From an optimization exercise on the open Yosys and OpenROAD flow, aimed at small area and a short achievable clock period; shortcuts taken in it are not production practice. At most, simulation tests tie the RTL to the original design; equivalence was not proved. Some runs may be left out. An edit can pass the tests and still lose a function that they never use. No functional check of the RTL was part of runs 2 to 7. No activity file was given, so power comes from the tool's default toggle rates.

==> flow/design.v <==
module alu(instr,clk,rst,alucon,result,zero,so1,so2);
input[31:0] instr;
input clk;
input rst;
output reg [3:0] alucon;
output zero;
output reg [31:0]so1;
output reg [31:0]so2;
output reg [31:0]result;
reg[31:0] memory [26:0];
integer i;
reg[31:0] s0;
reg[31:0] s1;
reg[31:0] s2;
reg[31:0] s3;
reg[31:0] s4;
reg[31:0] s5;
reg[31:0] s6;
reg[31:0] s7;
reg[31:0] rdata;
assign zero = (result == 32'b0);
always@(posedge clk)
  if(rst)
  begin
    s0=32'b0; s1=32'b0; s2=32'b0; s3=32'b0;
    s4=32'b0; s5=32'b0; s6=32'b0; s7=32'b0;
    alucon=4'b0; so1=32'b0; so2=32'b0; result=32'b0;
    for(i=0;i<27;i=i+1)
      memory[i] = (i<18) ? i+1 : 32'b0;
  end
  else
  begin
    if(instr[31:26]==6'b000000)
      begin
        if(instr[5:0]==6'b100000)alucon=4'b0010;
        else if(instr[5:0]==6'b100010)alucon=4'b0011;
        else if(instr[5:0]==6'b100100)alucon=4'b0000;
        else if(instr[5:0]==6'b100101)alucon=4'b0001;
        else if(instr[5:0]==6'b011000)alucon=4'b0100;
      end
    else if(instr[31:26]==6'b100011)
      begin
        alucon=4'b0010;
      end
    else if(instr[31:26]==6'b101011)
      begin
        alucon=4'b0010;
      end
    else if(instr[31:26]==6'b000100)
      begin
        alucon=4'b0011;
      end
    else if(instr[31:26]==6'b001000)
      begin
        alucon=4'b0010;
      end
  if(instr[31:26]==6'b000000|| instr[31:26]==6'b000100)
      begin
        case(instr[25:21])
          5'b10000:so1=s0;
          5'b10001:so1=s1;
          5'b10010:so1=s2;
          5'b10011:so1=s3;
          5'b10100:so1=s4;
          5'b10101:so1=s5;
          5'b10110:so1=s6;
          5'b10111:so1=s7;
        endcase
        case(instr[20:16])
          5'b10000:so2=s0;
          5'b10001:so2=s1;
          5'b10010:so2=s2;
          5'b10011:so2=s3;
          5'b10100:so2=s4;
          5'b10101:so2=s5;
          5'b10110:so2=s6;
          5'b10111:so2=s7;
        endcase
      end
    else if(instr[31:26]==6'b100011 || instr[31:26]==6'b101011 || instr[31:26]==6'b001000)
      begin
        case(instr[25:21])
          5'b10000:so1=s0;
          5'b10001:so1=s1;
          5'b10010:so1=s2;
          5'b10011:so1=s3;
          5'b10100:so1=s4;
          5'b10101:so1=s5;
          5'b10110:so1=s6;
          5'b10111:so1=s7;
        endcase
        so2 = instr[15:0];
      end
    case(alucon)
        4'b0000:  result = so1&so2;
        4'b0001:  result = so1|so2;
        4'b0010:result = so1+so2;
        4'b0011:
            begin
                  result = so1-so2;
            end
        4'b0100:result = so1*so2;
    endcase
    rdata = (result < 32'd27) ? memory[result[4:0]] : 32'b0;
      case(instr[31:26])
            6'b100011: 
                  begin
                  case(instr[20:16])
                        5'b10000:s0=rdata;
                        5'b10001:s1=rdata;
                        5'b10010:s2=rdata;
                        5'b10011:s3=rdata;
                        5'b10100:s4=rdata;
                        5'b10101:s5=rdata;
                        5'b10110:s6=rdata;
                        5'b10111:s7=rdata;
                  endcase
                  end
            6'b101011: 
                  if(result < 32'd27)
                  begin
                  case(instr[20:16])
                        5'b10000:memory[result[4:0]]=s0;
                        5'b10001:memory[result[4:0]]=s1;
                        5'b10010:memory[result[4:0]]=s2;
                        5'b10011:memory[result[4:0]]=s3;
                        5'b10100:memory[result[4:0]]=s4;
                        5'b10101:memory[result[4:0]]=s5;
                        5'b10110:memory[result[4:0]]=s6;
                        5'b10111:memory[result[4:0]]=s7;
                  endcase
                  end
            6'b000000:
                  case(instr[15:11])
                        5'b10000:s0=result;
                        5'b10001:s1=result;
                        5'b10010:s2=result;
                        5'b10011:s3=result;
                        5'b10100:s4=result;
                        5'b10101:s5=result;
                        5'b10110:s6=result;
                        5'b10111:s7=result;
                  endcase
            6'b001000:
                  case(instr[20:16])
                        5'b10000:s0=result;
                        5'b10001:s1=result;
                        5'b10010:s2=result;
                        5'b10011:s3=result;
                        5'b10100:s4=result;
                        5'b10101:s5=result;
                        5'b10110:s6=result;
                        5'b10111:s7=result;
                  endcase
      endcase
      end
endmodule
==> flow/run.sh <==
#!/bin/bash
# synth_recipe.tcl (not shown) runs the flow's synth.tcl, then flattens the netlist and writes it again
# the make line also repeats each setting of config.mk as NAME=value (left out here)
make -C /OpenROAD-flow-scripts/flow DESIGN_CONFIG=/design/flow/config.mk WORK_HOME=/design/flow/orfs CLKGATE_MAP_FILE= SYNTH_SCRIPT=/design/flow/synth_recipe.tcl finish
==> flow/config.mk <==
export PLATFORM = sky130hd
export DESIGN_NAME = alu
export DESIGN_NICKNAME = alu
export VERILOG_FILES = /design/flow/design.v
export SDC_FILE = /design/flow/constraint.sdc
export NUM_CORES = 4
export LEC_CHECK = 0
export CAP_MARGIN = 20
export CORE_MARGIN = 2
export CORE_UTILIZATION = 40
export PLACE_DENSITY = 0.6
export SLEW_MARGIN = 20
==> flow/constraint.sdc <==
create_clock -name core_clock -period 16.0 [get_ports {clk}]
set_input_delay 3.2000 -clock core_clock [delete_from_list [all_inputs] [get_ports {clk}]]
set_output_delay 3.2000 -clock core_clock [all_outputs]
set_load 0.01 [all_outputs]
==> results.toml, run 1 <==
[outcome]
outcome = "complete, no violations"

[grt]
grt_pass1_vias = 64600
grt_antenna_before_repair = 14

[clock_tree]
hold_buffers = 0
cts_buffer_depth = 3
postCtsSetupRepairBufs = 0
cts_resized = 0
tritoncts = "done"

[synthesis]
synth_cell_type_count = 97
synth_seq_area_share = 0.339
yosys_most_used_dff = "dfxtp_1"
netlist_instances = 8351
syn_nets = 8949
yosysTopAreaCellShare = 0.339
synth.area.top_cells = "dfxtp_1 (34%), fa_1 (11%), nand3b_1 (7.1%)"
synth-async-reset-ratio = 0
netlist_area_um2 = 72100

[timing]
fin_ws_ns = 0.816
finalClockSkew_ns = 0.0348
slew_viol_final = 0
worst_pin_slew_ns = 1.25
whs_ns = 0.465
setup_viol = 0
maxSlewHeadroom = 0.167
period_minus_slack_ns = 15.18
fmax_mhz = 65.9

[cells_and_area]
nFillCells = 17400
final_area_um2 = 81600
nets = 8832
drive_gt1_frac = 0.0844

[pwr]
p_switching_mw = 2.09
power_frac_comb = 0.124
sw_frac_of_total = 0.289
p_int_mw = 5.12

[placement]
place.gp.congestion = 1.03
portBuffers = 134
post_dp_cell_area_um2 = 77000

[worst_setup_path]
ff2ff_path_depth = 37
crit_family = "simple AND/OR/NAND/NOR gates"
path_buf_inv = 9
ff2ff_setup_slack_ns = 4.34
startpoint_type = "input pin"
crit_arrival_ns = 15.87
crit_type = "in2reg"
critPathRequiredTime_ns = 16.69
crit_path_end_kind = "register"
crit_top_cell = "fa_1"

[flow_run]
maxCapViolCount = 0

[routing]
first_iter_violations = 9387
drc = 0
routed_wl_mm = 327
ant_nets = 0
num_vias = 68400
wl_per_cell_um = 30.5

[min_path]
min_from = "memory[24][3]"
min_path_type = "reg2reg"

[die]
num_io_pins = 135
start_util = 0.403
-- run 1: worst min-delay path: cells and delay by family, from the launching register on --
| kind | cells | cell delay, ns |
|---|---|---|
| flip-flops | 1 | 0.30 |
| buffers and inverters | 1 | 0.06 |
| AO/OA/AOI/OAI | 1 | 0.06 |
-- run 1: power by group through the flow --
stage,registers [mW],logic (mW),clock network (mW)
CTS,3.10,0.853,3.23
global route,3.10,0.910,3.35
finish,3.10,0.891,3.22
global placement,3.17,0.852,0
detailed placement,3.17,0.849,0
floorplan,3.15,0.473,0
-- run 1: how the worst max path moves through the flow --
stage,start,end,slack [ns],cells past startpoint
6_report,instr[23],s7[19],0.82,39
5_1_grt,instr[23],memory[8][0],0.68,41
4_1_cts,instr[23],memory[0][16],1.19,43
3_5_place_dp,instr[23],memory[0][9],0.40,43
3_3_place_gp,instr[23],memory[0][1],0.42,43
2_1_floorplan,instr[29],memory[14][25],1.93,43
-- run 1: state kept, by name, indices dropped and copies added (netlist names) --
name / flops
memory: 864
result: 32
s0: 32
s1: 32
s2: 32
s3: 32
s4: 32
s5: 32
s6: 32
s7: 32
so1: 32
so2: 32
alucon: 4
-- run 1: layout by cell type (no fill, tap or decap), drive strengths merged, types with 75 or more instances in the layout --
master | Yosys | routed
fa | 409 | 409
nand2b | 154 | 154
nand4 | 105 | 105
nor2 | 935 | 935
a22oi | 308 | 308
nor3 | 101 | 101
buf | 84 | 356
clkbuf | 660 | 212
a21o | 78 | 78
a21oi | 256 | 256
nand2 | 412 | 412
mux2i | 196 | 196
xnor2 | 90 | 90
and3 | 85 | 85
ha | 155 | 155
o21ai | 788 | 788
a222oi | 75 | 75
a211oi | 286 | 286
a221oi | 87 | 87
inv | 459 | 468
dfxtp | 1220 | 1220
clkdlybuf4s50 | 0 | 132
nand3 | 107 | 107
nand3b | 684 | 684
-- run 1: per-layer routing --
| layer | vias up | GRT usage | wire length, um |
|---|---|---|---|
| met3 | 968 | 0.0802 | 36500 |
| li1 | 29400 | - | - |
| met4 | 12 | 0.217 | 24400 |
| met1 | 33800 | 0.449 | 128000 |
| met2 | 4271 | 0.512 | 138000 |
| met5 | - | 0 | 82 |
-- run 1: metrics by stage --
step                      power (mW)  cells
final                           7.21  10700
after global routing            7.36  10700
after CTS                       7.18  10700
after detailed placement        4.02  10400
after global placement          4.02  10400
after floorplan                 3.62   8351
-- run 1: synth_stat cells (46+ instances only) --
| master | count |
|---|---|
| a21o_1 | 78 |
| ha_1 | 155 |
| a22oi_1 | 308 |
| nor2_1 | 935 |
| nand2b_1 | 154 |
| a211oi_1 | 286 |
| a22o_1 | 50 |
| inv_1 | 456 |
| nand2_1 | 412 |
| clkbuf_1 | 660 |
| a222oi_1 | 75 |
| nand3b_1 | 684 |
| nor3_1 | 99 |
| a221oi_1 | 87 |
| fa_1 | 409 |
| o21ai_0 | 779 |
| xnor2_1 | 90 |
| and3_1 | 85 |
| mux2i_1 | 196 |
| nand3_1 | 107 |
| nand4_1 | 105 |
| dfxtp_1 | 1220 |
| buf_1 | 46 |
| a21oi_1 | 255 |
-- run 1: cell type report --
| cell class | instances | area (um^2) | area share |
|---|---|---|---|
| inverters | 466 | 1750 | 0.0214 |
| clock inverters | 32 | 493 | 0.00604 |
| diodes | 10 | 25.0 | 0.000307 |
| well taps | 2355 | 2950 | 0.0361 |
| flip-flops and latches | 1220 | 24400 | 0.299 |
| repair buffers | 488 | 4370 | 0.0536 |
| clock buffers | 212 | 4000 | 0.0491 |
| multi-input cells | 5921 | 43600 | 0.534 |
-- run 1: kinds of logic after synthesis --
logic type               count (synthesis)  share of synthesized area
AO/OA/AOI/OAI                         2242                      0.206
XOR/XNOR                               120                     0.0155
multiplexers                           206                     0.0288
flip-flops                            1220                      0.339
AND/OR/NAND/NOR                       2789                      0.207
adder cells (fa/ha/maj)                564                      0.140
buffers and inverters                 1210                     0.0638
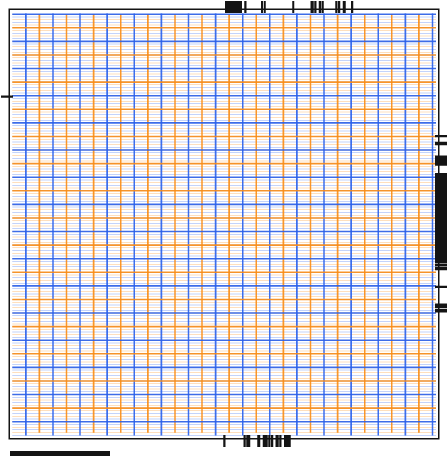
Run 1: supply network
The bar under the picture is 100 um long. Pins as bars on the die edge.
legend:
  blue:
    net: VSS
  orange:
    net: VDD
signal pins: 135
rows: 155
met5 straps: 31
met4 straps: 31
met1 rails: 156
Die Wd: 429 um
IR drop worst, VDD: 0.101 mV
Core ar.: 179,000 um^2
Die Ht: 429 um

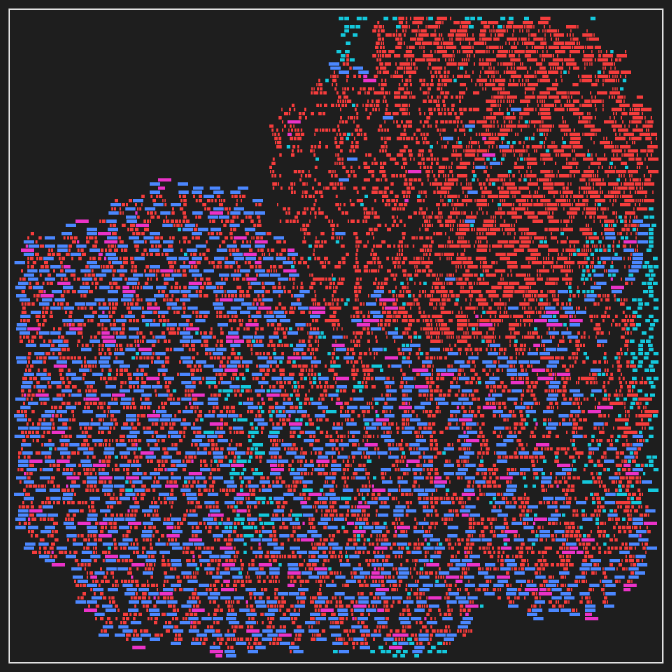
Run 1: cells coloured by class
legend:
  magenta:
    class: clock drivers and dummy loads
    cells: 244
  cyan:
    class: remaining buffers and delay cells
    cells: 488
  red:
    class: combinational and other logic
    cells: 6,387
  blue:
    class: sequential cells
    cells: 1,220
cell row count: 155
fin util: 0.456
Seq area share: 0.299

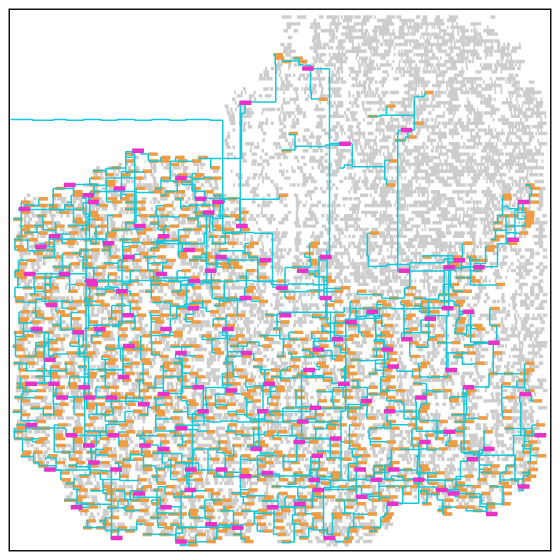
Run 1: routed clock nets over the placement
legend:
  magenta:
    item: clock drivers
    count: 137
  orange:
    item: flip-flops
    count: 1,220
  cyan:
    item: clock wires
    length: 16,600 um
routed clock nets: 138
Clock group: 3.22 mW
worst-skew pair later-pin latency: 0.82 ns
Clk pwr share: 0.446

--- run 2 (changed files replaced; the others as in run 1) ---
==> flow/design.v <==
module alu(instr,clk,rst,alucon,result,zero,so1,so2);
input [31:0] instr;
input clk;
input rst;
output [3:0] alucon;
output zero;
output reg [31:0] so1;
output reg [31:0] so2;
output [31:0] result;
  reg [2:0] ac;
  assign alucon = {1'b0, ac};
  reg [31:0] s0, s1, s2, s3, s4, s5, s6, s7;
  reg [32*27-1:0] mem;   
  reg        pend;       
  reg [2:0]  pend_rd;    
  reg        pend_ld;    
  reg [4:0]  maddr;      
  reg        mok;        
  reg [31:0] row0;
  reg [31:0] row1;
  reg [31:0] row2;
  reg [31:0] row3;
  reg cin;
  wire ps1 = row0[0] ^ row1[0];
  wire pc2 = row0[0] & row1[0];
  wire ps3 = row0[1] ^ row1[1] ^ row2[1];
  wire pc4 = (row0[1] & row1[1]) | (row0[1] & row2[1]) | (row1[1] & row2[1]);
  wire ps5 = row0[2] ^ row1[2] ^ row2[2];
  wire pc6 = (row0[2] & row1[2]) | (row0[2] & row2[2]) | (row1[2] & row2[2]);
  wire ps7 = row0[3] ^ row1[3] ^ row2[3];
  wire pc8 = (row0[3] & row1[3]) | (row0[3] & row2[3]) | (row1[3] & row2[3]);
  wire ps9 = row0[4] ^ row1[4] ^ row2[4];
  wire pc10 = (row0[4] & row1[4]) | (row0[4] & row2[4]) | (row1[4] & row2[4]);
  wire ps11 = row0[5] ^ row1[5] ^ row2[5];
  wire pc12 = (row0[5] & row1[5]) | (row0[5] & row2[5]) | (row1[5] & row2[5]);
  wire ps13 = row0[6] ^ row1[6] ^ row2[6];
  wire pc14 = (row0[6] & row1[6]) | (row0[6] & row2[6]) | (row1[6] & row2[6]);
  wire ps15 = row0[7] ^ row1[7] ^ row2[7];
  wire pc16 = (row0[7] & row1[7]) | (row0[7] & row2[7]) | (row1[7] & row2[7]);
  wire ps17 = row0[8] ^ row1[8] ^ row2[8];
  wire pc18 = (row0[8] & row1[8]) | (row0[8] & row2[8]) | (row1[8] & row2[8]);
  wire ps19 = row0[9] ^ row1[9] ^ row2[9];
  wire pc20 = (row0[9] & row1[9]) | (row0[9] & row2[9]) | (row1[9] & row2[9]);
  wire ps21 = row0[10] ^ row1[10] ^ row2[10];
  wire pc22 = (row0[10] & row1[10]) | (row0[10] & row2[10]) | (row1[10] & row2[10]);
  wire ps23 = row0[11] ^ row1[11] ^ row2[11];
  wire pc24 = (row0[11] & row1[11]) | (row0[11] & row2[11]) | (row1[11] & row2[11]);
  wire ps25 = row0[12] ^ row1[12] ^ row2[12];
  wire pc26 = (row0[12] & row1[12]) | (row0[12] & row2[12]) | (row1[12] & row2[12]);
  wire ps27 = row0[13] ^ row1[13] ^ row2[13];
  wire pc28 = (row0[13] & row1[13]) | (row0[13] & row2[13]) | (row1[13] & row2[13]);
  wire ps29 = row0[14] ^ row1[14] ^ row2[14];
  wire pc30 = (row0[14] & row1[14]) | (row0[14] & row2[14]) | (row1[14] & row2[14]);
  wire ps31 = row0[15] ^ row1[15] ^ row2[15];
  wire pc32 = (row0[15] & row1[15]) | (row0[15] & row2[15]) | (row1[15] & row2[15]);
  wire ps33 = row0[16] ^ row1[16] ^ row2[16];
  wire pc34 = (row0[16] & row1[16]) | (row0[16] & row2[16]) | (row1[16] & row2[16]);
  wire ps35 = row0[17] ^ row1[17] ^ row2[17];
  wire pc36 = (row0[17] & row1[17]) | (row0[17] & row2[17]) | (row1[17] & row2[17]);
  wire ps37 = row0[18] ^ row1[18] ^ row2[18];
  wire pc38 = (row0[18] & row1[18]) | (row0[18] & row2[18]) | (row1[18] & row2[18]);
  wire ps39 = row0[19] ^ row1[19] ^ row2[19];
  wire pc40 = (row0[19] & row1[19]) | (row0[19] & row2[19]) | (row1[19] & row2[19]);
  wire ps41 = row0[20] ^ row1[20] ^ row2[20];
  wire pc42 = (row0[20] & row1[20]) | (row0[20] & row2[20]) | (row1[20] & row2[20]);
  wire ps43 = row0[21] ^ row1[21] ^ row2[21];
  wire pc44 = (row0[21] & row1[21]) | (row0[21] & row2[21]) | (row1[21] & row2[21]);
  wire ps45 = row0[22] ^ row1[22] ^ row2[22];
  wire pc46 = (row0[22] & row1[22]) | (row0[22] & row2[22]) | (row1[22] & row2[22]);
  wire ps47 = row0[23] ^ row1[23] ^ row2[23];
  wire pc48 = (row0[23] & row1[23]) | (row0[23] & row2[23]) | (row1[23] & row2[23]);
  wire ps49 = row0[24] ^ row1[24] ^ row2[24];
  wire pc50 = (row0[24] & row1[24]) | (row0[24] & row2[24]) | (row1[24] & row2[24]);
  wire ps51 = row0[25] ^ row1[25] ^ row2[25];
  wire pc52 = (row0[25] & row1[25]) | (row0[25] & row2[25]) | (row1[25] & row2[25]);
  wire ps53 = row0[26] ^ row1[26] ^ row2[26];
  wire pc54 = (row0[26] & row1[26]) | (row0[26] & row2[26]) | (row1[26] & row2[26]);
  wire ps55 = row0[27] ^ row1[27] ^ row2[27];
  wire pc56 = (row0[27] & row1[27]) | (row0[27] & row2[27]) | (row1[27] & row2[27]);
  wire ps57 = row0[28] ^ row1[28] ^ row2[28];
  wire pc58 = (row0[28] & row1[28]) | (row0[28] & row2[28]) | (row1[28] & row2[28]);
  wire ps59 = row0[29] ^ row1[29] ^ row2[29];
  wire pc60 = (row0[29] & row1[29]) | (row0[29] & row2[29]) | (row1[29] & row2[29]);
  wire ps61 = row0[30] ^ row1[30] ^ row2[30];
  wire pc62 = (row0[30] & row1[30]) | (row0[30] & row2[30]) | (row1[30] & row2[30]);
  wire ps63 = row0[31] ^ row1[31] ^ row2[31];
  wire pc64 = (row0[31] & row1[31]) | (row0[31] & row2[31]) | (row1[31] & row2[31]);
  wire ps65 = row2[0] ^ row3[0];
  wire pc66 = row2[0] & row3[0];
  wire ps67 = row3[1] ^ ps3 ^ pc2;
  wire pc68 = (row3[1] & ps3) | (row3[1] & pc2) | (ps3 & pc2);
  wire ps69 = row3[2] ^ ps5 ^ pc4;
  wire pc70 = (row3[2] & ps5) | (row3[2] & pc4) | (ps5 & pc4);
  wire ps71 = row3[3] ^ ps7 ^ pc6;
  wire pc72 = (row3[3] & ps7) | (row3[3] & pc6) | (ps7 & pc6);
  wire ps73 = row3[4] ^ ps9 ^ pc8;
  wire pc74 = (row3[4] & ps9) | (row3[4] & pc8) | (ps9 & pc8);
  wire ps75 = row3[5] ^ ps11 ^ pc10;
  wire pc76 = (row3[5] & ps11) | (row3[5] & pc10) | (ps11 & pc10);
  wire ps77 = row3[6] ^ ps13 ^ pc12;
  wire pc78 = (row3[6] & ps13) | (row3[6] & pc12) | (ps13 & pc12);
  wire ps79 = row3[7] ^ ps15 ^ pc14;
  wire pc80 = (row3[7] & ps15) | (row3[7] & pc14) | (ps15 & pc14);
  wire ps81 = row3[8] ^ ps17 ^ pc16;
  wire pc82 = (row3[8] & ps17) | (row3[8] & pc16) | (ps17 & pc16);
  wire ps83 = row3[9] ^ ps19 ^ pc18;
  wire pc84 = (row3[9] & ps19) | (row3[9] & pc18) | (ps19 & pc18);
  wire ps85 = row3[10] ^ ps21 ^ pc20;
  wire pc86 = (row3[10] & ps21) | (row3[10] & pc20) | (ps21 & pc20);
  wire ps87 = row3[11] ^ ps23 ^ pc22;
  wire pc88 = (row3[11] & ps23) | (row3[11] & pc22) | (ps23 & pc22);
  wire ps89 = row3[12] ^ ps25 ^ pc24;
  wire pc90 = (row3[12] & ps25) | (row3[12] & pc24) | (ps25 & pc24);
  wire ps91 = row3[13] ^ ps27 ^ pc26;
  wire pc92 = (row3[13] & ps27) | (row3[13] & pc26) | (ps27 & pc26);
  wire ps93 = row3[14] ^ ps29 ^ pc28;
  wire pc94 = (row3[14] & ps29) | (row3[14] & pc28) | (ps29 & pc28);
  wire ps95 = row3[15] ^ ps31 ^ pc30;
  wire pc96 = (row3[15] & ps31) | (row3[15] & pc30) | (ps31 & pc30);
  wire ps97 = row3[16] ^ ps33 ^ pc32;
  wire pc98 = (row3[16] & ps33) | (row3[16] & pc32) | (ps33 & pc32);
  wire ps99 = row3[17] ^ ps35 ^ pc34;
  wire pc100 = (row3[17] & ps35) | (row3[17] & pc34) | (ps35 & pc34);
  wire ps101 = row3[18] ^ ps37 ^ pc36;
  wire pc102 = (row3[18] & ps37) | (row3[18] & pc36) | (ps37 & pc36);
  wire ps103 = row3[19] ^ ps39 ^ pc38;
  wire pc104 = (row3[19] & ps39) | (row3[19] & pc38) | (ps39 & pc38);
  wire ps105 = row3[20] ^ ps41 ^ pc40;
  wire pc106 = (row3[20] & ps41) | (row3[20] & pc40) | (ps41 & pc40);
  wire ps107 = row3[21] ^ ps43 ^ pc42;
  wire pc108 = (row3[21] & ps43) | (row3[21] & pc42) | (ps43 & pc42);
  wire ps109 = row3[22] ^ ps45 ^ pc44;
  wire pc110 = (row3[22] & ps45) | (row3[22] & pc44) | (ps45 & pc44);
  wire ps111 = row3[23] ^ ps47 ^ pc46;
  wire pc112 = (row3[23] & ps47) | (row3[23] & pc46) | (ps47 & pc46);
  wire ps113 = row3[24] ^ ps49 ^ pc48;
  wire pc114 = (row3[24] & ps49) | (row3[24] & pc48) | (ps49 & pc48);
  wire ps115 = row3[25] ^ ps51 ^ pc50;
  wire pc116 = (row3[25] & ps51) | (row3[25] & pc50) | (ps51 & pc50);
  wire ps117 = row3[26] ^ ps53 ^ pc52;
  wire pc118 = (row3[26] & ps53) | (row3[26] & pc52) | (ps53 & pc52);
  wire ps119 = row3[27] ^ ps55 ^ pc54;
  wire pc120 = (row3[27] & ps55) | (row3[27] & pc54) | (ps55 & pc54);
  wire ps121 = row3[28] ^ ps57 ^ pc56;
  wire pc122 = (row3[28] & ps57) | (row3[28] & pc56) | (ps57 & pc56);
  wire ps123 = row3[29] ^ ps59 ^ pc58;
  wire pc124 = (row3[29] & ps59) | (row3[29] & pc58) | (ps59 & pc58);
  wire ps125 = row3[30] ^ ps61 ^ pc60;
  wire pc126 = (row3[30] & ps61) | (row3[30] & pc60) | (ps61 & pc60);
  wire ps127 = row3[31] ^ ps63 ^ pc62;
  wire pc128 = (row3[31] & ps63) | (row3[31] & pc62) | (ps63 & pc62);
  wire [31:0] fa_ = {ps127, ps125, ps123, ps121, ps119, ps117, ps115, ps113, ps111, ps109, ps107, ps105, ps103, ps101, ps99, ps97, ps95, ps93, ps91, ps89, ps87, ps85, ps83, ps81, ps79, ps77, ps75, ps73, ps71, ps69, ps67, ps1};
  wire [31:0] fb_ = {pc126, pc124, pc122, pc120, pc118, pc116, pc114, pc112, pc110, pc108, pc106, pc104, pc102, pc100, pc98, pc96, pc94, pc92, pc90, pc88, pc86, pc84, pc82, pc80, pc78, pc76, pc74, pc72, pc70, pc68, pc66, ps65};
  wire [31:0] sum = fa_ + fb_ + {31'b0, cin};
  wire zsum = ~|(fa_ ^ fb_ ^ {fa_[30:0] | fb_[30:0], cin});
  wire [31:0] andv = so1 & so2;
  wire [31:0] orv = so1 | so2;
  assign result = (ac == 3'd0) ? andv : (ac == 3'd1) ? orv : sum;
  assign zero = (ac == 3'd0) ? ~|andv : (ac == 3'd1) ? ~|orv : zsum;
  reg [31:0] mrd;
  always @* begin
    case (maddr)
      5'd0: mrd = mem[31:0];
      5'd1: mrd = mem[63:32];
      5'd2: mrd = mem[95:64];
      5'd3: mrd = mem[127:96];
      5'd4: mrd = mem[159:128];
      5'd5: mrd = mem[191:160];
      5'd6: mrd = mem[223:192];
      5'd7: mrd = mem[255:224];
      5'd8: mrd = mem[287:256];
      5'd9: mrd = mem[319:288];
      5'd10: mrd = mem[351:320];
      5'd11: mrd = mem[383:352];
      5'd12: mrd = mem[415:384];
      5'd13: mrd = mem[447:416];
      5'd14: mrd = mem[479:448];
      5'd15: mrd = mem[511:480];
      5'd16: mrd = mem[543:512];
      5'd17: mrd = mem[575:544];
      5'd18: mrd = mem[607:576];
      5'd19: mrd = mem[639:608];
      5'd20: mrd = mem[671:640];
      5'd21: mrd = mem[703:672];
      5'd22: mrd = mem[735:704];
      5'd23: mrd = mem[767:736];
      5'd24: mrd = mem[799:768];
      5'd25: mrd = mem[831:800];
      5'd26: mrd = mem[863:832];
      default: mrd = 32'b0;
    endcase
  end
  wire [31:0] pv = pend_ld ? (mok ? mrd : 32'b0) : result;
  wire [5:0] op = instr[31:26];
  wire [5:0] fn = instr[5:0];
  wire [4:0] rs = instr[25:21];
  wire [4:0] rt = instr[20:16];
  wire [4:0] rd = instr[15:11];
  wire [15:0] imm = instr[15:0];
  wire isR  = op == 6'h00;
  wire isLW = op == 6'h23;
  wire isSW = op == 6'h2b;
  wire isAI = op == 6'h08;
  wire isBQ = op == 6'h04;
  wire isI  = isLW | isSW | isAI;
  wire rs_ok = rs[4:3] == 2'b10;
  wire rt_ok = rt[4:3] == 2'b10;
  wire rd_ok = rd[4:3] == 2'b10;
  reg [2:0] ac_n;
  always @* begin
    ac_n = ac;
    if (isR) begin
      if (fn == 6'h20) ac_n = 3'd2;
      else if (fn == 6'h22) ac_n = 3'd3;
      else if (fn == 6'h24) ac_n = 3'd0;
      else if (fn == 6'h25) ac_n = 3'd1;
      else if (fn == 6'h18) ac_n = 3'd4;
    end else if (isI) ac_n = 3'd2;
    else if (isBQ) ac_n = 3'd3;
  end
  function [31:0] rdreg(input [2:0] a);
    case (a)
      3'd0: rdreg = s0; 3'd1: rdreg = s1; 3'd2: rdreg = s2; 3'd3: rdreg = s3;
      3'd4: rdreg = s4; 3'd5: rdreg = s5; 3'd6: rdreg = s6; default: rdreg = s7;
    endcase
  endfunction
  wire [31:0] r1 = (pend && pend_rd == rs[2:0]) ? pv : rdreg(rs[2:0]);
  wire [31:0] r2 = (pend && pend_rd == rt[2:0]) ? pv : rdreg(rt[2:0]);
  wire [31:0] x = ((isR | isBQ | isI) & rs_ok) ? r1 : so1;
  wire [31:0] y = ((isR | isBQ) & rt_ok) ? r2 : isI ? {16'b0, imm} : so2;
  wire [31:0] eb = {16'b0, imm};
  wire [5:0] ea_lo = {1'b0, x[4:0]} + {1'b0, imm[4:0]};
  wire [31:0] ea_ph = x ^ eb;
  wire [31:0] ea_pg = x | eb;
  wire ea_hz = (ea_ph[5] == ea_lo[5]) & (ea_ph[31:6] == ea_pg[30:5]);
  wire ea_ok = ea_hz & (ea_lo[4:0] < 5'd27);
  wire bn0 = y[1] & ~(y[0] & 1'b0);
  wire b10 = y[0] ^ 1'b0;
  wire b20 = (y[1] & ~y[0] & ~1'b0) | (~y[1] & y[0] & 1'b0);
  wire [31:0] pp0 = ({32{b10}} & x[31:0] | {32{b20}} & {x[30:0], 1'b0}) ^ {32{bn0}};
  wire bn1 = y[3] & ~(y[2] & y[1]);
  wire b11 = y[2] ^ y[1];
  wire b21 = (y[3] & ~y[2] & ~y[1]) | (~y[3] & y[2] & y[1]);
  wire [29:0] pp1 = ({30{b11}} & x[29:0] | {30{b21}} & {x[28:0], 1'b0}) ^ {30{bn1}};
  wire bn2 = y[5] & ~(y[4] & y[3]);
  wire b12 = y[4] ^ y[3];
  wire b22 = (y[5] & ~y[4] & ~y[3]) | (~y[5] & y[4] & y[3]);
  wire [27:0] pp2 = ({28{b12}} & x[27:0] | {28{b22}} & {x[26:0], 1'b0}) ^ {28{bn2}};
  wire bn3 = y[7] & ~(y[6] & y[5]);
  wire b13 = y[6] ^ y[5];
  wire b23 = (y[7] & ~y[6] & ~y[5]) | (~y[7] & y[6] & y[5]);
  wire [25:0] pp3 = ({26{b13}} & x[25:0] | {26{b23}} & {x[24:0], 1'b0}) ^ {26{bn3}};
  wire bn4 = y[9] & ~(y[8] & y[7]);
  wire b14 = y[8] ^ y[7];
  wire b24 = (y[9] & ~y[8] & ~y[7]) | (~y[9] & y[8] & y[7]);
  wire [23:0] pp4 = ({24{b14}} & x[23:0] | {24{b24}} & {x[22:0], 1'b0}) ^ {24{bn4}};
  wire bn5 = y[11] & ~(y[10] & y[9]);
  wire b15 = y[10] ^ y[9];
  wire b25 = (y[11] & ~y[10] & ~y[9]) | (~y[11] & y[10] & y[9]);
  wire [21:0] pp5 = ({22{b15}} & x[21:0] | {22{b25}} & {x[20:0], 1'b0}) ^ {22{bn5}};
  wire bn6 = y[13] & ~(y[12] & y[11]);
  wire b16 = y[12] ^ y[11];
  wire b26 = (y[13] & ~y[12] & ~y[11]) | (~y[13] & y[12] & y[11]);
  wire [19:0] pp6 = ({20{b16}} & x[19:0] | {20{b26}} & {x[18:0], 1'b0}) ^ {20{bn6}};
  wire bn7 = y[15] & ~(y[14] & y[13]);
  wire b17 = y[14] ^ y[13];
  wire b27 = (y[15] & ~y[14] & ~y[13]) | (~y[15] & y[14] & y[13]);
  wire [17:0] pp7 = ({18{b17}} & x[17:0] | {18{b27}} & {x[16:0], 1'b0}) ^ {18{bn7}};
  wire bn8 = y[17] & ~(y[16] & y[15]);
  wire b18 = y[16] ^ y[15];
  wire b28 = (y[17] & ~y[16] & ~y[15]) | (~y[17] & y[16] & y[15]);
  wire [15:0] pp8 = ({16{b18}} & x[15:0] | {16{b28}} & {x[14:0], 1'b0}) ^ {16{bn8}};
  wire bn9 = y[19] & ~(y[18] & y[17]);
  wire b19 = y[18] ^ y[17];
  wire b29 = (y[19] & ~y[18] & ~y[17]) | (~y[19] & y[18] & y[17]);
  wire [13:0] pp9 = ({14{b19}} & x[13:0] | {14{b29}} & {x[12:0], 1'b0}) ^ {14{bn9}};
  wire bn10 = y[21] & ~(y[20] & y[19]);
  wire b110 = y[20] ^ y[19];
  wire b210 = (y[21] & ~y[20] & ~y[19]) | (~y[21] & y[20] & y[19]);
  wire [11:0] pp10 = ({12{b110}} & x[11:0] | {12{b210}} & {x[10:0], 1'b0}) ^ {12{bn10}};
  wire bn11 = y[23] & ~(y[22] & y[21]);
  wire b111 = y[22] ^ y[21];
  wire b211 = (y[23] & ~y[22] & ~y[21]) | (~y[23] & y[22] & y[21]);
  wire [9:0] pp11 = ({10{b111}} & x[9:0] | {10{b211}} & {x[8:0], 1'b0}) ^ {10{bn11}};
  wire bn12 = y[25] & ~(y[24] & y[23]);
  wire b112 = y[24] ^ y[23];
  wire b212 = (y[25] & ~y[24] & ~y[23]) | (~y[25] & y[24] & y[23]);
  wire [7:0] pp12 = ({8{b112}} & x[7:0] | {8{b212}} & {x[6:0], 1'b0}) ^ {8{bn12}};
  wire bn13 = y[27] & ~(y[26] & y[25]);
  wire b113 = y[26] ^ y[25];
  wire b213 = (y[27] & ~y[26] & ~y[25]) | (~y[27] & y[26] & y[25]);
  wire [5:0] pp13 = ({6{b113}} & x[5:0] | {6{b213}} & {x[4:0], 1'b0}) ^ {6{bn13}};
  wire bn14 = y[29] & ~(y[28] & y[27]);
  wire b114 = y[28] ^ y[27];
  wire b214 = (y[29] & ~y[28] & ~y[27]) | (~y[29] & y[28] & y[27]);
  wire [3:0] pp14 = ({4{b114}} & x[3:0] | {4{b214}} & {x[2:0], 1'b0}) ^ {4{bn14}};
  wire bn15 = y[31] & ~(y[30] & y[29]);
  wire b115 = y[30] ^ y[29];
  wire b215 = (y[31] & ~y[30] & ~y[29]) | (~y[31] & y[30] & y[29]);
  wire pp15_0 = b115 & x[0];
  wire pp15_1 = b115 ? (x[1] ^ (bn15 & x[0])) : (b215 & x[0]);
  wire ms129 = pp0[24] ^ pp1[22];
  wire mc130 = pp0[24] & pp1[22];
  wire ms131 = pp0[25] ^ pp1[23];
  wire mc132 = pp0[25] & pp1[23];
  wire ms133 = pp0[26] ^ pp1[24] ^ pp2[22];
  wire mc134 = (pp0[26] & pp1[24]) | (pp0[26] & pp2[22]) | (pp1[24] & pp2[22]);
  wire ms135 = pp3[20] ^ pp4[18];
  wire mc136 = pp3[20] & pp4[18];
  wire ms137 = pp0[27] ^ pp1[25] ^ pp2[23];
  wire mc138 = (pp0[27] & pp1[25]) | (pp0[27] & pp2[23]) | (pp1[25] & pp2[23]);
  wire ms139 = pp3[21] ^ pp4[19];
  wire mc140 = pp3[21] & pp4[19];
  wire ms141 = pp0[28] ^ pp1[26] ^ pp2[24];
  wire mc142 = (pp0[28] & pp1[26]) | (pp0[28] & pp2[24]) | (pp1[26] & pp2[24]);
  wire ms143 = pp3[22] ^ pp4[20] ^ pp5[18];
  wire mc144 = (pp3[22] & pp4[20]) | (pp3[22] & pp5[18]) | (pp4[20] & pp5[18]);
  wire ms145 = pp6[16] ^ pp7[14];
  wire mc146 = pp6[16] & pp7[14];
  wire ms147 = pp0[29] ^ pp1[27] ^ pp2[25];
  wire mc148 = (pp0[29] & pp1[27]) | (pp0[29] & pp2[25]) | (pp1[27] & pp2[25]);
  wire ms149 = pp3[23] ^ pp4[21] ^ pp5[19];
  wire mc150 = (pp3[23] & pp4[21]) | (pp3[23] & pp5[19]) | (pp4[21] & pp5[19]);
  wire ms151 = pp6[17] ^ pp7[15];
  wire mc152 = pp6[17] & pp7[15];
  wire ms153 = pp0[30] ^ pp1[28] ^ pp2[26];
  wire mc154 = (pp0[30] & pp1[28]) | (pp0[30] & pp2[26]) | (pp1[28] & pp2[26]);
  wire ms155 = pp3[24] ^ pp4[22] ^ pp5[20];
  wire mc156 = (pp3[24] & pp4[22]) | (pp3[24] & pp5[20]) | (pp4[22] & pp5[20]);
  wire ms157 = pp6[18] ^ pp7[16] ^ pp8[14];
  wire mc158 = (pp6[18] & pp7[16]) | (pp6[18] & pp8[14]) | (pp7[16] & pp8[14]);
  wire ms159 = pp0[31] ^ pp1[29] ^ pp2[27];
  wire mc160 = (pp0[31] & pp1[29]) | (pp0[31] & pp2[27]) | (pp1[29] & pp2[27]);
  wire ms161 = pp3[25] ^ pp4[23] ^ pp5[21];
  wire mc162 = (pp3[25] & pp4[23]) | (pp3[25] & pp5[21]) | (pp4[23] & pp5[21]);
  wire ms163 = pp6[19] ^ pp7[17] ^ pp8[15];
  wire mc164 = (pp6[19] & pp7[17]) | (pp6[19] & pp8[15]) | (pp7[17] & pp8[15]);
  wire ms165 = pp0[16] ^ pp1[14];
  wire mc166 = pp0[16] & pp1[14];
  wire ms167 = pp0[17] ^ pp1[15];
  wire mc168 = pp0[17] & pp1[15];
  wire ms169 = pp0[18] ^ pp1[16] ^ pp2[14];
  wire mc170 = (pp0[18] & pp1[16]) | (pp0[18] & pp2[14]) | (pp1[16] & pp2[14]);
  wire ms171 = pp3[12] ^ pp4[10];
  wire mc172 = pp3[12] & pp4[10];
  wire ms173 = pp0[19] ^ pp1[17] ^ pp2[15];
  wire mc174 = (pp0[19] & pp1[17]) | (pp0[19] & pp2[15]) | (pp1[17] & pp2[15]);
  wire ms175 = pp3[13] ^ pp4[11];
  wire mc176 = pp3[13] & pp4[11];
  wire ms177 = pp0[20] ^ pp1[18] ^ pp2[16];
  wire mc178 = (pp0[20] & pp1[18]) | (pp0[20] & pp2[16]) | (pp1[18] & pp2[16]);
  wire ms179 = pp3[14] ^ pp4[12] ^ pp5[10];
  wire mc180 = (pp3[14] & pp4[12]) | (pp3[14] & pp5[10]) | (pp4[12] & pp5[10]);
  wire ms181 = pp6[8] ^ pp7[6];
  wire mc182 = pp6[8] & pp7[6];
  wire ms183 = pp0[21] ^ pp1[19] ^ pp2[17];
  wire mc184 = (pp0[21] & pp1[19]) | (pp0[21] & pp2[17]) | (pp1[19] & pp2[17]);
  wire ms185 = pp3[15] ^ pp4[13] ^ pp5[11];
  wire mc186 = (pp3[15] & pp4[13]) | (pp3[15] & pp5[11]) | (pp4[13] & pp5[11]);
  wire ms187 = pp6[9] ^ pp7[7];
  wire mc188 = pp6[9] & pp7[7];
  wire ms189 = pp0[22] ^ pp1[20] ^ pp2[18];
  wire mc190 = (pp0[22] & pp1[20]) | (pp0[22] & pp2[18]) | (pp1[20] & pp2[18]);
  wire ms191 = pp3[16] ^ pp4[14] ^ pp5[12];
  wire mc192 = (pp3[16] & pp4[14]) | (pp3[16] & pp5[12]) | (pp4[14] & pp5[12]);
  wire ms193 = pp6[10] ^ pp7[8] ^ pp8[6];
  wire mc194 = (pp6[10] & pp7[8]) | (pp6[10] & pp8[6]) | (pp7[8] & pp8[6]);
  wire ms195 = pp9[4] ^ pp10[2];
  wire mc196 = pp9[4] & pp10[2];
  wire ms197 = pp0[23] ^ pp1[21] ^ pp2[19];
  wire mc198 = (pp0[23] & pp1[21]) | (pp0[23] & pp2[19]) | (pp1[21] & pp2[19]);
  wire ms199 = pp3[17] ^ pp4[15] ^ pp5[13];
  wire mc200 = (pp3[17] & pp4[15]) | (pp3[17] & pp5[13]) | (pp4[15] & pp5[13]);
  wire ms201 = pp6[11] ^ pp7[9] ^ pp8[7];
  wire mc202 = (pp6[11] & pp7[9]) | (pp6[11] & pp8[7]) | (pp7[9] & pp8[7]);
  wire ms203 = pp9[5] ^ pp10[3];
  wire mc204 = pp9[5] & pp10[3];
  wire ms205 = pp2[20] ^ pp3[18] ^ pp4[16];
  wire mc206 = (pp2[20] & pp3[18]) | (pp2[20] & pp4[16]) | (pp3[18] & pp4[16]);
  wire ms207 = pp5[14] ^ pp6[12] ^ pp7[10];
  wire mc208 = (pp5[14] & pp6[12]) | (pp5[14] & pp7[10]) | (pp6[12] & pp7[10]);
  wire ms209 = pp8[8] ^ pp9[6] ^ pp10[4];
  wire mc210 = (pp8[8] & pp9[6]) | (pp8[8] & pp10[4]) | (pp9[6] & pp10[4]);
  wire ms211 = pp11[2] ^ pp12[0] ^ bn12;
  wire mc212 = (pp11[2] & pp12[0]) | (pp11[2] & bn12) | (pp12[0] & bn12);
  wire ms213 = pp2[21] ^ pp3[19] ^ pp4[17];
  wire mc214 = (pp2[21] & pp3[19]) | (pp2[21] & pp4[17]) | (pp3[19] & pp4[17]);
  wire ms215 = pp5[15] ^ pp6[13] ^ pp7[11];
  wire mc216 = (pp5[15] & pp6[13]) | (pp5[15] & pp7[11]) | (pp6[13] & pp7[11]);
  wire ms217 = pp8[9] ^ pp9[7] ^ pp10[5];
  wire mc218 = (pp8[9] & pp9[7]) | (pp8[9] & pp10[5]) | (pp9[7] & pp10[5]);
  wire ms219 = pp11[3] ^ pp12[1] ^ ms131;
  wire mc220 = (pp11[3] & pp12[1]) | (pp11[3] & ms131) | (pp12[1] & ms131);
  wire ms221 = pp5[16] ^ pp6[14] ^ pp7[12];
  wire mc222 = (pp5[16] & pp6[14]) | (pp5[16] & pp7[12]) | (pp6[14] & pp7[12]);
  wire ms223 = pp8[10] ^ pp9[8] ^ pp10[6];
  wire mc224 = (pp8[10] & pp9[8]) | (pp8[10] & pp10[6]) | (pp9[8] & pp10[6]);
  wire ms225 = pp11[4] ^ pp12[2] ^ pp13[0];
  wire mc226 = (pp11[4] & pp12[2]) | (pp11[4] & pp13[0]) | (pp12[2] & pp13[0]);
  wire ms227 = bn13 ^ ms133 ^ ms135;
  wire mc228 = (bn13 & ms133) | (bn13 & ms135) | (ms133 & ms135);
  wire ms229 = pp5[17] ^ pp6[15] ^ pp7[13];
  wire mc230 = (pp5[17] & pp6[15]) | (pp5[17] & pp7[13]) | (pp6[15] & pp7[13]);
  wire ms231 = pp8[11] ^ pp9[9] ^ pp10[7];
  wire mc232 = (pp8[11] & pp9[9]) | (pp8[11] & pp10[7]) | (pp9[9] & pp10[7]);
  wire ms233 = pp11[5] ^ pp12[3] ^ pp13[1];
  wire mc234 = (pp11[5] & pp12[3]) | (pp11[5] & pp13[1]) | (pp12[3] & pp13[1]);
  wire ms235 = ms137 ^ ms139 ^ mc134;
  wire mc236 = (ms137 & ms139) | (ms137 & mc134) | (ms139 & mc134);
  wire ms237 = pp8[12] ^ pp9[10] ^ pp10[8];
  wire mc238 = (pp8[12] & pp9[10]) | (pp8[12] & pp10[8]) | (pp9[10] & pp10[8]);
  wire ms239 = pp11[6] ^ pp12[4] ^ pp13[2];
  wire mc240 = (pp11[6] & pp12[4]) | (pp11[6] & pp13[2]) | (pp12[4] & pp13[2]);
  wire ms241 = pp14[0] ^ bn14 ^ ms141;
  wire mc242 = (pp14[0] & bn14) | (pp14[0] & ms141) | (bn14 & ms141);
  wire ms243 = ms143 ^ ms145 ^ mc138;
  wire mc244 = (ms143 & ms145) | (ms143 & mc138) | (ms145 & mc138);
  wire ms245 = pp8[13] ^ pp9[11] ^ pp10[9];
  wire mc246 = (pp8[13] & pp9[11]) | (pp8[13] & pp10[9]) | (pp9[11] & pp10[9]);
  wire ms247 = pp11[7] ^ pp12[5] ^ pp13[3];
  wire mc248 = (pp11[7] & pp12[5]) | (pp11[7] & pp13[3]) | (pp12[5] & pp13[3]);
  wire ms249 = pp14[1] ^ ms147 ^ ms149;
  wire mc250 = (pp14[1] & ms147) | (pp14[1] & ms149) | (ms147 & ms149);
  wire ms251 = ms151 ^ mc142 ^ mc144;
  wire mc252 = (ms151 & mc142) | (ms151 & mc144) | (mc142 & mc144);
  wire ms253 = pp9[12] ^ pp10[10] ^ pp11[8];
  wire mc254 = (pp9[12] & pp10[10]) | (pp9[12] & pp11[8]) | (pp10[10] & pp11[8]);
  wire ms255 = pp12[6] ^ pp13[4] ^ pp14[2];
  wire mc256 = (pp12[6] & pp13[4]) | (pp12[6] & pp14[2]) | (pp13[4] & pp14[2]);
  wire ms257 = pp15_0 ^ ms153 ^ ms155;
  wire mc258 = (pp15_0 & ms153) | (pp15_0 & ms155) | (ms153 & ms155);
  wire ms259 = ms157 ^ mc148 ^ mc150;
  wire mc260 = (ms157 & mc148) | (ms157 & mc150) | (mc148 & mc150);
  wire ms261 = pp9[13] ^ pp10[11] ^ pp11[9];
  wire mc262 = (pp9[13] & pp10[11]) | (pp9[13] & pp11[9]) | (pp10[11] & pp11[9]);
  wire ms263 = pp12[7] ^ pp13[5] ^ pp14[3];
  wire mc264 = (pp12[7] & pp13[5]) | (pp12[7] & pp14[3]) | (pp13[5] & pp14[3]);
  wire ms265 = pp15_1 ^ ms159 ^ ms161;
  wire mc266 = (pp15_1 & ms159) | (pp15_1 & ms161) | (ms159 & ms161);
  wire ms267 = ms163 ^ mc154 ^ mc156;
  wire mc268 = (ms163 & mc154) | (ms163 & mc156) | (mc154 & mc156);
  wire ms269 = pp0[10] ^ pp1[8];
  wire mc270 = pp0[10] & pp1[8];
  wire ms271 = pp0[11] ^ pp1[9];
  wire mc272 = pp0[11] & pp1[9];
  wire ms273 = pp0[12] ^ pp1[10] ^ pp2[8];
  wire mc274 = (pp0[12] & pp1[10]) | (pp0[12] & pp2[8]) | (pp1[10] & pp2[8]);
  wire ms275 = pp3[6] ^ pp4[4];
  wire mc276 = pp3[6] & pp4[4];
  wire ms277 = pp0[13] ^ pp1[11] ^ pp2[9];
  wire mc278 = (pp0[13] & pp1[11]) | (pp0[13] & pp2[9]) | (pp1[11] & pp2[9]);
  wire ms279 = pp3[7] ^ pp4[5];
  wire mc280 = pp3[7] & pp4[5];
  wire ms281 = pp0[14] ^ pp1[12] ^ pp2[10];
  wire mc282 = (pp0[14] & pp1[12]) | (pp0[14] & pp2[10]) | (pp1[12] & pp2[10]);
  wire ms283 = pp3[8] ^ pp4[6] ^ pp5[4];
  wire mc284 = (pp3[8] & pp4[6]) | (pp3[8] & pp5[4]) | (pp4[6] & pp5[4]);
  wire ms285 = pp6[2] ^ pp7[0];
  wire mc286 = pp6[2] & pp7[0];
  wire ms287 = pp0[15] ^ pp1[13] ^ pp2[11];
  wire mc288 = (pp0[15] & pp1[13]) | (pp0[15] & pp2[11]) | (pp1[13] & pp2[11]);
  wire ms289 = pp3[9] ^ pp4[7] ^ pp5[5];
  wire mc290 = (pp3[9] & pp4[7]) | (pp3[9] & pp5[5]) | (pp4[7] & pp5[5]);
  wire ms291 = pp6[3] ^ pp7[1];
  wire mc292 = pp6[3] & pp7[1];
  wire ms293 = pp2[12] ^ pp3[10] ^ pp4[8];
  wire mc294 = (pp2[12] & pp3[10]) | (pp2[12] & pp4[8]) | (pp3[10] & pp4[8]);
  wire ms295 = pp5[6] ^ pp6[4] ^ pp7[2];
  wire mc296 = (pp5[6] & pp6[4]) | (pp5[6] & pp7[2]) | (pp6[4] & pp7[2]);
  wire ms297 = pp8[0] ^ bn8 ^ ms165;
  wire mc298 = (pp8[0] & bn8) | (pp8[0] & ms165) | (bn8 & ms165);
  wire ms299 = pp2[13] ^ pp3[11] ^ pp4[9];
  wire mc300 = (pp2[13] & pp3[11]) | (pp2[13] & pp4[9]) | (pp3[11] & pp4[9]);
  wire ms301 = pp5[7] ^ pp6[5] ^ pp7[3];
  wire mc302 = (pp5[7] & pp6[5]) | (pp5[7] & pp7[3]) | (pp6[5] & pp7[3]);
  wire ms303 = pp8[1] ^ ms167 ^ mc166;
  wire mc304 = (pp8[1] & ms167) | (pp8[1] & mc166) | (ms167 & mc166);
  wire ms305 = pp5[8] ^ pp6[6] ^ pp7[4];
  wire mc306 = (pp5[8] & pp6[6]) | (pp5[8] & pp7[4]) | (pp6[6] & pp7[4]);
  wire ms307 = pp8[2] ^ pp9[0] ^ bn9;
  wire mc308 = (pp8[2] & pp9[0]) | (pp8[2] & bn9) | (pp9[0] & bn9);
  wire ms309 = ms169 ^ ms171 ^ mc168;
  wire mc310 = (ms169 & ms171) | (ms169 & mc168) | (ms171 & mc168);
  wire ms311 = pp5[9] ^ pp6[7] ^ pp7[5];
  wire mc312 = (pp5[9] & pp6[7]) | (pp5[9] & pp7[5]) | (pp6[7] & pp7[5]);
  wire ms313 = pp8[3] ^ pp9[1] ^ ms173;
  wire mc314 = (pp8[3] & pp9[1]) | (pp8[3] & ms173) | (pp9[1] & ms173);
  wire ms315 = ms175 ^ mc170 ^ mc172;
  wire mc316 = (ms175 & mc170) | (ms175 & mc172) | (mc170 & mc172);
  wire ms317 = pp8[4] ^ pp9[2] ^ pp10[0];
  wire mc318 = (pp8[4] & pp9[2]) | (pp8[4] & pp10[0]) | (pp9[2] & pp10[0]);
  wire ms319 = bn10 ^ ms177 ^ ms179;
  wire mc320 = (bn10 & ms177) | (bn10 & ms179) | (ms177 & ms179);
  wire ms321 = ms181 ^ mc174 ^ mc176;
  wire mc322 = (ms181 & mc174) | (ms181 & mc176) | (mc174 & mc176);
  wire ms323 = pp8[5] ^ pp9[3] ^ pp10[1];
  wire mc324 = (pp8[5] & pp9[3]) | (pp8[5] & pp10[1]) | (pp9[3] & pp10[1]);
  wire ms325 = ms183 ^ ms185 ^ ms187;
  wire mc326 = (ms183 & ms185) | (ms183 & ms187) | (ms185 & ms187);
  wire ms327 = mc178 ^ mc180 ^ mc182;
  wire mc328 = (mc178 & mc180) | (mc178 & mc182) | (mc180 & mc182);
  wire ms329 = pp11[0] ^ bn11 ^ ms189;
  wire mc330 = (pp11[0] & bn11) | (pp11[0] & ms189) | (bn11 & ms189);
  wire ms331 = ms191 ^ ms193 ^ ms195;
  wire mc332 = (ms191 & ms193) | (ms191 & ms195) | (ms193 & ms195);
  wire ms333 = mc184 ^ mc186 ^ mc188;
  wire mc334 = (mc184 & mc186) | (mc184 & mc188) | (mc186 & mc188);
  wire ms335 = pp11[1] ^ ms197 ^ ms199;
  wire mc336 = (pp11[1] & ms197) | (pp11[1] & ms199) | (ms197 & ms199);
  wire ms337 = ms201 ^ ms203 ^ mc190;
  wire mc338 = (ms201 & ms203) | (ms201 & mc190) | (ms203 & mc190);
  wire ms339 = mc192 ^ mc194 ^ mc196;
  wire mc340 = (mc192 & mc194) | (mc192 & mc196) | (mc194 & mc196);
  wire ms341 = ms129 ^ ms205 ^ ms207;
  wire mc342 = (ms129 & ms205) | (ms129 & ms207) | (ms205 & ms207);
  wire ms343 = ms209 ^ ms211 ^ mc198;
  wire mc344 = (ms209 & ms211) | (ms209 & mc198) | (ms211 & mc198);
  wire ms345 = mc200 ^ mc202 ^ mc204;
  wire mc346 = (mc200 & mc202) | (mc200 & mc204) | (mc202 & mc204);
  wire ms347 = mc130 ^ ms213 ^ ms215;
  wire mc348 = (mc130 & ms213) | (mc130 & ms215) | (ms213 & ms215);
  wire ms349 = ms217 ^ ms219 ^ mc206;
  wire mc350 = (ms217 & ms219) | (ms217 & mc206) | (ms219 & mc206);
  wire ms351 = mc208 ^ mc210 ^ mc212;
  wire mc352 = (mc208 & mc210) | (mc208 & mc212) | (mc210 & mc212);
  wire ms353 = mc132 ^ ms221 ^ ms223;
  wire mc354 = (mc132 & ms221) | (mc132 & ms223) | (ms221 & ms223);
  wire ms355 = ms225 ^ ms227 ^ mc214;
  wire mc356 = (ms225 & ms227) | (ms225 & mc214) | (ms227 & mc214);
  wire ms357 = mc216 ^ mc218 ^ mc220;
  wire mc358 = (mc216 & mc218) | (mc216 & mc220) | (mc218 & mc220);
  wire ms359 = mc136 ^ ms229 ^ ms231;
  wire mc360 = (mc136 & ms229) | (mc136 & ms231) | (ms229 & ms231);
  wire ms361 = ms233 ^ ms235 ^ mc222;
  wire mc362 = (ms233 & ms235) | (ms233 & mc222) | (ms235 & mc222);
  wire ms363 = mc224 ^ mc226 ^ mc228;
  wire mc364 = (mc224 & mc226) | (mc224 & mc228) | (mc226 & mc228);
  wire ms365 = mc140 ^ ms237 ^ ms239;
  wire mc366 = (mc140 & ms237) | (mc140 & ms239) | (ms237 & ms239);
  wire ms367 = ms241 ^ ms243 ^ mc230;
  wire mc368 = (ms241 & ms243) | (ms241 & mc230) | (ms243 & mc230);
  wire ms369 = mc232 ^ mc234 ^ mc236;
  wire mc370 = (mc232 & mc234) | (mc232 & mc236) | (mc234 & mc236);
  wire ms371 = mc146 ^ ms245 ^ ms247;
  wire mc372 = (mc146 & ms245) | (mc146 & ms247) | (ms245 & ms247);
  wire ms373 = ms249 ^ ms251 ^ mc238;
  wire mc374 = (ms249 & ms251) | (ms249 & mc238) | (ms251 & mc238);
  wire ms375 = mc240 ^ mc242 ^ mc244;
  wire mc376 = (mc240 & mc242) | (mc240 & mc244) | (mc242 & mc244);
  wire ms377 = mc152 ^ ms253 ^ ms255;
  wire mc378 = (mc152 & ms253) | (mc152 & ms255) | (ms253 & ms255);
  wire ms379 = ms257 ^ ms259 ^ mc246;
  wire mc380 = (ms257 & ms259) | (ms257 & mc246) | (ms259 & mc246);
  wire ms381 = mc248 ^ mc250 ^ mc252;
  wire mc382 = (mc248 & mc250) | (mc248 & mc252) | (mc250 & mc252);
  wire ms383 = mc158 ^ ms261 ^ ms263;
  wire mc384 = (mc158 & ms261) | (mc158 & ms263) | (ms261 & ms263);
  wire ms385 = ms265 ^ ms267 ^ mc254;
  wire mc386 = (ms265 & ms267) | (ms265 & mc254) | (ms267 & mc254);
  wire ms387 = mc256 ^ mc258 ^ mc260;
  wire mc388 = (mc256 & mc258) | (mc256 & mc260) | (mc258 & mc260);
  wire ms389 = pp0[6] ^ pp1[4];
  wire mc390 = pp0[6] & pp1[4];
  wire ms391 = pp0[7] ^ pp1[5];
  wire mc392 = pp0[7] & pp1[5];
  wire ms393 = pp0[8] ^ pp1[6] ^ pp2[4];
  wire mc394 = (pp0[8] & pp1[6]) | (pp0[8] & pp2[4]) | (pp1[6] & pp2[4]);
  wire ms395 = pp3[2] ^ pp4[0];
  wire mc396 = pp3[2] & pp4[0];
  wire ms397 = pp0[9] ^ pp1[7] ^ pp2[5];
  wire mc398 = (pp0[9] & pp1[7]) | (pp0[9] & pp2[5]) | (pp1[7] & pp2[5]);
  wire ms399 = pp3[3] ^ pp4[1];
  wire mc400 = pp3[3] & pp4[1];
  wire ms401 = pp2[6] ^ pp3[4] ^ pp4[2];
  wire mc402 = (pp2[6] & pp3[4]) | (pp2[6] & pp4[2]) | (pp3[4] & pp4[2]);
  wire ms403 = pp5[0] ^ bn5 ^ ms269;
  wire mc404 = (pp5[0] & bn5) | (pp5[0] & ms269) | (bn5 & ms269);
  wire ms405 = pp2[7] ^ pp3[5] ^ pp4[3];
  wire mc406 = (pp2[7] & pp3[5]) | (pp2[7] & pp4[3]) | (pp3[5] & pp4[3]);
  wire ms407 = pp5[1] ^ ms271 ^ mc270;
  wire mc408 = (pp5[1] & ms271) | (pp5[1] & mc270) | (ms271 & mc270);
  wire ms409 = pp5[2] ^ pp6[0] ^ bn6;
  wire mc410 = (pp5[2] & pp6[0]) | (pp5[2] & bn6) | (pp6[0] & bn6);
  wire ms411 = ms273 ^ ms275 ^ mc272;
  wire mc412 = (ms273 & ms275) | (ms273 & mc272) | (ms275 & mc272);
  wire ms413 = pp5[3] ^ pp6[1] ^ ms277;
  wire mc414 = (pp5[3] & pp6[1]) | (pp5[3] & ms277) | (pp6[1] & ms277);
  wire ms415 = ms279 ^ mc274 ^ mc276;
  wire mc416 = (ms279 & mc274) | (ms279 & mc276) | (mc274 & mc276);
  wire ms417 = bn7 ^ ms281 ^ ms283;
  wire mc418 = (bn7 & ms281) | (bn7 & ms283) | (ms281 & ms283);
  wire ms419 = ms285 ^ mc278 ^ mc280;
  wire mc420 = (ms285 & mc278) | (ms285 & mc280) | (mc278 & mc280);
  wire ms421 = ms287 ^ ms289 ^ ms291;
  wire mc422 = (ms287 & ms289) | (ms287 & ms291) | (ms289 & ms291);
  wire ms423 = mc282 ^ mc284 ^ mc286;
  wire mc424 = (mc282 & mc284) | (mc282 & mc286) | (mc284 & mc286);
  wire ms425 = ms293 ^ ms295 ^ ms297;
  wire mc426 = (ms293 & ms295) | (ms293 & ms297) | (ms295 & ms297);
  wire ms427 = mc288 ^ mc290 ^ mc292;
  wire mc428 = (mc288 & mc290) | (mc288 & mc292) | (mc290 & mc292);
  wire ms429 = ms299 ^ ms301 ^ ms303;
  wire mc430 = (ms299 & ms301) | (ms299 & ms303) | (ms301 & ms303);
  wire ms431 = mc294 ^ mc296 ^ mc298;
  wire mc432 = (mc294 & mc296) | (mc294 & mc298) | (mc296 & mc298);
  wire ms433 = ms305 ^ ms307 ^ ms309;
  wire mc434 = (ms305 & ms307) | (ms305 & ms309) | (ms307 & ms309);
  wire ms435 = mc300 ^ mc302 ^ mc304;
  wire mc436 = (mc300 & mc302) | (mc300 & mc304) | (mc302 & mc304);
  wire ms437 = ms311 ^ ms313 ^ ms315;
  wire mc438 = (ms311 & ms313) | (ms311 & ms315) | (ms313 & ms315);
  wire ms439 = mc306 ^ mc308 ^ mc310;
  wire mc440 = (mc306 & mc308) | (mc306 & mc310) | (mc308 & mc310);
  wire ms441 = ms317 ^ ms319 ^ ms321;
  wire mc442 = (ms317 & ms319) | (ms317 & ms321) | (ms319 & ms321);
  wire ms443 = mc312 ^ mc314 ^ mc316;
  wire mc444 = (mc312 & mc314) | (mc312 & mc316) | (mc314 & mc316);
  wire ms445 = ms323 ^ ms325 ^ ms327;
  wire mc446 = (ms323 & ms325) | (ms323 & ms327) | (ms325 & ms327);
  wire ms447 = mc318 ^ mc320 ^ mc322;
  wire mc448 = (mc318 & mc320) | (mc318 & mc322) | (mc320 & mc322);
  wire ms449 = ms329 ^ ms331 ^ ms333;
  wire mc450 = (ms329 & ms331) | (ms329 & ms333) | (ms331 & ms333);
  wire ms451 = mc324 ^ mc326 ^ mc328;
  wire mc452 = (mc324 & mc326) | (mc324 & mc328) | (mc326 & mc328);
  wire ms453 = ms335 ^ ms337 ^ ms339;
  wire mc454 = (ms335 & ms337) | (ms335 & ms339) | (ms337 & ms339);
  wire ms455 = mc330 ^ mc332 ^ mc334;
  wire mc456 = (mc330 & mc332) | (mc330 & mc334) | (mc332 & mc334);
  wire ms457 = ms341 ^ ms343 ^ ms345;
  wire mc458 = (ms341 & ms343) | (ms341 & ms345) | (ms343 & ms345);
  wire ms459 = mc336 ^ mc338 ^ mc340;
  wire mc460 = (mc336 & mc338) | (mc336 & mc340) | (mc338 & mc340);
  wire ms461 = ms347 ^ ms349 ^ ms351;
  wire mc462 = (ms347 & ms349) | (ms347 & ms351) | (ms349 & ms351);
  wire ms463 = mc342 ^ mc344 ^ mc346;
  wire mc464 = (mc342 & mc344) | (mc342 & mc346) | (mc344 & mc346);
  wire ms465 = ms353 ^ ms355 ^ ms357;
  wire mc466 = (ms353 & ms355) | (ms353 & ms357) | (ms355 & ms357);
  wire ms467 = mc348 ^ mc350 ^ mc352;
  wire mc468 = (mc348 & mc350) | (mc348 & mc352) | (mc350 & mc352);
  wire ms469 = ms359 ^ ms361 ^ ms363;
  wire mc470 = (ms359 & ms361) | (ms359 & ms363) | (ms361 & ms363);
  wire ms471 = mc354 ^ mc356 ^ mc358;
  wire mc472 = (mc354 & mc356) | (mc354 & mc358) | (mc356 & mc358);
  wire ms473 = ms365 ^ ms367 ^ ms369;
  wire mc474 = (ms365 & ms367) | (ms365 & ms369) | (ms367 & ms369);
  wire ms475 = mc360 ^ mc362 ^ mc364;
  wire mc476 = (mc360 & mc362) | (mc360 & mc364) | (mc362 & mc364);
  wire ms477 = ms371 ^ ms373 ^ ms375;
  wire mc478 = (ms371 & ms373) | (ms371 & ms375) | (ms373 & ms375);
  wire ms479 = mc366 ^ mc368 ^ mc370;
  wire mc480 = (mc366 & mc368) | (mc366 & mc370) | (mc368 & mc370);
  wire ms481 = ms377 ^ ms379 ^ ms381;
  wire mc482 = (ms377 & ms379) | (ms377 & ms381) | (ms379 & ms381);
  wire ms483 = mc372 ^ mc374 ^ mc376;
  wire mc484 = (mc372 & mc374) | (mc372 & mc376) | (mc374 & mc376);
  wire ms485 = ms383 ^ ms385 ^ ms387;
  wire mc486 = (ms383 & ms385) | (ms383 & ms387) | (ms385 & ms387);
  wire ms487 = mc378 ^ mc380 ^ mc382;
  wire mc488 = (mc378 & mc380) | (mc378 & mc382) | (mc380 & mc382);
  wire [31:0] mrow0 = {ms485, ms481, ms477, ms473, ms469, ms465, ms461, ms457, ms453, ms449, ms445, ms441, ms437, ms433, ms429, ms425, ms421, ms417, ms413, ms409, ms405, ms401, ms397, bn4, pp2[3], pp2[2], pp0[5], pp0[4], pp0[3], pp0[2], pp0[1], pp0[0]};
  wire [31:0] mrow1 = {ms487, ms483, ms479, ms475, ms471, ms467, ms463, ms459, ms455, ms451, ms447, ms443, ms439, ms435, ms431, ms427, ms423, ms419, ms415, ms411, ms407, ms403, ms399, ms393, pp3[1], pp3[0], pp1[3], pp1[2], pp1[1], pp1[0], 1'b0, bn0};
  wire [31:0] mrow2 = {mc482, mc478, mc474, mc470, mc466, mc462, mc458, mc454, mc450, mc446, mc442, mc438, mc434, mc430, mc426, mc422, mc418, mc414, mc410, mc406, mc402, mc398, mc394, ms395, ms391, bn3, pp2[1], pp2[0], 1'b0, bn1, 1'b0, 1'b0};
  wire [31:0] mrow3 = {mc484, mc480, mc476, mc472, mc468, mc464, mc460, mc456, mc452, mc448, mc444, mc440, mc436, mc432, mc428, mc424, mc420, mc416, mc412, mc408, mc404, mc400, mc396, mc392, mc390, ms389, 1'b0, bn2, 1'b0, 1'b0, 1'b0, 1'b0};
  wire mul_n = ac_n == 3'd4;
  wire sub_n = ac_n == 3'd3;
  always @(posedge clk) begin
    if (rst) begin
      ac <= 3'd0; so1 <= 32'b0; so2 <= 32'b0;
      pend <= 1'b0;
    end else begin
      ac <= ac_n; so1 <= x; so2 <= y;
      pend <= (isR & rd_ok) | ((isAI | isLW) & rt_ok);
    end
    pend_rd <= isR ? rd[2:0] : rt[2:0];
    pend_ld <= isLW;
    maddr <= ea_lo[4:0];
    mok <= ea_ok;
    row0 <= mul_n ? mrow0 : x;
    row1 <= mul_n ? mrow1 : (sub_n ? ~y : y);
    row2 <= mul_n ? mrow2 : 32'b0;
    row3 <= mul_n ? mrow3 : 32'b0;
    cin <= sub_n & ~mul_n;
  end
  wire [31:0] pv0 = pv & {32{~rst}};
  wire [7:0] swe;
  genvar w;
  generate
    for (w = 0; w < 8; w = w + 1) begin : g_swe
      assign swe[w] = rst | (pend && pend_rd == w);
    end
  endgenerate
  always @(posedge clk) begin
    if (swe[0]) s0 <= pv0;
    if (swe[1]) s1 <= pv0;
    if (swe[2]) s2 <= pv0;
    if (swe[3]) s3 <= pv0;
    if (swe[4]) s4 <= pv0;
    if (swe[5]) s5 <= pv0;
    if (swe[6]) s6 <= pv0;
    if (swe[7]) s7 <= pv0;
  end
  wire st = isSW & rt_ok & ea_ok;
  wire [31:0] sd = r2;
  wire [31:0] sd0 = sd & {32{~rst}};
  wire [31:0] sd1 = sd | {32{rst}};
  generate
    for (w = 0; w < 27; w = w + 1) begin : g_mem
      wire we = rst | (st && ea_lo[4:0] == w);
      wire [31:0] c = (w < 18) ? w + 1 : 32'b0;
      always @(posedge clk)
        if (we) mem[32*w +: 32] <= (c & sd1) | (~c & sd0);
    end
  endgenerate
endmodule
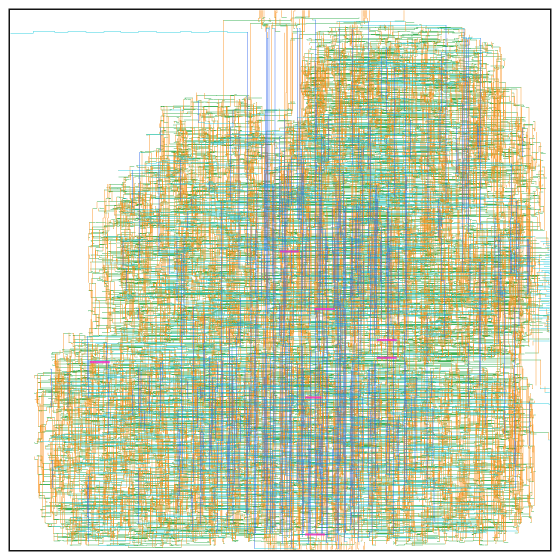
Run 2: metal layers overlaid
legend:
  magenta:
    layer: metal 5
    wire_length: 93.2 um
  cyan:
    layer: metal 3
    wire_length: 38.8 mm
  green:
    layer: metal 1
    wire_length: 110 mm
  blue:
    layer: metal 4
    wire_length: 20.5 mm
  orange:
    layer: metal 2
    wire_length: 119 mm
Total Routing Usage GR: 0.327
Routed WL: 288 mm
Routed WL per cell: 36.3 um

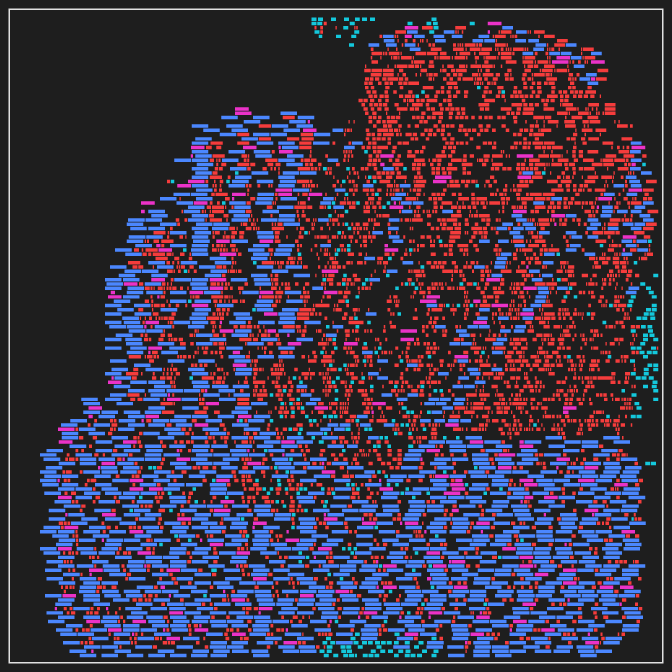
Run 2: cells coloured by class
legend:
  red:
    class: combinational and other logic
    cells: 3,786
  magenta:
    class: clock drivers and dummy loads
    cells: 256
  cyan:
    class: remaining buffers and delay cells
    cells: 360
  blue:
    class: sequential cells
    cells: 1,319
Seq area share: 0.489
Core ar.: 168,000 um^2
fin util: 0.459

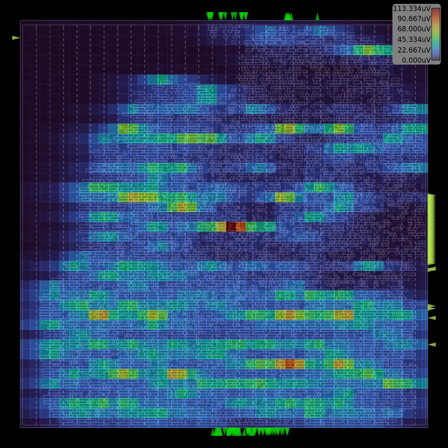
Run 2: IR drop over the die
PnR Total Power: 8.28 mW
pwr dens: 108 nW/um^2

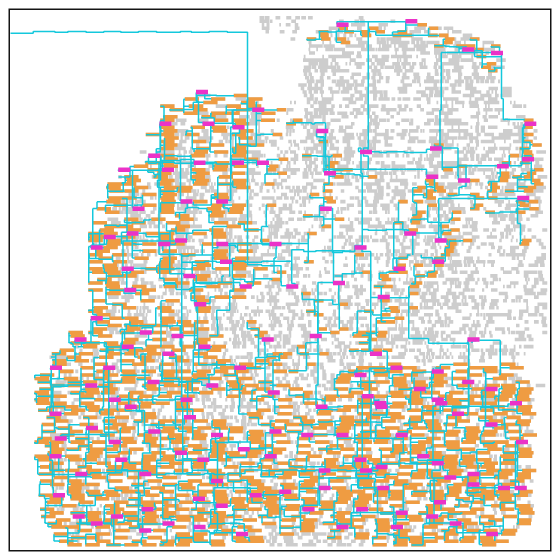
Run 2: routed clock nets over the placement
legend:
  orange:
    item: flip-flops
    count: 1,319
  magenta:
    item: clock drivers
    count: 142
  cyan:
    item: clock wires
    length: 16,400 um
routed clock nets: 143
flops lie: spread over the die
Final Skew: 0.0624 ns
worst-skew pair later-pin latency: 0.83 ns
Clk pwr share: 0.400
Clock group: 3.31 mW

==> run 2 against run 1 <==
Core utilization rose by 0.25 points; clock power rose by 3%; area after synthesis fell by 6.1%; highest routed layer unchanged; design area fell by 5.8%; cell count fell by 26%; clock skew rose by 0.028 ns; sequential share of layout area rose by 19 points; largest power group is now sequential cells; maximum frequency rose by 35%.
==> results.toml, run 2 <==
[outcome]
outcome = "complete, no violations"

[placement]
dp_cells = 7667
portBuffers = 133
post_dp_cell_area_um2 = 72100
pre_cts_ws_ns = 4.20
place.gp.congestion = 1.00

[routing]
drc = 0
num_vias = 51500
ant_nets = 0
first_iter_violations = 8632

[die]
fp-row-count = 150
die_y_um = 415
die_x_um = 415
num_io_pins = 135
start_util = 0.404

[worst_setup_path]
critPathRequiredTime_ns = 16.72
crit_type = "in2reg"
crit_start = "instr[16]"
crit_arrival_ns = 11.93
crit_end = "row0[31]"
crit_top_cell = "xnor2_1"
crit_path_end_kind = "register"
ff2ff_path_depth = 27

[synthesis]
yosysTopAreaCellShare = 0.497
netlist_area_um2 = 67700
synth_cell_type_count = 98
syn_nets = 5876
synth-async-reset-ratio = 0
synth_seq_area_share = 0.556
synth.area.top_cells = "edfxtp_1 (50%), dfxtp_1 (5.9%), fa_1 (5.7%)"
yosys_most_used_dff = "edfxtp_1"
yosysMostFrequentCell = "edfxtp_1"

[timing]
worst_pin_slew_ns = 1.34
setup_viol = 0
fin_ws_ns = 4.79
period_minus_slack_ns = 11.21
fmax_mhz = 89.2
maxSlewHeadroom = 0.109

[grt]
grt_pass1_vias = 48000
grt_antenna_before_repair = 22

[clock_tree]
hold_buffers = 0
cts_buffer_depth = 3
tritoncts = "done"
postCtsSetupRepairBufs = 0

[cells_and_area]
layout_common_cells = "edfxtp_1 (1,120), a22oi_1 (468), inv_1 (293)"
final_common_cell = "edfxtp_1"
final_area_um2 = 76900
largest_register_ffs = 864
nets = 5958

[flow_run]
maxCapViolCount = 0

[pwr]
ir_worst_vdd_mv = 0.0908

[min_path]
min_path_type = "reg2reg"
run 2: cell count changes after synthesis, sizes merged, moves of 146 or more:
cell and change:
a211oi -261, a22oi +160, clkbuf -365, dfxtp -1021, edfxtp +1120, fa -217
inv -164, nand3b -675, nor2 -609, o21ai -633, xnor2 +146
run 2: worst min-delay path by stage:
stage,start,to,slack [ns]
finish,so1[12],so1[12],0.94
global route,so1[12],so1[12],0.98
CTS,so1[12],so1[12],0.93
detailed placement,so1[12],so1[12],0.92
global placement,so1[12],so1[12],0.89
floorplan,ac[1],ac[1],0.64
run 2: worst max-delay path, delay by kind of cell:
family	cells	cell delay, ns
mux	1	0.14
xor+xnor	11	2.72
compound gates	4	1.69
simple gates	2	0.85
fa+ha+maj	3	1.94
buf+inv	3	1.31
run 2: layout make-up:
cell class | count | area, um^2
diodes | 12 | 30.0
clock buffers | 178 | 3780
clock inverters | 78 | 883
fillers | 15100 | 90700
inverters | 295 | 1110
multi-input cells | 3491 | 27700
flip-flops and latches | 1319 | 37600
well taps | 2204 | 2760
repair buffers | 360 | 3020
run 2: cells by family after synthesis:
logic type               share of synthesized area
AO/OA/AOI/OAI                                0.142
flip-flops                                   0.556
AND/OR/NAND/NOR                             0.0952
buffers and inverters                       0.0414
XOR/XNOR                                    0.0497
adder cells (fa/ha/maj)                     0.0821
multiplexers                                0.0338
other                                    0.0000554
run 2: power breakdown:
| part | internal [mW] | leakage [nW] | total, mW | switching (mW) |
|---|---|---|---|---|
| logic | 0.260 | 12.9 | 0.943 | 0.682 |
| registers | 3.96 | 13.0 | 4.03 | 0.0706 |
| clock network | 1.85 | 2.27 | 3.31 | 1.46 |
| total | 6.07 | 28.2 | 8.28 | 2.21 |
run 2: layer usage:
layer / wire length [um] / GRT usage
met5: 93 / 0
met4: 20500 / 0.196
met3: 38800 / 0.0967
met2: 119000 / 0.459
met1: 110000 / 0.444
--- run 3 (diff from run 2) ---
--- a/flow/config.mk
+++ b/flow/config.mk
@@ -7,2 +7,3 @@
 export LEC_CHECK = 0
+export ABC_AREA = 1
 export CAP_MARGIN = 20
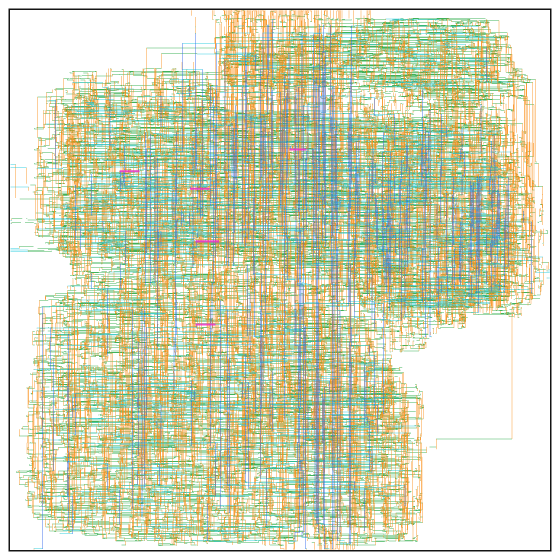
Run 3: metal layers overlaid
legend:
  green:
    layer: metal 1
    wire_length: 107 mm
  magenta:
    layer: metal 5
    wire_length: 69.9 um
  blue:
    layer: metal 4
    wire_length: 18,800 um
  cyan:
    layer: metal 3
    wire_length: 29.4 mm
  orange:
    layer: metal 2
    wire_length: 119 mm
Routed WL per cell: 28.0 um
Routed WL: 274 mm
Total Routing Usage GR: 0.308
total number of vias: 56,300

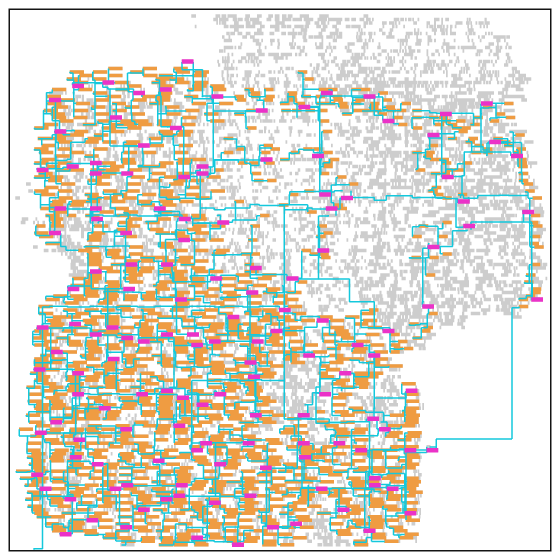
Run 3: routed clock nets over the placement
legend:
  magenta:
    item: clock drivers
    count: 144
  cyan:
    item: clock wires
    length: 16,300 um
  orange:
    item: flip-flops
    count: 1,319
flops lie: spread over the die
Clock group: 3.32 mW
Clk pwr share: 0.392

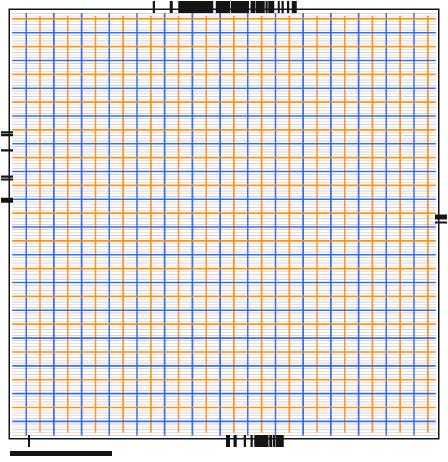
Run 3: supply network
The bar under the picture is 100 um long. Pins as bars on the die edge.
legend:
  blue:
    net: VSS
  orange:
    net: VDD
met4 straps: 30
met1 rails: 153
met5 straps: 30
rows: 152
Die Ht: 419 um
Core ar.: 172,000 um^2
Die Wd: 419 um
IR drop worst, VDD: 0.0988 mV

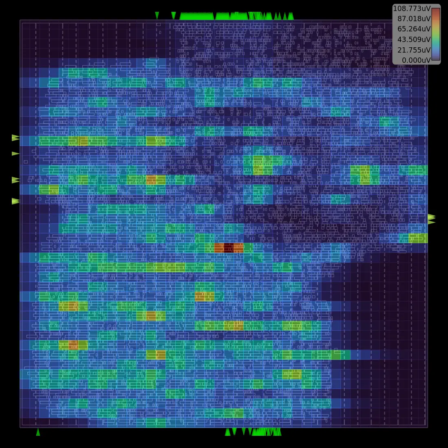
Run 3: IR drop over the die
Psw: 2.32 mW
PnR Total Power: 8.47 mW
pwr dens: 108 nW/um^2
Int Power: 6.15 mW

==> run 3 against run 2 <==
Worst setup slack improved by 0.69 ns; critical path depth increased by 3; sequential cell count unchanged; die area increased by 2.0%; clock skew increased by 0.0028 ns; global-route usage decreased by 1.9 points; non-clock buffer count decreased by 58; total power increased by 2.3%.
==> results.toml, run 3 <==
[cells_and_area]
layout_common_cells = "nand2_1 (1,931), edfxtp_1 (1,120), inv_1 (845)"
nets = 7703
largest_register_ffs = 864
drive_gt1_frac = 0.0743
final_common_cell = "nand2_1"

[synthesis]
synth_seq_area_share = 0.545
netlist_instances = 7229
synthXorXnorAreaFrac = 0.0321
synth-simple-area-share = 0.184
yosys_most_used_dff = "edfxtp_1"
synth_compound_area_frac = 0.0908
yosysMostFrequentCell = "nand2_1"
synth_top_family_by_area = "simple AND/OR/NAND/NOR gates"
synthAdderAreaFrac = 0.0780
synth_cell_type_count = 63
synthTopCellsByCount = "nand2_1 (1,934), edfxtp_1 (1,120), inv_1 (848)"
synth-async-reset-ratio = 0
netlist_area_um2 = 69000
syn_nets = 7578
synth.area.top_cells = "edfxtp_1 (49%), nand2_1 (11%), dfxtp_1 (5.8%)"
muxShareOfSynthArea = 0.000290

[outcome]
outcome = "complete, no violations"

[placement]
place.gp.congestion = 1.03

[clock_tree]
tritoncts = "done"
hold_buffers = 0
postCtsSetupRepairBufs = 0
cts_buffer_depth = 3
clk_latency_ns = 0.82

[timing]
slew_viol_final = 0
maxSlewHeadroom = 0.130
setup_viol = 0
fmax_mhz = 95.1
finalClockSkew_ns = 0.0652
worst_pin_slew_ns = 1.29

[grt]
grt_antenna_before_repair = 10
grt_pass1_vias = 52500

[min_path]
min_path_type = "reg2reg"
worstHoldEndpoint = "so2[31]"
min_from = "so2[31]"

[worst_setup_path]
ff2ff_setup_slack_ns = 7.07
crit_type = "in2reg"
crit_path_end_kind = "register"
critPathRequiredTime_ns = 16.50

[die]
num_io_pins = 135
fp-row-count = 152
start_util = 0.402

[routing]
drc = 0
first_iter_violations = 8133

[flow_run]
maxCapViolCount = 0
## run 3: cell count changes after synthesis, moves of 63 or more
cell and delta:
a22oi_1 -446, and2_1 -63, and3_1 -153, clkbuf_1 -114, inv_1 +555, nand2_1 +1643, nand3_1 +260, nor2_1 +263
nor2b_1 -69, o22ai_1 +316, xnor2_1 -214, xor2_1 +98
## run 3: stage by stage
stage	instances	setup slack, ns	instance area [um^2]	total power, mW	utilization
after floorplan	7229	6.05	69000	4.68	-
after global placement	9512	4.41	73700	5.17	0.430
after detailed placement	9515	4.39	73800	5.19	0.430
after CTS	9779	5.24	78500	8.48	0.458
after global routing	9783	5.03	78600	8.71	0.458
final	9787	5.48	78600	8.47	0.458
## run 3: kinds of logic after synthesis
logic type,after synthesis
AO/OA/AOI/OAI,1018
XOR/XNOR,253
adder cells (fa/ha/maj),315
buffers and inverters,1217
flip-flops,1319
multiplexers,2
other,1
AND/OR/NAND/NOR,3104
## run 3: critical path, delay by kind of cell
family	cells	cell delay (ns)
compound gates	3	1.25
xor+xnor	1	0.23
fa+ha+maj	2	0.62
simple gates	11	2.56
buf+inv	10	3.09
## run 3: how the worst max path moves through the flow
stage,end,start,slack [ns],cells after the start
floorplan,mem[160],instr[30],6.05,25
global placement,mem[593],instr[27],4.41,26
detailed placement,mem[260],instr[23],4.39,24
CTS,mem[276],instr[23],5.24,24
global route,mem[576],instr[23],5.03,25
finish,mem[576],instr[27],5.48,27
## run 3: layer usage
metal / track usage / share of wire / vias to the layer above
li1: - / - / 24600
met1: 0.411 / 0.39 / 27400
met2: 0.463 / 0.43 / 3562
met3: 0.0661 / 0.11 / 751
met4: 0.175 / 0.068 / 10
met5: 0 / 0.00025 / -
## run 3: layout make-up
class / instances / area, um^2
tap: 2310 / 2890
multi-input combinational: 4693 / 27300
clock inverter: 88 / 947
timing repair buffer: 302 / 2700
sequential: 1319 / 37600
inverter: 894 / 3360
clock buffer: 176 / 3780
fill: 16300 / 92900
antenna: 5 / 12.5
## run 3: where the power goes
part           leakage, nW  switching [mW]  internal, mW
Combinational         17.4           0.794         0.266
Sequential            13.1          0.0731          4.02
Clock                 2.29            1.45          1.87
Total                 32.8            2.32          6.15
--- run 4: outline of the changes from run 3 ---
flow/design.v: 716 -> 720 lines; modules unchanged: 0
  alu: edited, 716 -> 720 lines
==> flow/flow/run.sh (new file) <==
#!/bin/bash
# Layout flow: the standard ORFS flow (standard synthesis, floorplan,
# placement, CTS, routing) with a larger setup-slack target for the timing
# repair steps, so that the repair keeps improving paths that already meet
# the 16 ns clock. The clock, I/O delays and all constraints are the standard flow's.
set -euo pipefail
MARGIN=9
TNS=10
sed -e "s/\"\${@:-finish}\"/SETUP_SLACK_MARGIN=$MARGIN TNS_END_PERCENT=$TNS \"\${@:-finish}\"/" standard.sh > standard_margin.sh
grep -q "SETUP_SLACK_MARGIN=$MARGIN TNS_END_PERCENT" standard_margin.sh
bash standard_margin.sh > standard.log 2>&1
==> flow/standard.sh (new file) <==
#!/bin/bash
# synth_recipe.tcl (not shown) runs the flow's synth.tcl, then flattens the netlist and writes it again
# the make line also repeats each setting of config.mk as NAME=value (left out here)
make -C /OpenROAD-flow-scripts/flow DESIGN_CONFIG=/design/flow/config.mk WORK_HOME=/design/flow/orfs CLKGATE_MAP_FILE= SYNTH_SCRIPT=/design/flow/synth_recipe.tcl "${@:-finish}"
--- a/flow/config.mk
+++ b/flow/config.mk
@@ -6,5 +6,4 @@
 export NUM_CORES = 4
 export LEC_CHECK = 0
-export ABC_AREA = 1
 export CAP_MARGIN = 20
 export CORE_MARGIN = 2
removed: flow/run.sh
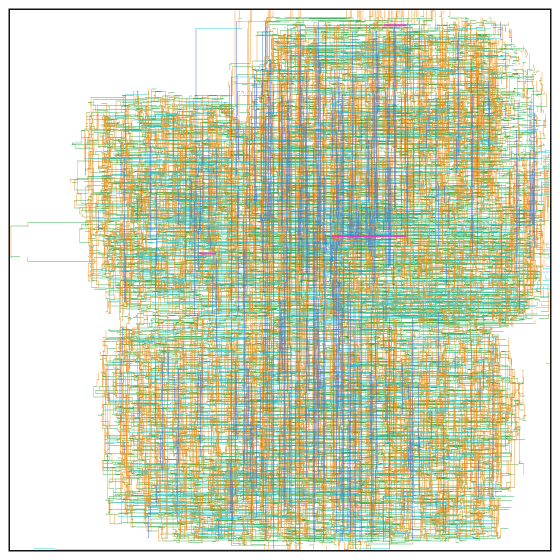
Run 4: metal layers overlaid
legend:
  blue:
    layer: metal 4
    wire_length: 22.1 mm
  magenta:
    layer: metal 5
    wire_length: 82.8 um
  cyan:
    layer: metal 3
    wire_length: 38.8 mm
  green:
    layer: metal 1
    wire_length: 111 mm
  orange:
    layer: metal 2
    wire_length: 122 mm
Routed WL per cell: 36.2 um
Routed WL: 293 mm
total number of vias: 52,900
Total Routing Usage GR: 0.329

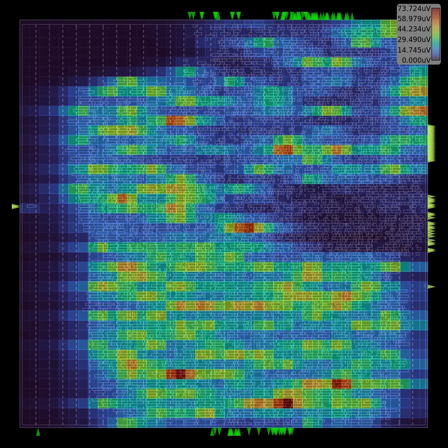
Run 4: IR drop over the die
PnR Total Power: 8.59 mW
pwr dens: 105 nW/um^2

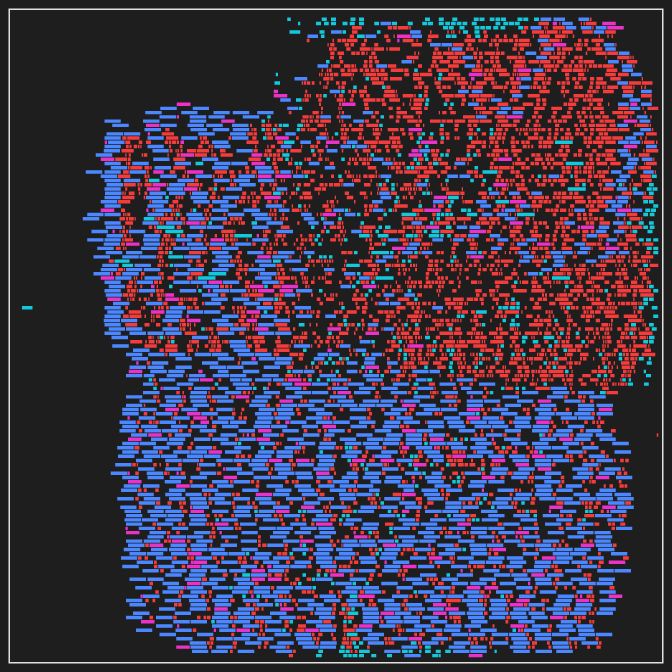
Run 4: cells coloured by class
legend:
  magenta:
    class: clock drivers and dummy loads
    cells: 256
  blue:
    class: sequential cells
    cells: 1,350
  red:
    class: combinational and other logic
    cells: 3,750
  cyan:
    class: remaining buffers and delay cells
    cells: 519
Core ar.: 170,000 um^2
post-route cell area: 81,500 um^2

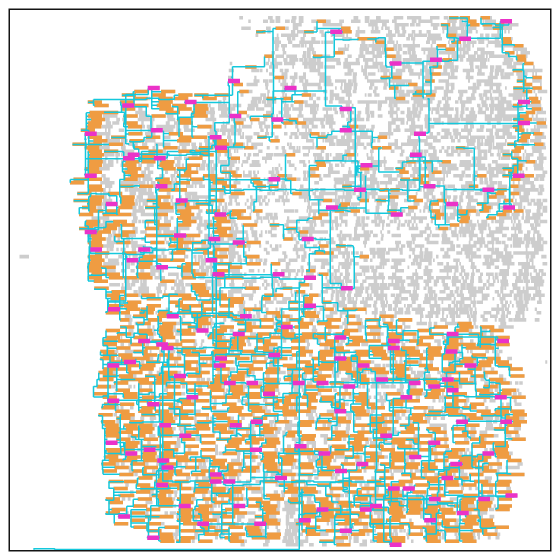
Run 4: routed clock nets over the placement
legend:
  orange:
    item: flip-flops
    count: 1,350
  magenta:
    item: clock drivers
    count: 142
  cyan:
    item: clock wires
    length: 16,400 um
flops lie: spread over the die
Clock group: 3.35 mW
Final Skew: 0.0498 ns

==> run 4 against run 3 <==
Design area grew 3.6%; clock-buffer cell count grew 13; total power grew 1.4%; combinational power is essentially flat; highest routed layer unchanged.
==> results.toml, run 4 <==
[outcome]
outcome = "complete, no violations"

[worst_setup_path]
crit_path_end_kind = "output pin"
startpoint_type = "register"
critPathRequiredTime_ns = 12.80
ff2ff_path_depth = 23
crit_arrival_ns = 4.84
crit_start = "row0[13]"
crit_type = "reg2out"

[cells_and_area]
final_common_cell = "edfxtp_1"
layout_common_cells = "edfxtp_1 (1,120), a22oi_1 (509), buf_4 (329)"
largest_register_ffs = 864
instances_no_fill = 8102
drive_gt1_frac = 0.194

[placement]
post_dp_cell_area_um2 = 73100
dp_cells = 7691
portBuffers = 133
place.gp.congestion = 1.02

[routing]
drc = 0
first_iter_violations = 8749

[synthesis]
yosysTopAreaCellShare = 0.490
yosysMostFrequentCell = "edfxtp_1"
netlist_instances = 5516
yosys_most_used_dff = "edfxtp_1"
syn_nets = 5865

[die]
num_io_pins = 135
die_x_um = 418
fp-row-count = 151

[timing]
slew_viol_final = 0
maxSlewHeadroom = 0.137
worst_pin_slew_ns = 1.28
setup_viol = 0
period_minus_slack_ns = 8.04

[flow_run]
maxCapViolCount = 0

[pwr]
ir_worst_vdd_mv = 0.125

[min_path]
min_path_type = "reg2reg"

[clock_tree]
clk_latency_ns = 0.84
tritoncts = "done"
## run 4: per-layer routing
metal,vias up,GRT usage,share of wire
met2,4217,0.465,0.42
met4,6,0.205,0.075
li1,21300,-,-
met5,-,0,0.00028
met3,828,0.0948,0.13
met1,26600,0.445,0.38
## run 4: logic make-up after synthesis
logic type | after synthesis | share of synthesized area
mux | 157 | 0.0316
simple gates | 1161 | 0.0877
buf+inv | 732 | 0.0443
xor+xnor | 392 | 0.0520
fa+ha+maj | 334 | 0.0815
compound gates | 1389 | 0.145
flops | 1350 | 0.558
other cells | 1 | 0.0000547
## run 4: through the flow
step	util	hold WS [ns]
after floorplan	-	0.501
after global placement	0.430	0.624
after detailed placement	0.430	0.616
after CTS	0.474	0.607
after global routing	0.480	0.630
final	0.480	0.615
## run 4: how the worst min path moves through the flow
stage	start	to	cells past startpoint
2_1_floorplan	sdr[4]	mem[484]	1
3_3_place_gp	sdr[4]	mem[484]	1
3_5_place_dp	sdr[4]	mem[484]	1
4_1_cts	sdr[4]	mem[548]	1
5_1_grt	sdr[4]	mem[548]	1
6_report	sdr[4]	mem[548]	1
## run 4: what timing repair did
| item | CTS | global route |
|---|---|---|
| pin swaps | 81 | 52 |
| endpoints found under the setup margin | 138 | 99 |
| cloned | 13 | 2 |
| resized for setup | 461 | 117 |
| hold buffers | 0 | 0 |
| endpoints found under the hold margin | 0 | 0 |
| buffers inserted | 91 | 37 |
## run 4: final cells by class
cell class / instances / area, um^2
diodes: 9 / 22.5
clock buffers: 189 / 3830
clock inverters: 67 / 822
fillers: 14900 / 88300
inverters: 316 / 1230
multi-input cells: 3434 / 29600
flip-flops and latches: 1350 / 38200
well taps: 2218 / 2780
repair buffers: 519 / 4920
## run 4: worst max-delay path, stage by stage (launching register included)
cell      delay, ns
dfxtp_1        0.31
inv_1          0.06
fa_1           0.55
fa_1           0.44
a21oi_1        0.25
ha_2           0.39
a21oi_1        0.27
o21bai_1       0.12
a21oi_2        0.22
a21boi_2       0.21
buf_4          0.14
o21ai_2        0.08
a21oi_4        0.26
xnor2_2        0.16
nor2_2         0.08
a31oi_4        0.34
buf_6          0.16
## run 4: where the power goes
part | switching, mW | internal, mW
Combinational | 0.748 | 0.333
Clock | 1.45 | 1.90
Sequential | 0.0834 | 4.07
--- run 5 (diff from run 4) ---
--- a/flow/flow/run.sh
+++ b/flow/flow/run.sh
@@ -6,3 +6,3 @@
 set -euo pipefail
-MARGIN=9
+MARGIN=7
 TNS=10
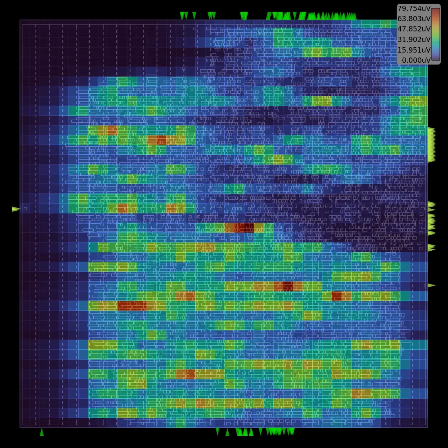
Run 5: IR drop over the die
PnR Total Power: 8.64 mW
Psw: 2.27 mW

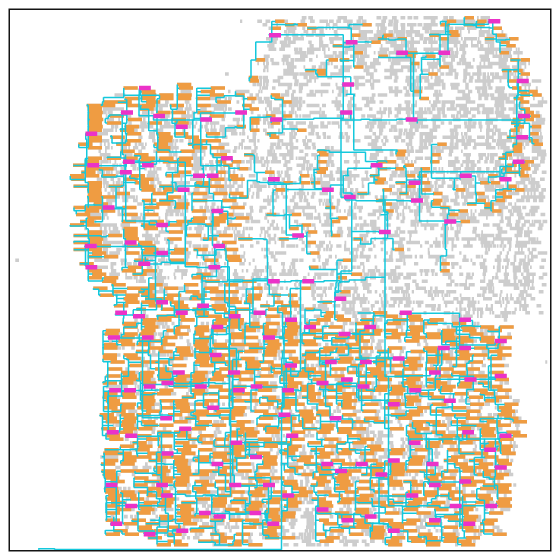
Run 5: routed clock nets over the placement
legend:
  magenta:
    item: clock drivers
    count: 144
  cyan:
    item: clock wires
    length: 16,500 um
  orange:
    item: flip-flops
    count: 1,350
flops lie: spread over the die
routed clock nets: 145
Final Skew: 0.0430 ns
Clk pwr share: 0.403

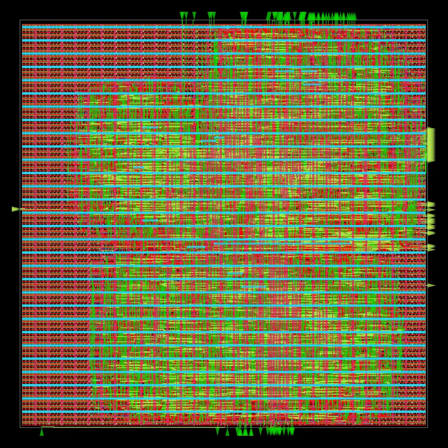
Run 5: full-chip view from the flow's report step
post-route cell area: 78,200 um^2
Ports: 135

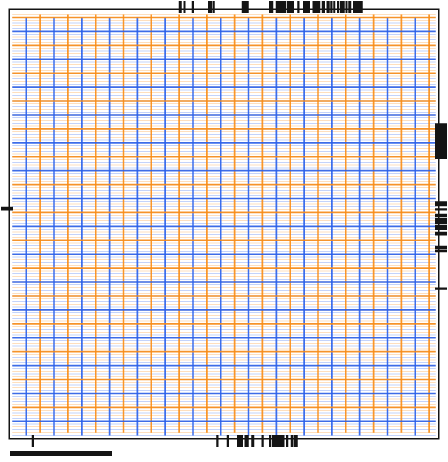
Run 5: supply network
The bar under the picture is 100 um long. Pins as bars on the die edge.
legend:
  orange:
    net: VDD
  blue:
    net: VSS
rows: 151
met1 rails: 152
met4 straps: 30
met5 straps: 30
signal pins: 135
Die Ht: 418 um
IR drop worst, VDD: 0.124 mV

==> run 5 against run 4 <==
Still clean; core utilization shrank 1.9 points; synthesized cell count is the same; via count shrank 1.9%; critical path type unchanged; first-iteration DRC count shrank 4.4%; wire length shrank 1.3%; sequential share of layout area grew 2.0 points.
==> results.toml, run 5 <==
[clock_tree]
clk_latency_ns = 0.83
cts_buffer_depth = 3
hold_buffers = 0

[synthesis]
synth.area.top_cells = "edfxtp_1 (49%), dfxtp_1 (6.7%), fa_1 (5.7%)"
yosysTopAreaCellShare = 0.490
yosys_most_used_dff = "edfxtp_1"
syn_nets = 5865
yosysMostFrequentCell = "edfxtp_1"
netlist_area_um2 = 68600
synthTopCellsByCount = "edfxtp_1 (1,120), a22oi_1 (516), inv_1 (310)"
netlist_instances = 5516
synth_seq_area_share = 0.558

[routing]
num_vias = 51800
routed_wl_mm = 289
drc = 0
wl_per_cell_um = 36.3

[worst_setup_path]
path_cells = "inv_1 -> fa_1 -> fa_1 -> a21oi_1 -> ha_2 -> a21oi_1 -> o21a_1 -> o31ai_1 -> a221oi_1 -> o21ai_0 -> a21oi_2 -> xnor2_1 -> nor2_1 -> a31oi_4 -> clkdlybuf4s50_1"
crit_type = "reg2out"
cp_slowest_cell = "clkdlybuf4s50_1"
crit_arrival_ns = 5.96
ff2ff_path_depth = 24
startpoint_type = "register"
ff2ff_setup_slack_ns = 6.94

[min_path]
hold_depth = 1
min_path_type = "reg2reg"
worstHoldEndpoint = "mem[484]"

[timing]
worst_pin_slew_ns = 1.27
period_minus_slack_ns = 9.16
setup_viol = 0

[placement]
place.gp.congestion = 1.01

[grt]
grt_pass1_vias = 48000
grt_usage = 0.323

[outcome]
outcome = "complete, no violations"

[die]
start_util = 0.404
fp-row-count = 151

[cells_and_area]
layout_common_cells = "edfxtp_1 (1,120), a22oi_1 (516), inv_1 (309)"
final_common_cell = "edfxtp_1"
drive_gt1_frac = 0.133

[flow_run]
maxCapViolCount = 0

[pwr]
sw_frac_of_total = 0.263
run 5: cell count changes in the layout (fill, tap and decap cells not counted), moves of 21 or more:
cell	change
a21oi_2	-30
clkdlybuf4s50_1	+21
a21oi_1	+53
buf_6	-21
o21ai_0	+22
ha_4	-29
a21oi_4	-23
ha_1	+29
buf_4	-90
run 5: logic make-up (layout without fill, tap and decap cells):
group | count (synthesis) | in the layout | synth area share
AO/OA/AOI/OAI | 1389 | 1390 | 0.145
XOR/XNOR | 392 | 392 | 0.0520
adder cells (fa/ha/maj) | 334 | 334 | 0.0815
flip-flops | 1350 | 1350 | 0.558
buffers and inverters | 732 | 959 | 0.0443
AND/OR/NAND/NOR | 1161 | 1161 | 0.0877
other | 1 | 9 | 0.0000547
multiplexers | 157 | 157 | 0.0316
run 5: cell type report:
type / count / share of cell area
clock inverters: 74 / 0.0122
repair buffers: 378 / 0.0410
well taps: 2218 / 0.0355
diodes: 8 / 0.000256
inverters: 316 / 0.0154
clock buffers: 190 / 0.0503
multi-input cells: 3435 / 0.356
repair inverters: 1 / 0.0000640
flip-flops and latches: 1350 / 0.489
run 5: timing repair:
| action | 4_1_cts | 5_1_grt |
|---|---|---|
| pin swaps | 1 | 2 |
| cloned | 0 | 2 |
| setup buffers | 2 | 2 |
| endpoints found under the setup margin | 41 | 22 |
| resized for setup | 34 | 34 |
run 5: worst max-delay path by stage:
stage | end | slack [ns] | cells past startpoint
5_1_grt | result[28] | 6.81 | 15
4_1_cts | result[27] | 6.87 | 15
2_1_floorplan | row2[31] | 7.03 | 29
6_report | result[28] | 6.84 | 15
3_5_place_dp | row2[31] | 5.79 | 23
3_3_place_gp | row2[31] | 5.86 | 23
run 5: metal layers:
layer,routed length (um),vias up,GRT usage,share of wire
met5,299,-,0.00556,0.0010
met4,21200,24,0.201,0.073
met3,37300,747,0.0836,0.13
met2,121000,3952,0.461,0.42
met1,110000,26100,0.436,0.38
li1,-,21000,-,-
run 5: through the flow:
stage | cells | hold WS [ns] | power [mW] | instance area, um^2 | utilization
final | 7970 | 0.626 | 8.64 | 78200 | 0.460
after CTS | 7957 | 0.617 | 8.62 | 78000 | 0.459
after detailed placement | 7691 | 0.605 | 5.19 | 73000 | 0.430
after global routing | 7963 | 0.641 | 8.83 | 78200 | 0.460
after global placement | 7691 | 0.598 | 5.17 | 73000 | 0.430
after floorplan | 5516 | 0.501 | 4.72 | 68600 | -
run 5: power by group through the flow:
stage	registers [mW]	clock network (mW)	logic, mW
2_1_floorplan	4.20	0	0.521
3_3_place_gp	4.22	0	0.953
4_1_cts	4.15	3.50	0.969
5_1_grt	4.17	3.63	1.04
3_5_place_dp	4.23	0	0.962
6_report	4.15	3.48	1.00
--- run 6 (diff from run 5) ---
--- a/flow/flow/run.sh
+++ b/flow/flow/run.sh
@@ -6,3 +6,3 @@
 set -euo pipefail
-MARGIN=7
+MARGIN=9
 TNS=10
--- a/flow/config.mk
+++ b/flow/config.mk
@@ -7,6 +7,8 @@
 export LEC_CHECK = 0
+export ABC_AREA = 1
 export CAP_MARGIN = 20
 export CORE_MARGIN = 2
-export CORE_UTILIZATION = 40
-export PLACE_DENSITY = 0.6
+export CORE_UTILIZATION = 55
+export CTS_BUF_LIST = sky130_fd_sc_hd__clkbuf_8
+export PLACE_DENSITY = 0.7
 export SLEW_MARGIN = 20
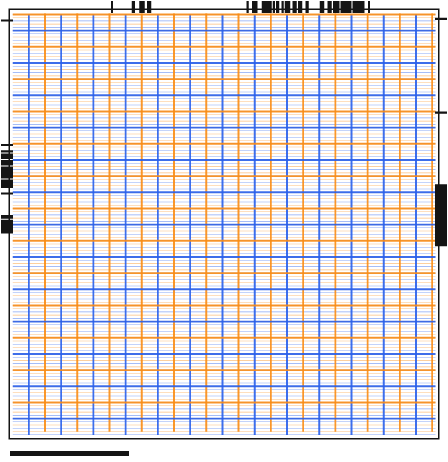
Run 6: supply network
The bar under the picture is 100 um long. Pins as bars on the die edge.
legend:
  blue:
    net: VSS
  orange:
    net: VDD
signal pins: 135
met5 straps: 26
rows: 130
met1 rails: 131
IR drop worst, VDD: 0.114 mV
Die Ht: 360 um
Die Wd: 360 um
Core ar.: 126,000 um^2

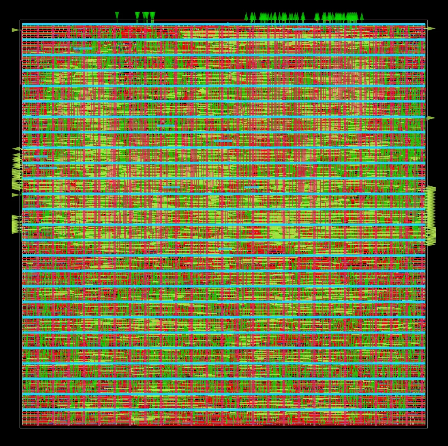
Run 6: full-chip view from the flow's report step
cell row count: 130
Routed WL: 279 mm
fin util: 0.657

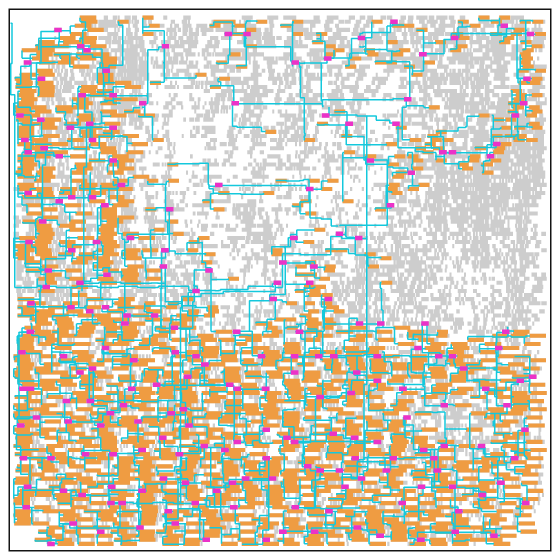
Run 6: routed clock nets over the placement
legend:
  magenta:
    item: clock drivers
    count: 215
  orange:
    item: flip-flops
    count: 1,350
  cyan:
    item: clock wires
    length: 17,000 um
flops lie: spread over the die
Clk pwr share: 0.347
Final Skew: 0.0813 ns
Clock group: 2.85 mW

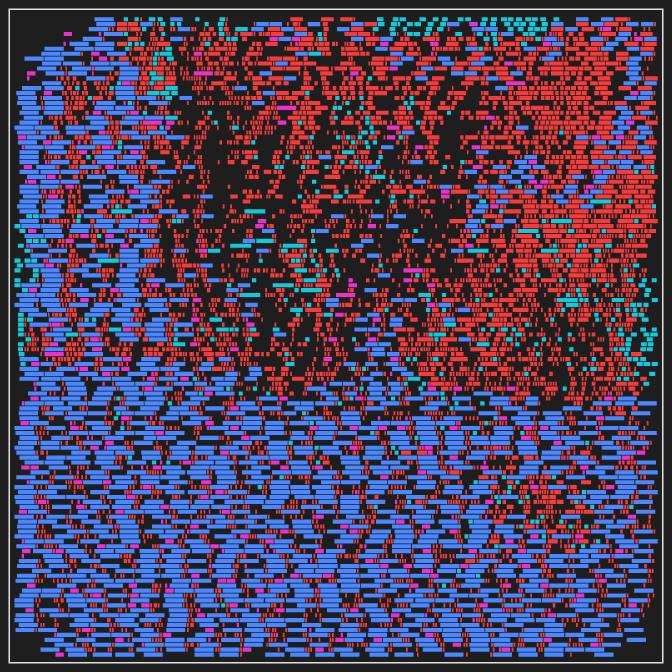
Run 6: cells coloured by class
legend:
  magenta:
    class: clock drivers and dummy loads
    cells: 388
  blue:
    class: sequential cells
    cells: 1,350
  cyan:
    class: remaining buffers and delay cells
    cells: 485
  red:
    class: combinational and other logic
    cells: 5,581
post-route cell area: 82,600 um^2
Seq area share: 0.463

==> run 6 against run 5 <==
Sequential power is essentially flat; sequential share of layout area shrank 2.6 points; synthesized cell count grew 31%; hold slack gained 0.0055 ns; maximum frequency grew 18%; core utilization grew 20 points; critical path type unchanged; largest cell class unchanged; highest routed layer unchanged.
==> results.toml, run 6 <==
[die]
start_util = 0.555
num_io_pins = 135

[worst_setup_path]
path_cells = "buf_12 -> buf_4 -> nor2_2 -> buf_4 -> clkinvlp_4 -> buf_4 -> nor3_1 -> a31oi_2 -> clkdlybuf4s50_1"
crit_arrival_ns = 4.55
startpoint_type = "register"
cp_slowest_cell = "clkinvlp_4"
crit_type = "reg2out"
critPathRequiredTime_ns = 12.80
crit_top_cell = "buf_4"
cp_slowest_stage_delay_ns = 0.61
crit_path_end_kind = "output pin"

[synthesis]
yosysTopAreaCellShare = 0.482
netlist_area_um2 = 69700
syn_nets = 7587
synth-async-reset-ratio = 0
synth_seq_area_share = 0.548
syn_area_per_cell_um2 = 9.63
synth_cell_type_count = 63
netlist_instances = 7238
yosysMostFrequentCell = "nand2_1"

[timing]
whs_ns = 0.631
maxSlewHeadroom = 0.188
fmax_mhz = 129
slew_viol_final = 0

[grt]
grt_pass1_vias = 54400
grt_usage = 0.423
grt_antenna_before_repair = 20

[flow_run]
maxCapViolCount = 0

[routing]
wl_per_cell_um = 29.5
num_vias = 58500
first_iter_violations = 9790
ant_nets = 0
drc = 0

[pwr]
sequentialPowerShare = 0.509
power_density_nw_per_um2 = 99.5
p_switching_mw = 2.36
sw_frac_of_total = 0.287

[cells_and_area]
largest_register_ffs = 864
drive_gt1_frac = 0.166
nets = 7982
final_common_cell = "nand2_1"

[clock_tree]
hold_buffers = 0
tritoncts = "done"
clk_latency_ns = 0.99

[placement]
place.gp.congestion = 1.06
portBuffers = 133
post_dp_cell_area_um2 = 73300

[outcome]
outcome = "complete, no violations"

[min_path]
min_path_type = "reg2reg"
-- run 6: cell type report --
class / instances / area (um^2)
inverter: 884 / 3590
fill: 9907 / 43100
timing repair inverter: 6 / 41.3
multi-input combinational: 4691 / 29800
clock inverter: 161 / 945
antenna: 13 / 32.5
timing repair buffer: 485 / 4760
sequential: 1350 / 38300
tap: 1650 / 2060
clock buffer: 227 / 3120
-- run 6: cells by family (layout without fill, tap and decap cells) --
| logic type | count (synthesis) | after routing | share of synthesized area |
|---|---|---|---|
| AOI/OAI and AO/OA | 850 | 850 | 0.0747 |
| muxes | 3 | 3 | 0.000431 |
| other | 1 | 14 | 0.0000538 |
| xor gates and xnor gates | 304 | 304 | 0.0382 |
| adders and majority gates | 317 | 317 | 0.0777 |
| and+or+nand+nor | 3214 | 3216 | 0.192 |
| buffers and inverters | 1199 | 1763 | 0.0690 |
| DFF | 1350 | 1350 | 0.548 |
-- run 6: repair_timing --
item	4_1_cts	5_1_grt
cloned	23	0
setup endpoints to repair	142	77
gates resized for setup	763	124
pin swaps	169	63
buffers inserted	178	12
-- run 6: path summary, 6_finish.rpt --
path / from / endpoint / slack (ns) / cells after the start
worst max register to register: maddr[3] / row2[31] / 8.74 / 27
worst max-delay path: ac[2] / result[4] / 8.25 / 9
worst min-delay path: sdr[3] / mem[163] / 0.63 / 2
worst min register to register: sdr[3] / mem[163] / 0.63 / 2
-- run 6: per-layer routing --
layer | routed length (um) | vias up | GRT usage | part of all wire
met5 | 114 | - | 0 | 0.00041
met4 | 16300 | 18 | 0.212 | 0.058
met3 | 42300 | 880 | 0.144 | 0.15
met2 | 113000 | 4568 | 0.582 | 0.40
met1 | 107000 | 28000 | 0.596 | 0.38
li1 | - | 25000 | - | -
-- run 6: metrics by stage --
stage,instances,power (mW)
4_1_cts,9441,8.18
3_5_place_dp,8852,5.26
5_1_grt,9456,8.45
6_report,9467,8.22
3_3_place_gp,8852,5.24
2_1_floorplan,7238,4.78
-- run 6: power groups by stage --
| stage | sequential [mW] | clock (mW) | combinational, mW |
|---|---|---|---|
| 2_1_floorplan | 4.23 | 0 | 0.550 |
| 3_3_place_gp | 4.24 | 0 | 0.998 |
| 3_5_place_dp | 4.25 | 0 | 1.01 |
| 4_1_cts | 4.18 | 2.86 | 1.13 |
| 5_1_grt | 4.20 | 3.01 | 1.23 |
| 6_report | 4.18 | 2.85 | 1.18 |
-- run 6: critical path: cells and delay by family, from the launching register on --
kind	cells	cell delay, ns
AOI/OAI and AO/OA	1	0.20
DFF	1	0.35
and+or+nand+nor	2	0.55
buffers and inverters	6	2.44
--- run 7 (diff from run 6) ---
--- a/flow/design.v
+++ b/flow/design.v
@@ -18,2 +18,3 @@
   reg        mok;        
+  reg [26:0] lsel;       
   reg        st;         
@@ -166,35 +167,9 @@
   reg [31:0] mrd;
+  integer k;
   always @* begin
-    case (maddr)
-      5'd0: mrd = mem[31:0];
-      5'd1: mrd = mem[63:32];
-      5'd2: mrd = mem[95:64];
-      5'd3: mrd = mem[127:96];
-      5'd4: mrd = mem[159:128];
-      5'd5: mrd = mem[191:160];
-      5'd6: mrd = mem[223:192];
-      5'd7: mrd = mem[255:224];
-      5'd8: mrd = mem[287:256];
-      5'd9: mrd = mem[319:288];
-      5'd10: mrd = mem[351:320];
-      5'd11: mrd = mem[383:352];
-      5'd12: mrd = mem[415:384];
-      5'd13: mrd = mem[447:416];
-      5'd14: mrd = mem[479:448];
-      5'd15: mrd = mem[511:480];
-      5'd16: mrd = mem[543:512];
-      5'd17: mrd = mem[575:544];
-      5'd18: mrd = mem[607:576];
-      5'd19: mrd = mem[639:608];
-      5'd20: mrd = mem[671:640];
-      5'd21: mrd = mem[703:672];
-      5'd22: mrd = mem[735:704];
-      5'd23: mrd = mem[767:736];
-      5'd24: mrd = mem[799:768];
-      5'd25: mrd = mem[831:800];
-      5'd26: mrd = mem[863:832];
-      default: mrd = 32'b0;
-    endcase
+    mrd = 32'b0;
+    for (k = 0; k < 27; k = k + 1)
+      mrd = mrd | (mem[32*k +: 32] & {32{lsel[k]}});
   end
-  wire [31:0] pv = pend_ld ? (mok ? mrd : 32'b0) : result;
+  wire [31:0] pv = mrd | (result & {32{~pend_ld}});
   wire [5:0] op = instr[31:26];
@@ -232,4 +207,26 @@
   endfunction
-  wire [31:0] r1 = (pend && pend_rd == rs[2:0]) ? pv : rdreg(rs[2:0]);
-  wire [31:0] r2 = (pend && pend_rd == rt[2:0]) ? pv : rdreg(rt[2:0]);
+  wire [7:0] pf, d1, d2;
+  wire [31:0] sv [0:7];
+  assign sv[0] = s0; assign sv[1] = s1; assign sv[2] = s2; assign sv[3] = s3;
+  assign sv[4] = s4; assign sv[5] = s5; assign sv[6] = s6; assign sv[7] = s7;
+  genvar g;
+  generate
+    for (g = 0; g < 8; g = g + 1) begin : g_rsel
+      assign pf[g] = pend & (pend_rd == g);
+      assign d1[g] = rs[2:0] == g;
+      assign d2[g] = rt[2:0] == g;
+    end
+  endgenerate
+  wire h1 = |(d1 & pf);
+  wire h2 = |(d2 & pf);
+  reg [31:0] r1, r2;
+  integer m;
+  always @* begin
+    r1 = pv & {32{h1}};
+    r2 = pv & {32{h2}};
+    for (m = 0; m < 8; m = m + 1) begin
+      r1 = r1 | (sv[m] & {32{d1[m] & ~pf[m]}});
+      r2 = r2 | (sv[m] & {32{d2[m] & ~pf[m]}});
+    end
+  end
   wire [31:0] x = ((isR | isBQ | isI) & rs_ok) ? r1 : so1;
@@ -242,65 +239,72 @@
   wire ea_ok = ea_hz & (ea_lo[4:0] < 5'd27);
-  wire bn0 = y[1] & ~(y[0] & 1'b0);
+  wire [26:0] lsel_n;
+  genvar q;
+  generate
+    for (q = 0; q < 27; q = q + 1) begin : g_lsel
+      assign lsel_n[q] = isLW & ea_ok & (ea_lo[4:0] == q);
+    end
+  endgenerate
+  wire bn0 = y[1];
   wire b10 = y[0] ^ 1'b0;
-  wire b20 = (y[1] & ~y[0] & ~1'b0) | (~y[1] & y[0] & 1'b0);
+  wire b20 = (y[1] ^ y[0]) & ~(y[0] ^ 1'b0);
   wire [31:0] pp0 = ({32{b10}} & x[31:0] | {32{b20}} & {x[30:0], 1'b0}) ^ {32{bn0}};
-  wire bn1 = y[3] & ~(y[2] & y[1]);
+  wire bn1 = y[3];
   wire b11 = y[2] ^ y[1];
-  wire b21 = (y[3] & ~y[2] & ~y[1]) | (~y[3] & y[2] & y[1]);
+  wire b21 = (y[3] ^ y[2]) & ~(y[2] ^ y[1]);
   wire [29:0] pp1 = ({30{b11}} & x[29:0] | {30{b21}} & {x[28:0], 1'b0}) ^ {30{bn1}};
-  wire bn2 = y[5] & ~(y[4] & y[3]);
+  wire bn2 = y[5];
   wire b12 = y[4] ^ y[3];
-  wire b22 = (y[5] & ~y[4] & ~y[3]) | (~y[5] & y[4] & y[3]);
+  wire b22 = (y[5] ^ y[4]) & ~(y[4] ^ y[3]);
   wire [27:0] pp2 = ({28{b12}} & x[27:0] | {28{b22}} & {x[26:0], 1'b0}) ^ {28{bn2}};
-  wire bn3 = y[7] & ~(y[6] & y[5]);
+  wire bn3 = y[7];
   wire b13 = y[6] ^ y[5];
-  wire b23 = (y[7] & ~y[6] & ~y[5]) | (~y[7] & y[6] & y[5]);
+  wire b23 = (y[7] ^ y[6]) & ~(y[6] ^ y[5]);
   wire [25:0] pp3 = ({26{b13}} & x[25:0] | {26{b23}} & {x[24:0], 1'b0}) ^ {26{bn3}};
-  wire bn4 = y[9] & ~(y[8] & y[7]);
+  wire bn4 = y[9];
   wire b14 = y[8] ^ y[7];
-  wire b24 = (y[9] & ~y[8] & ~y[7]) | (~y[9] & y[8] & y[7]);
+  wire b24 = (y[9] ^ y[8]) & ~(y[8] ^ y[7]);
   wire [23:0] pp4 = ({24{b14}} & x[23:0] | {24{b24}} & {x[22:0], 1'b0}) ^ {24{bn4}};
-  wire bn5 = y[11] & ~(y[10] & y[9]);
+  wire bn5 = y[11];
   wire b15 = y[10] ^ y[9];
-  wire b25 = (y[11] & ~y[10] & ~y[9]) | (~y[11] & y[10] & y[9]);
+  wire b25 = (y[11] ^ y[10]) & ~(y[10] ^ y[9]);
   wire [21:0] pp5 = ({22{b15}} & x[21:0] | {22{b25}} & {x[20:0], 1'b0}) ^ {22{bn5}};
-  wire bn6 = y[13] & ~(y[12] & y[11]);
+  wire bn6 = y[13];
   wire b16 = y[12] ^ y[11];
-  wire b26 = (y[13] & ~y[12] & ~y[11]) | (~y[13] & y[12] & y[11]);
+  wire b26 = (y[13] ^ y[12]) & ~(y[12] ^ y[11]);
   wire [19:0] pp6 = ({20{b16}} & x[19:0] | {20{b26}} & {x[18:0], 1'b0}) ^ {20{bn6}};
-  wire bn7 = y[15] & ~(y[14] & y[13]);
+  wire bn7 = y[15];
   wire b17 = y[14] ^ y[13];
-  wire b27 = (y[15] & ~y[14] & ~y[13]) | (~y[15] & y[14] & y[13]);
+  wire b27 = (y[15] ^ y[14]) & ~(y[14] ^ y[13]);
   wire [17:0] pp7 = ({18{b17}} & x[17:0] | {18{b27}} & {x[16:0], 1'b0}) ^ {18{bn7}};
-  wire bn8 = y[17] & ~(y[16] & y[15]);
+  wire bn8 = y[17];
   wire b18 = y[16] ^ y[15];
-  wire b28 = (y[17] & ~y[16] & ~y[15]) | (~y[17] & y[16] & y[15]);
+  wire b28 = (y[17] ^ y[16]) & ~(y[16] ^ y[15]);
   wire [15:0] pp8 = ({16{b18}} & x[15:0] | {16{b28}} & {x[14:0], 1'b0}) ^ {16{bn8}};
-  wire bn9 = y[19] & ~(y[18] & y[17]);
+  wire bn9 = y[19];
   wire b19 = y[18] ^ y[17];
-  wire b29 = (y[19] & ~y[18] & ~y[17]) | (~y[19] & y[18] & y[17]);
+  wire b29 = (y[19] ^ y[18]) & ~(y[18] ^ y[17]);
   wire [13:0] pp9 = ({14{b19}} & x[13:0] | {14{b29}} & {x[12:0], 1'b0}) ^ {14{bn9}};
-  wire bn10 = y[21] & ~(y[20] & y[19]);
+  wire bn10 = y[21];
   wire b110 = y[20] ^ y[19];
-  wire b210 = (y[21] & ~y[20] & ~y[19]) | (~y[21] & y[20] & y[19]);
+  wire b210 = (y[21] ^ y[20]) & ~(y[20] ^ y[19]);
   wire [11:0] pp10 = ({12{b110}} & x[11:0] | {12{b210}} & {x[10:0], 1'b0}) ^ {12{bn10}};
-  wire bn11 = y[23] & ~(y[22] & y[21]);
+  wire bn11 = y[23];
   wire b111 = y[22] ^ y[21];
-  wire b211 = (y[23] & ~y[22] & ~y[21]) | (~y[23] & y[22] & y[21]);
+  wire b211 = (y[23] ^ y[22]) & ~(y[22] ^ y[21]);
   wire [9:0] pp11 = ({10{b111}} & x[9:0] | {10{b211}} & {x[8:0], 1'b0}) ^ {10{bn11}};
-  wire bn12 = y[25] & ~(y[24] & y[23]);
+  wire bn12 = y[25];
   wire b112 = y[24] ^ y[23];
-  wire b212 = (y[25] & ~y[24] & ~y[23]) | (~y[25] & y[24] & y[23]);
+  wire b212 = (y[25] ^ y[24]) & ~(y[24] ^ y[23]);
   wire [7:0] pp12 = ({8{b112}} & x[7:0] | {8{b212}} & {x[6:0], 1'b0}) ^ {8{bn12}};
-  wire bn13 = y[27] & ~(y[26] & y[25]);
+  wire bn13 = y[27];
   wire b113 = y[26] ^ y[25];
-  wire b213 = (y[27] & ~y[26] & ~y[25]) | (~y[27] & y[26] & y[25]);
+  wire b213 = (y[27] ^ y[26]) & ~(y[26] ^ y[25]);
   wire [5:0] pp13 = ({6{b113}} & x[5:0] | {6{b213}} & {x[4:0], 1'b0}) ^ {6{bn13}};
-  wire bn14 = y[29] & ~(y[28] & y[27]);
+  wire bn14 = y[29];
   wire b114 = y[28] ^ y[27];
-  wire b214 = (y[29] & ~y[28] & ~y[27]) | (~y[29] & y[28] & y[27]);
+  wire b214 = (y[29] ^ y[28]) & ~(y[28] ^ y[27]);
   wire [3:0] pp14 = ({4{b114}} & x[3:0] | {4{b214}} & {x[2:0], 1'b0}) ^ {4{bn14}};
-  wire bn15 = y[31] & ~(y[30] & y[29]);
+  wire bn15 = y[31];
   wire b115 = y[30] ^ y[29];
-  wire b215 = (y[31] & ~y[30] & ~y[29]) | (~y[31] & y[30] & y[29]);
+  wire b215 = (y[31] ^ y[30]) & ~(y[30] ^ y[29]);
   wire pp15_0 = b115 & x[0];
@@ -684,2 +688,3 @@
     mok <= ea_ok;
+    lsel <= lsel_n;
     sdr <= r2;
--- a/flow/config.mk
+++ b/flow/config.mk
@@ -11,3 +11,4 @@
 export CORE_UTILIZATION = 55
-export CTS_BUF_LIST = sky130_fd_sc_hd__clkbuf_8
+export CTS_CLUSTER_DIAMETER = 100
+export CTS_CLUSTER_SIZE = 30
 export PLACE_DENSITY = 0.7
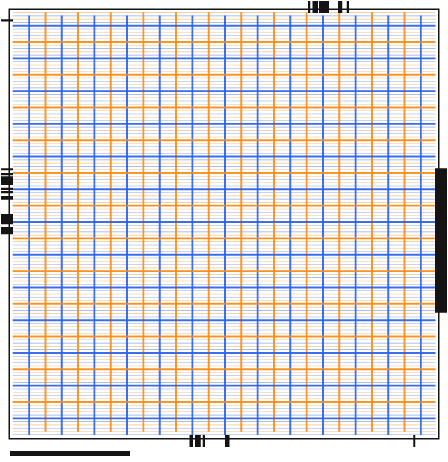
Run 7: supply network
The bar under the picture is 100 um long. Pins as bars on the die edge.
legend:
  blue:
    net: VSS
  orange:
    net: VDD
met4 straps: 25
signal pins: 135
rows: 129
Core ar.: 123,000 um^2
Die Wd: 356 um

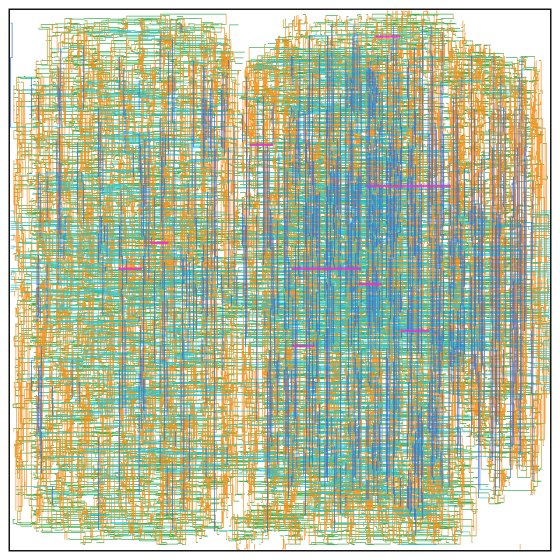
Run 7: metal layers overlaid
legend:
  orange:
    layer: metal 2
    wire_length: 123 mm
  blue:
    layer: metal 4
    wire_length: 27.1 mm
  green:
    layer: metal 1
    wire_length: 93.9 mm
  magenta:
    layer: metal 5
    wire_length: 196 um
  cyan:
    layer: metal 3
    wire_length: 42.3 mm
Routed WL per cell: 33.1 um
Total Routing Usage GR: 0.447

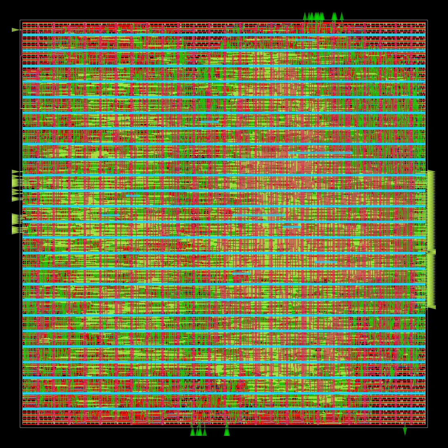
Run 7: full-chip view from the flow's report step
cell row count: 129
Die Ht: 356 um
Finished Layout Cells: 8,649
post-route cell area: 81,100 um^2
die footprint: 127,000 um^2

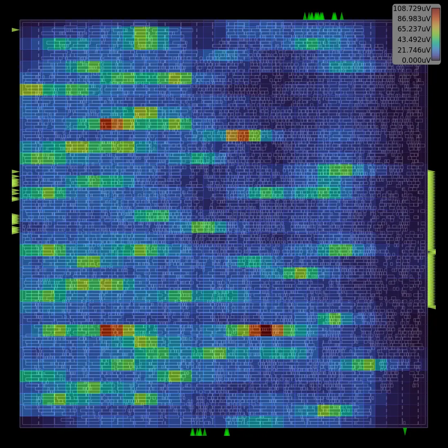
Run 7: IR drop over the die
Psw: 1.94 mW
pwr dens: 87.6 nW/um^2

==> run 7 against run 6 <==
Non-clock buffer count increased by 129; largest cell class unchanged; critical path depth increased by 13; register-to-register slack improved by 0.14 ns; combinational power decreased by 14%; hold slack got worse by 0.026 ns; clock power decreased by 36%; die area decreased by 2.4%; still clean; sequential cell count increased by 26.
==> results.toml, run 7 <==
[worst_setup_path]
path_buf_inv = 8
crit_type = "in2reg"
crit_family = "adder cells"

[pwr]
pwr-share-clk = 0.255
ir_worst_vdd_mv = 0.129

[synthesis]
yosysMostFrequentCell = "nand2_1"
synthXorXnorAreaFrac = 0.0372
synth_cell_type_count = 71
yosys_most_used_dff = "edfxtp_1"

[outcome]
outcome = "complete, no violations"

[cells_and_area]
final_common_cell = "nand2_1"
nets = 7291

[routing]
ant_nets = 0
routed_wl_mm = 286
wl_met3_mm = 42.3

[min_path]
min_from = "sdr[4]"

[timing]
fmax_mhz = 137

[clock_tree]
cts_resized = 987
hold_buffers = 0
## run 7: through the flow
stage               worst slack (ns)  total power [mW]  cell area (um^2)  utilization  hold WS, ns
floorplan                       8.77              4.78             68400            -        0.477
global placement                5.88              5.15             71700        0.582        0.562
detailed placement              5.85              5.16             71700        0.582        0.573
CTS                             8.74              7.01             80100        0.650        0.603
global route                    8.58              7.26             81000        0.657        0.633
finish                          8.68              7.10             81100        0.657        0.605
## run 7: layout make-up
cell class              instances  area (um^2)  share of cell area
diodes                         10         25.0            0.000309
clock buffers                  89         1480              0.0183
well taps                    1637         2050              0.0253
repair inverters                9         53.8            0.000664
inverters                     742         3060              0.0377
repair buffers                614         6220              0.0768
clock inverters                12          195             0.00241
flip-flops and latches       1376        38800               0.479
multi-input cells            4160        29200               0.360
## run 7: power by group through the flow
stage                     Clock [mW]  Combinational, mW  Sequential [mW]
after floorplan                    0              0.471             4.31
after global placement             0              0.816             4.33
after CTS                       1.80              0.955             4.26
after detailed placement           0              0.827             4.34
after global routing            1.91               1.06             4.28
final                           1.81               1.02             4.26

## Gallery

Full-chip view from the flow's report step.
picture 1
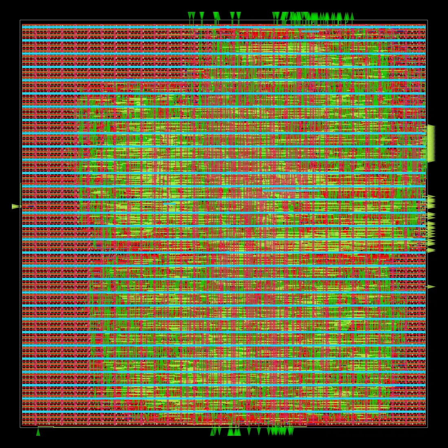
picture 2
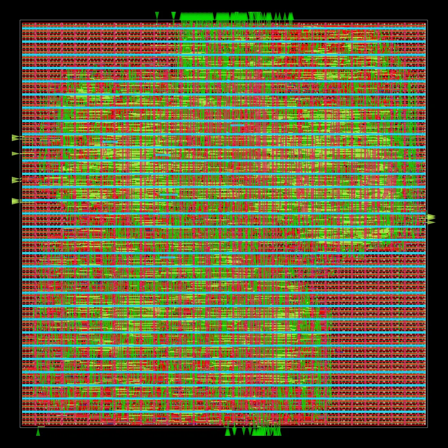
picture 3
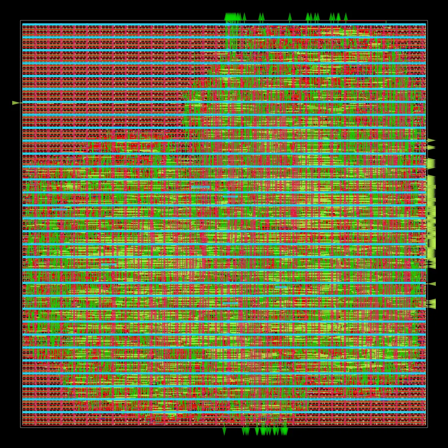
The one with the fewest cells is picture 1.
Run 3 is picture 2.
Run 1 is picture 3.
Run 4 is picture 1.


==> screenshots <==
Cells coloured by class.
panel A
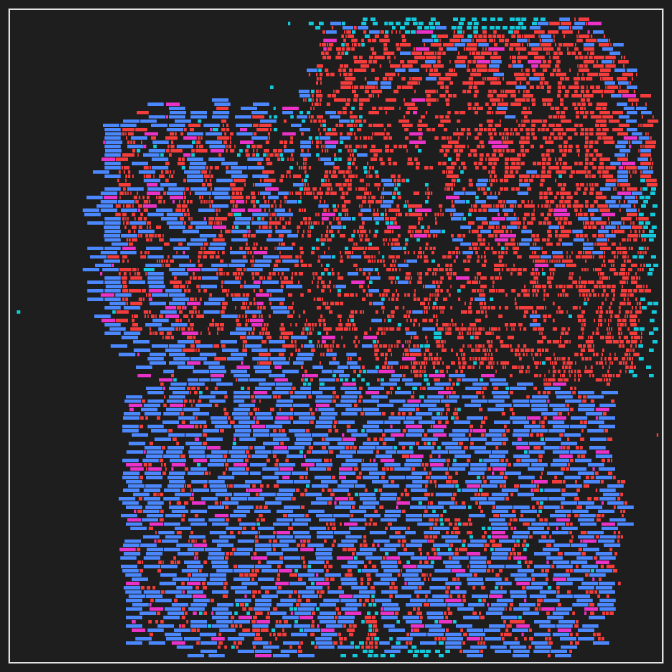
panel B
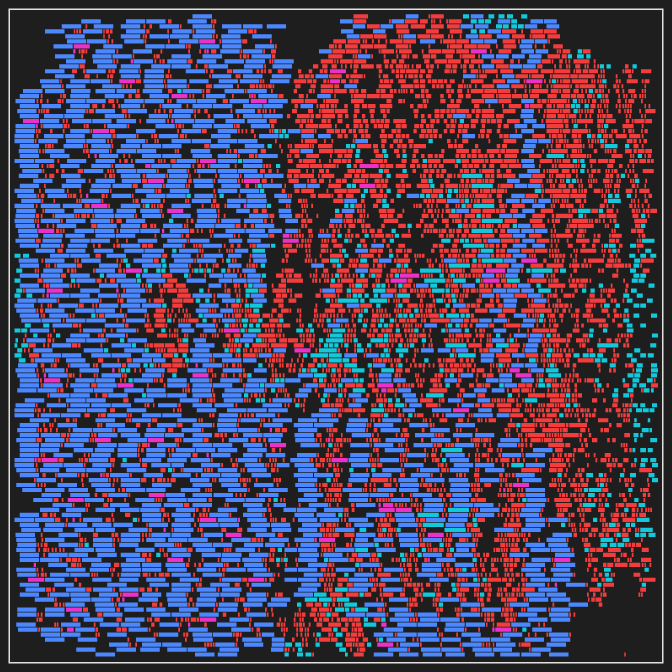
panel C
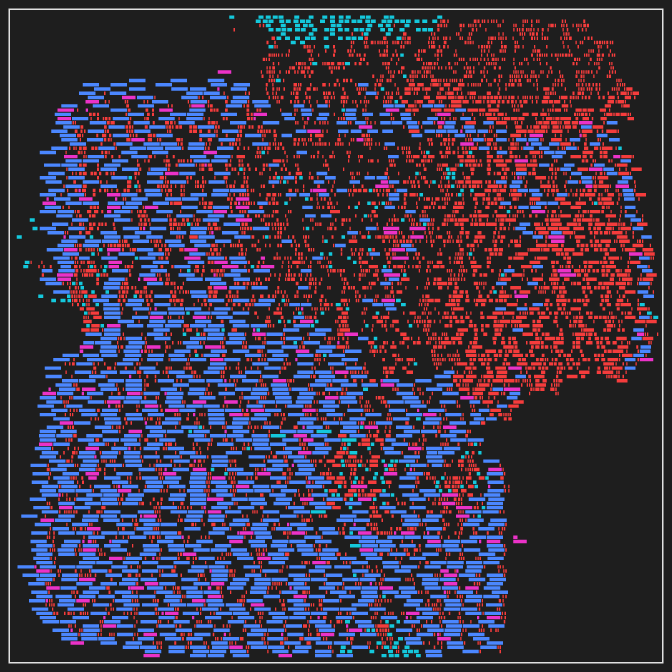
Of these, highest utilization: panel B
| picture | from |
|---|---|
| panel C | run 3 |
| panel A | run 5 |
| panel B | run 7 |

Key to panel C:
legend:
  magenta:
    class: clock drivers and dummy loads
    cells: 264
  cyan:
    class: remaining buffers and delay cells
    cells: 302
  red:
    class: combinational and other logic
    cells: 5,587
  blue:
    class: sequential cells
    cells: 1,319

-- separate check: timing with driven ports --
No port has a modelled driver above. Below, the same layouts with a new extraction and two added sets of constraints. Step 1: set_driving_cell puts a clkbuf_16 on clk and a buf_2 on each other input, an assumption about the parent block. Step 2 adds t to the input delays and takes it off the output delays; t is the mean of the earliest and latest rising clock arrival at the registers after step 1. Input paths then give back, and output paths get back, about the clock's delay inside the block. Slacks: ideal / step 1 / step 2; pairs: ideal / step 1.
| run | t (ns) | setup slack, ns | hold slack, ns | worst setup path after step 2 | pins driven straight from the clock port |
|---|---|---|---|---|---|
| run 1 | 0.879 | 0.816 / 0.847 / -0.031 | 0.465 / 0.465 / 0.465 | input to register | 1 |
| run 2 | 0.884 | 4.790 / 4.700 / 3.816 | 0.942 / 0.942 / 0.942 | input to register | 1 |
| run 3 | 0.873 | 5.481 / 5.535 / 4.662 | 0.762 / 0.762 / 0.762 | input to register | 1 |
| run 4 | 0.897 | 7.961 / 7.879 / 7.258 | 0.615 / 0.615 / 0.615 | input to register | 1 |
| run 5 | 0.891 | 6.843 / 6.761 / 6.230 | 0.626 / 0.626 / 0.626 | input to register | 1 |
| run 6 | 1.030 | 8.253 / 8.172 / 7.709 | 0.631 / 0.631 / 0.631 | input to register | 1 |
| run 7 | 0.807 | 8.678 / 8.616 / 7.908 | 0.605 / 0.605 / 0.605 | input to register | 1 |
With both steps, setup timing fails in run 1, where it was met with ideal ports. The setup slack of run 2, which loses most, moves by -0.090 ns with the drivers and by -0.974 ns with both steps.
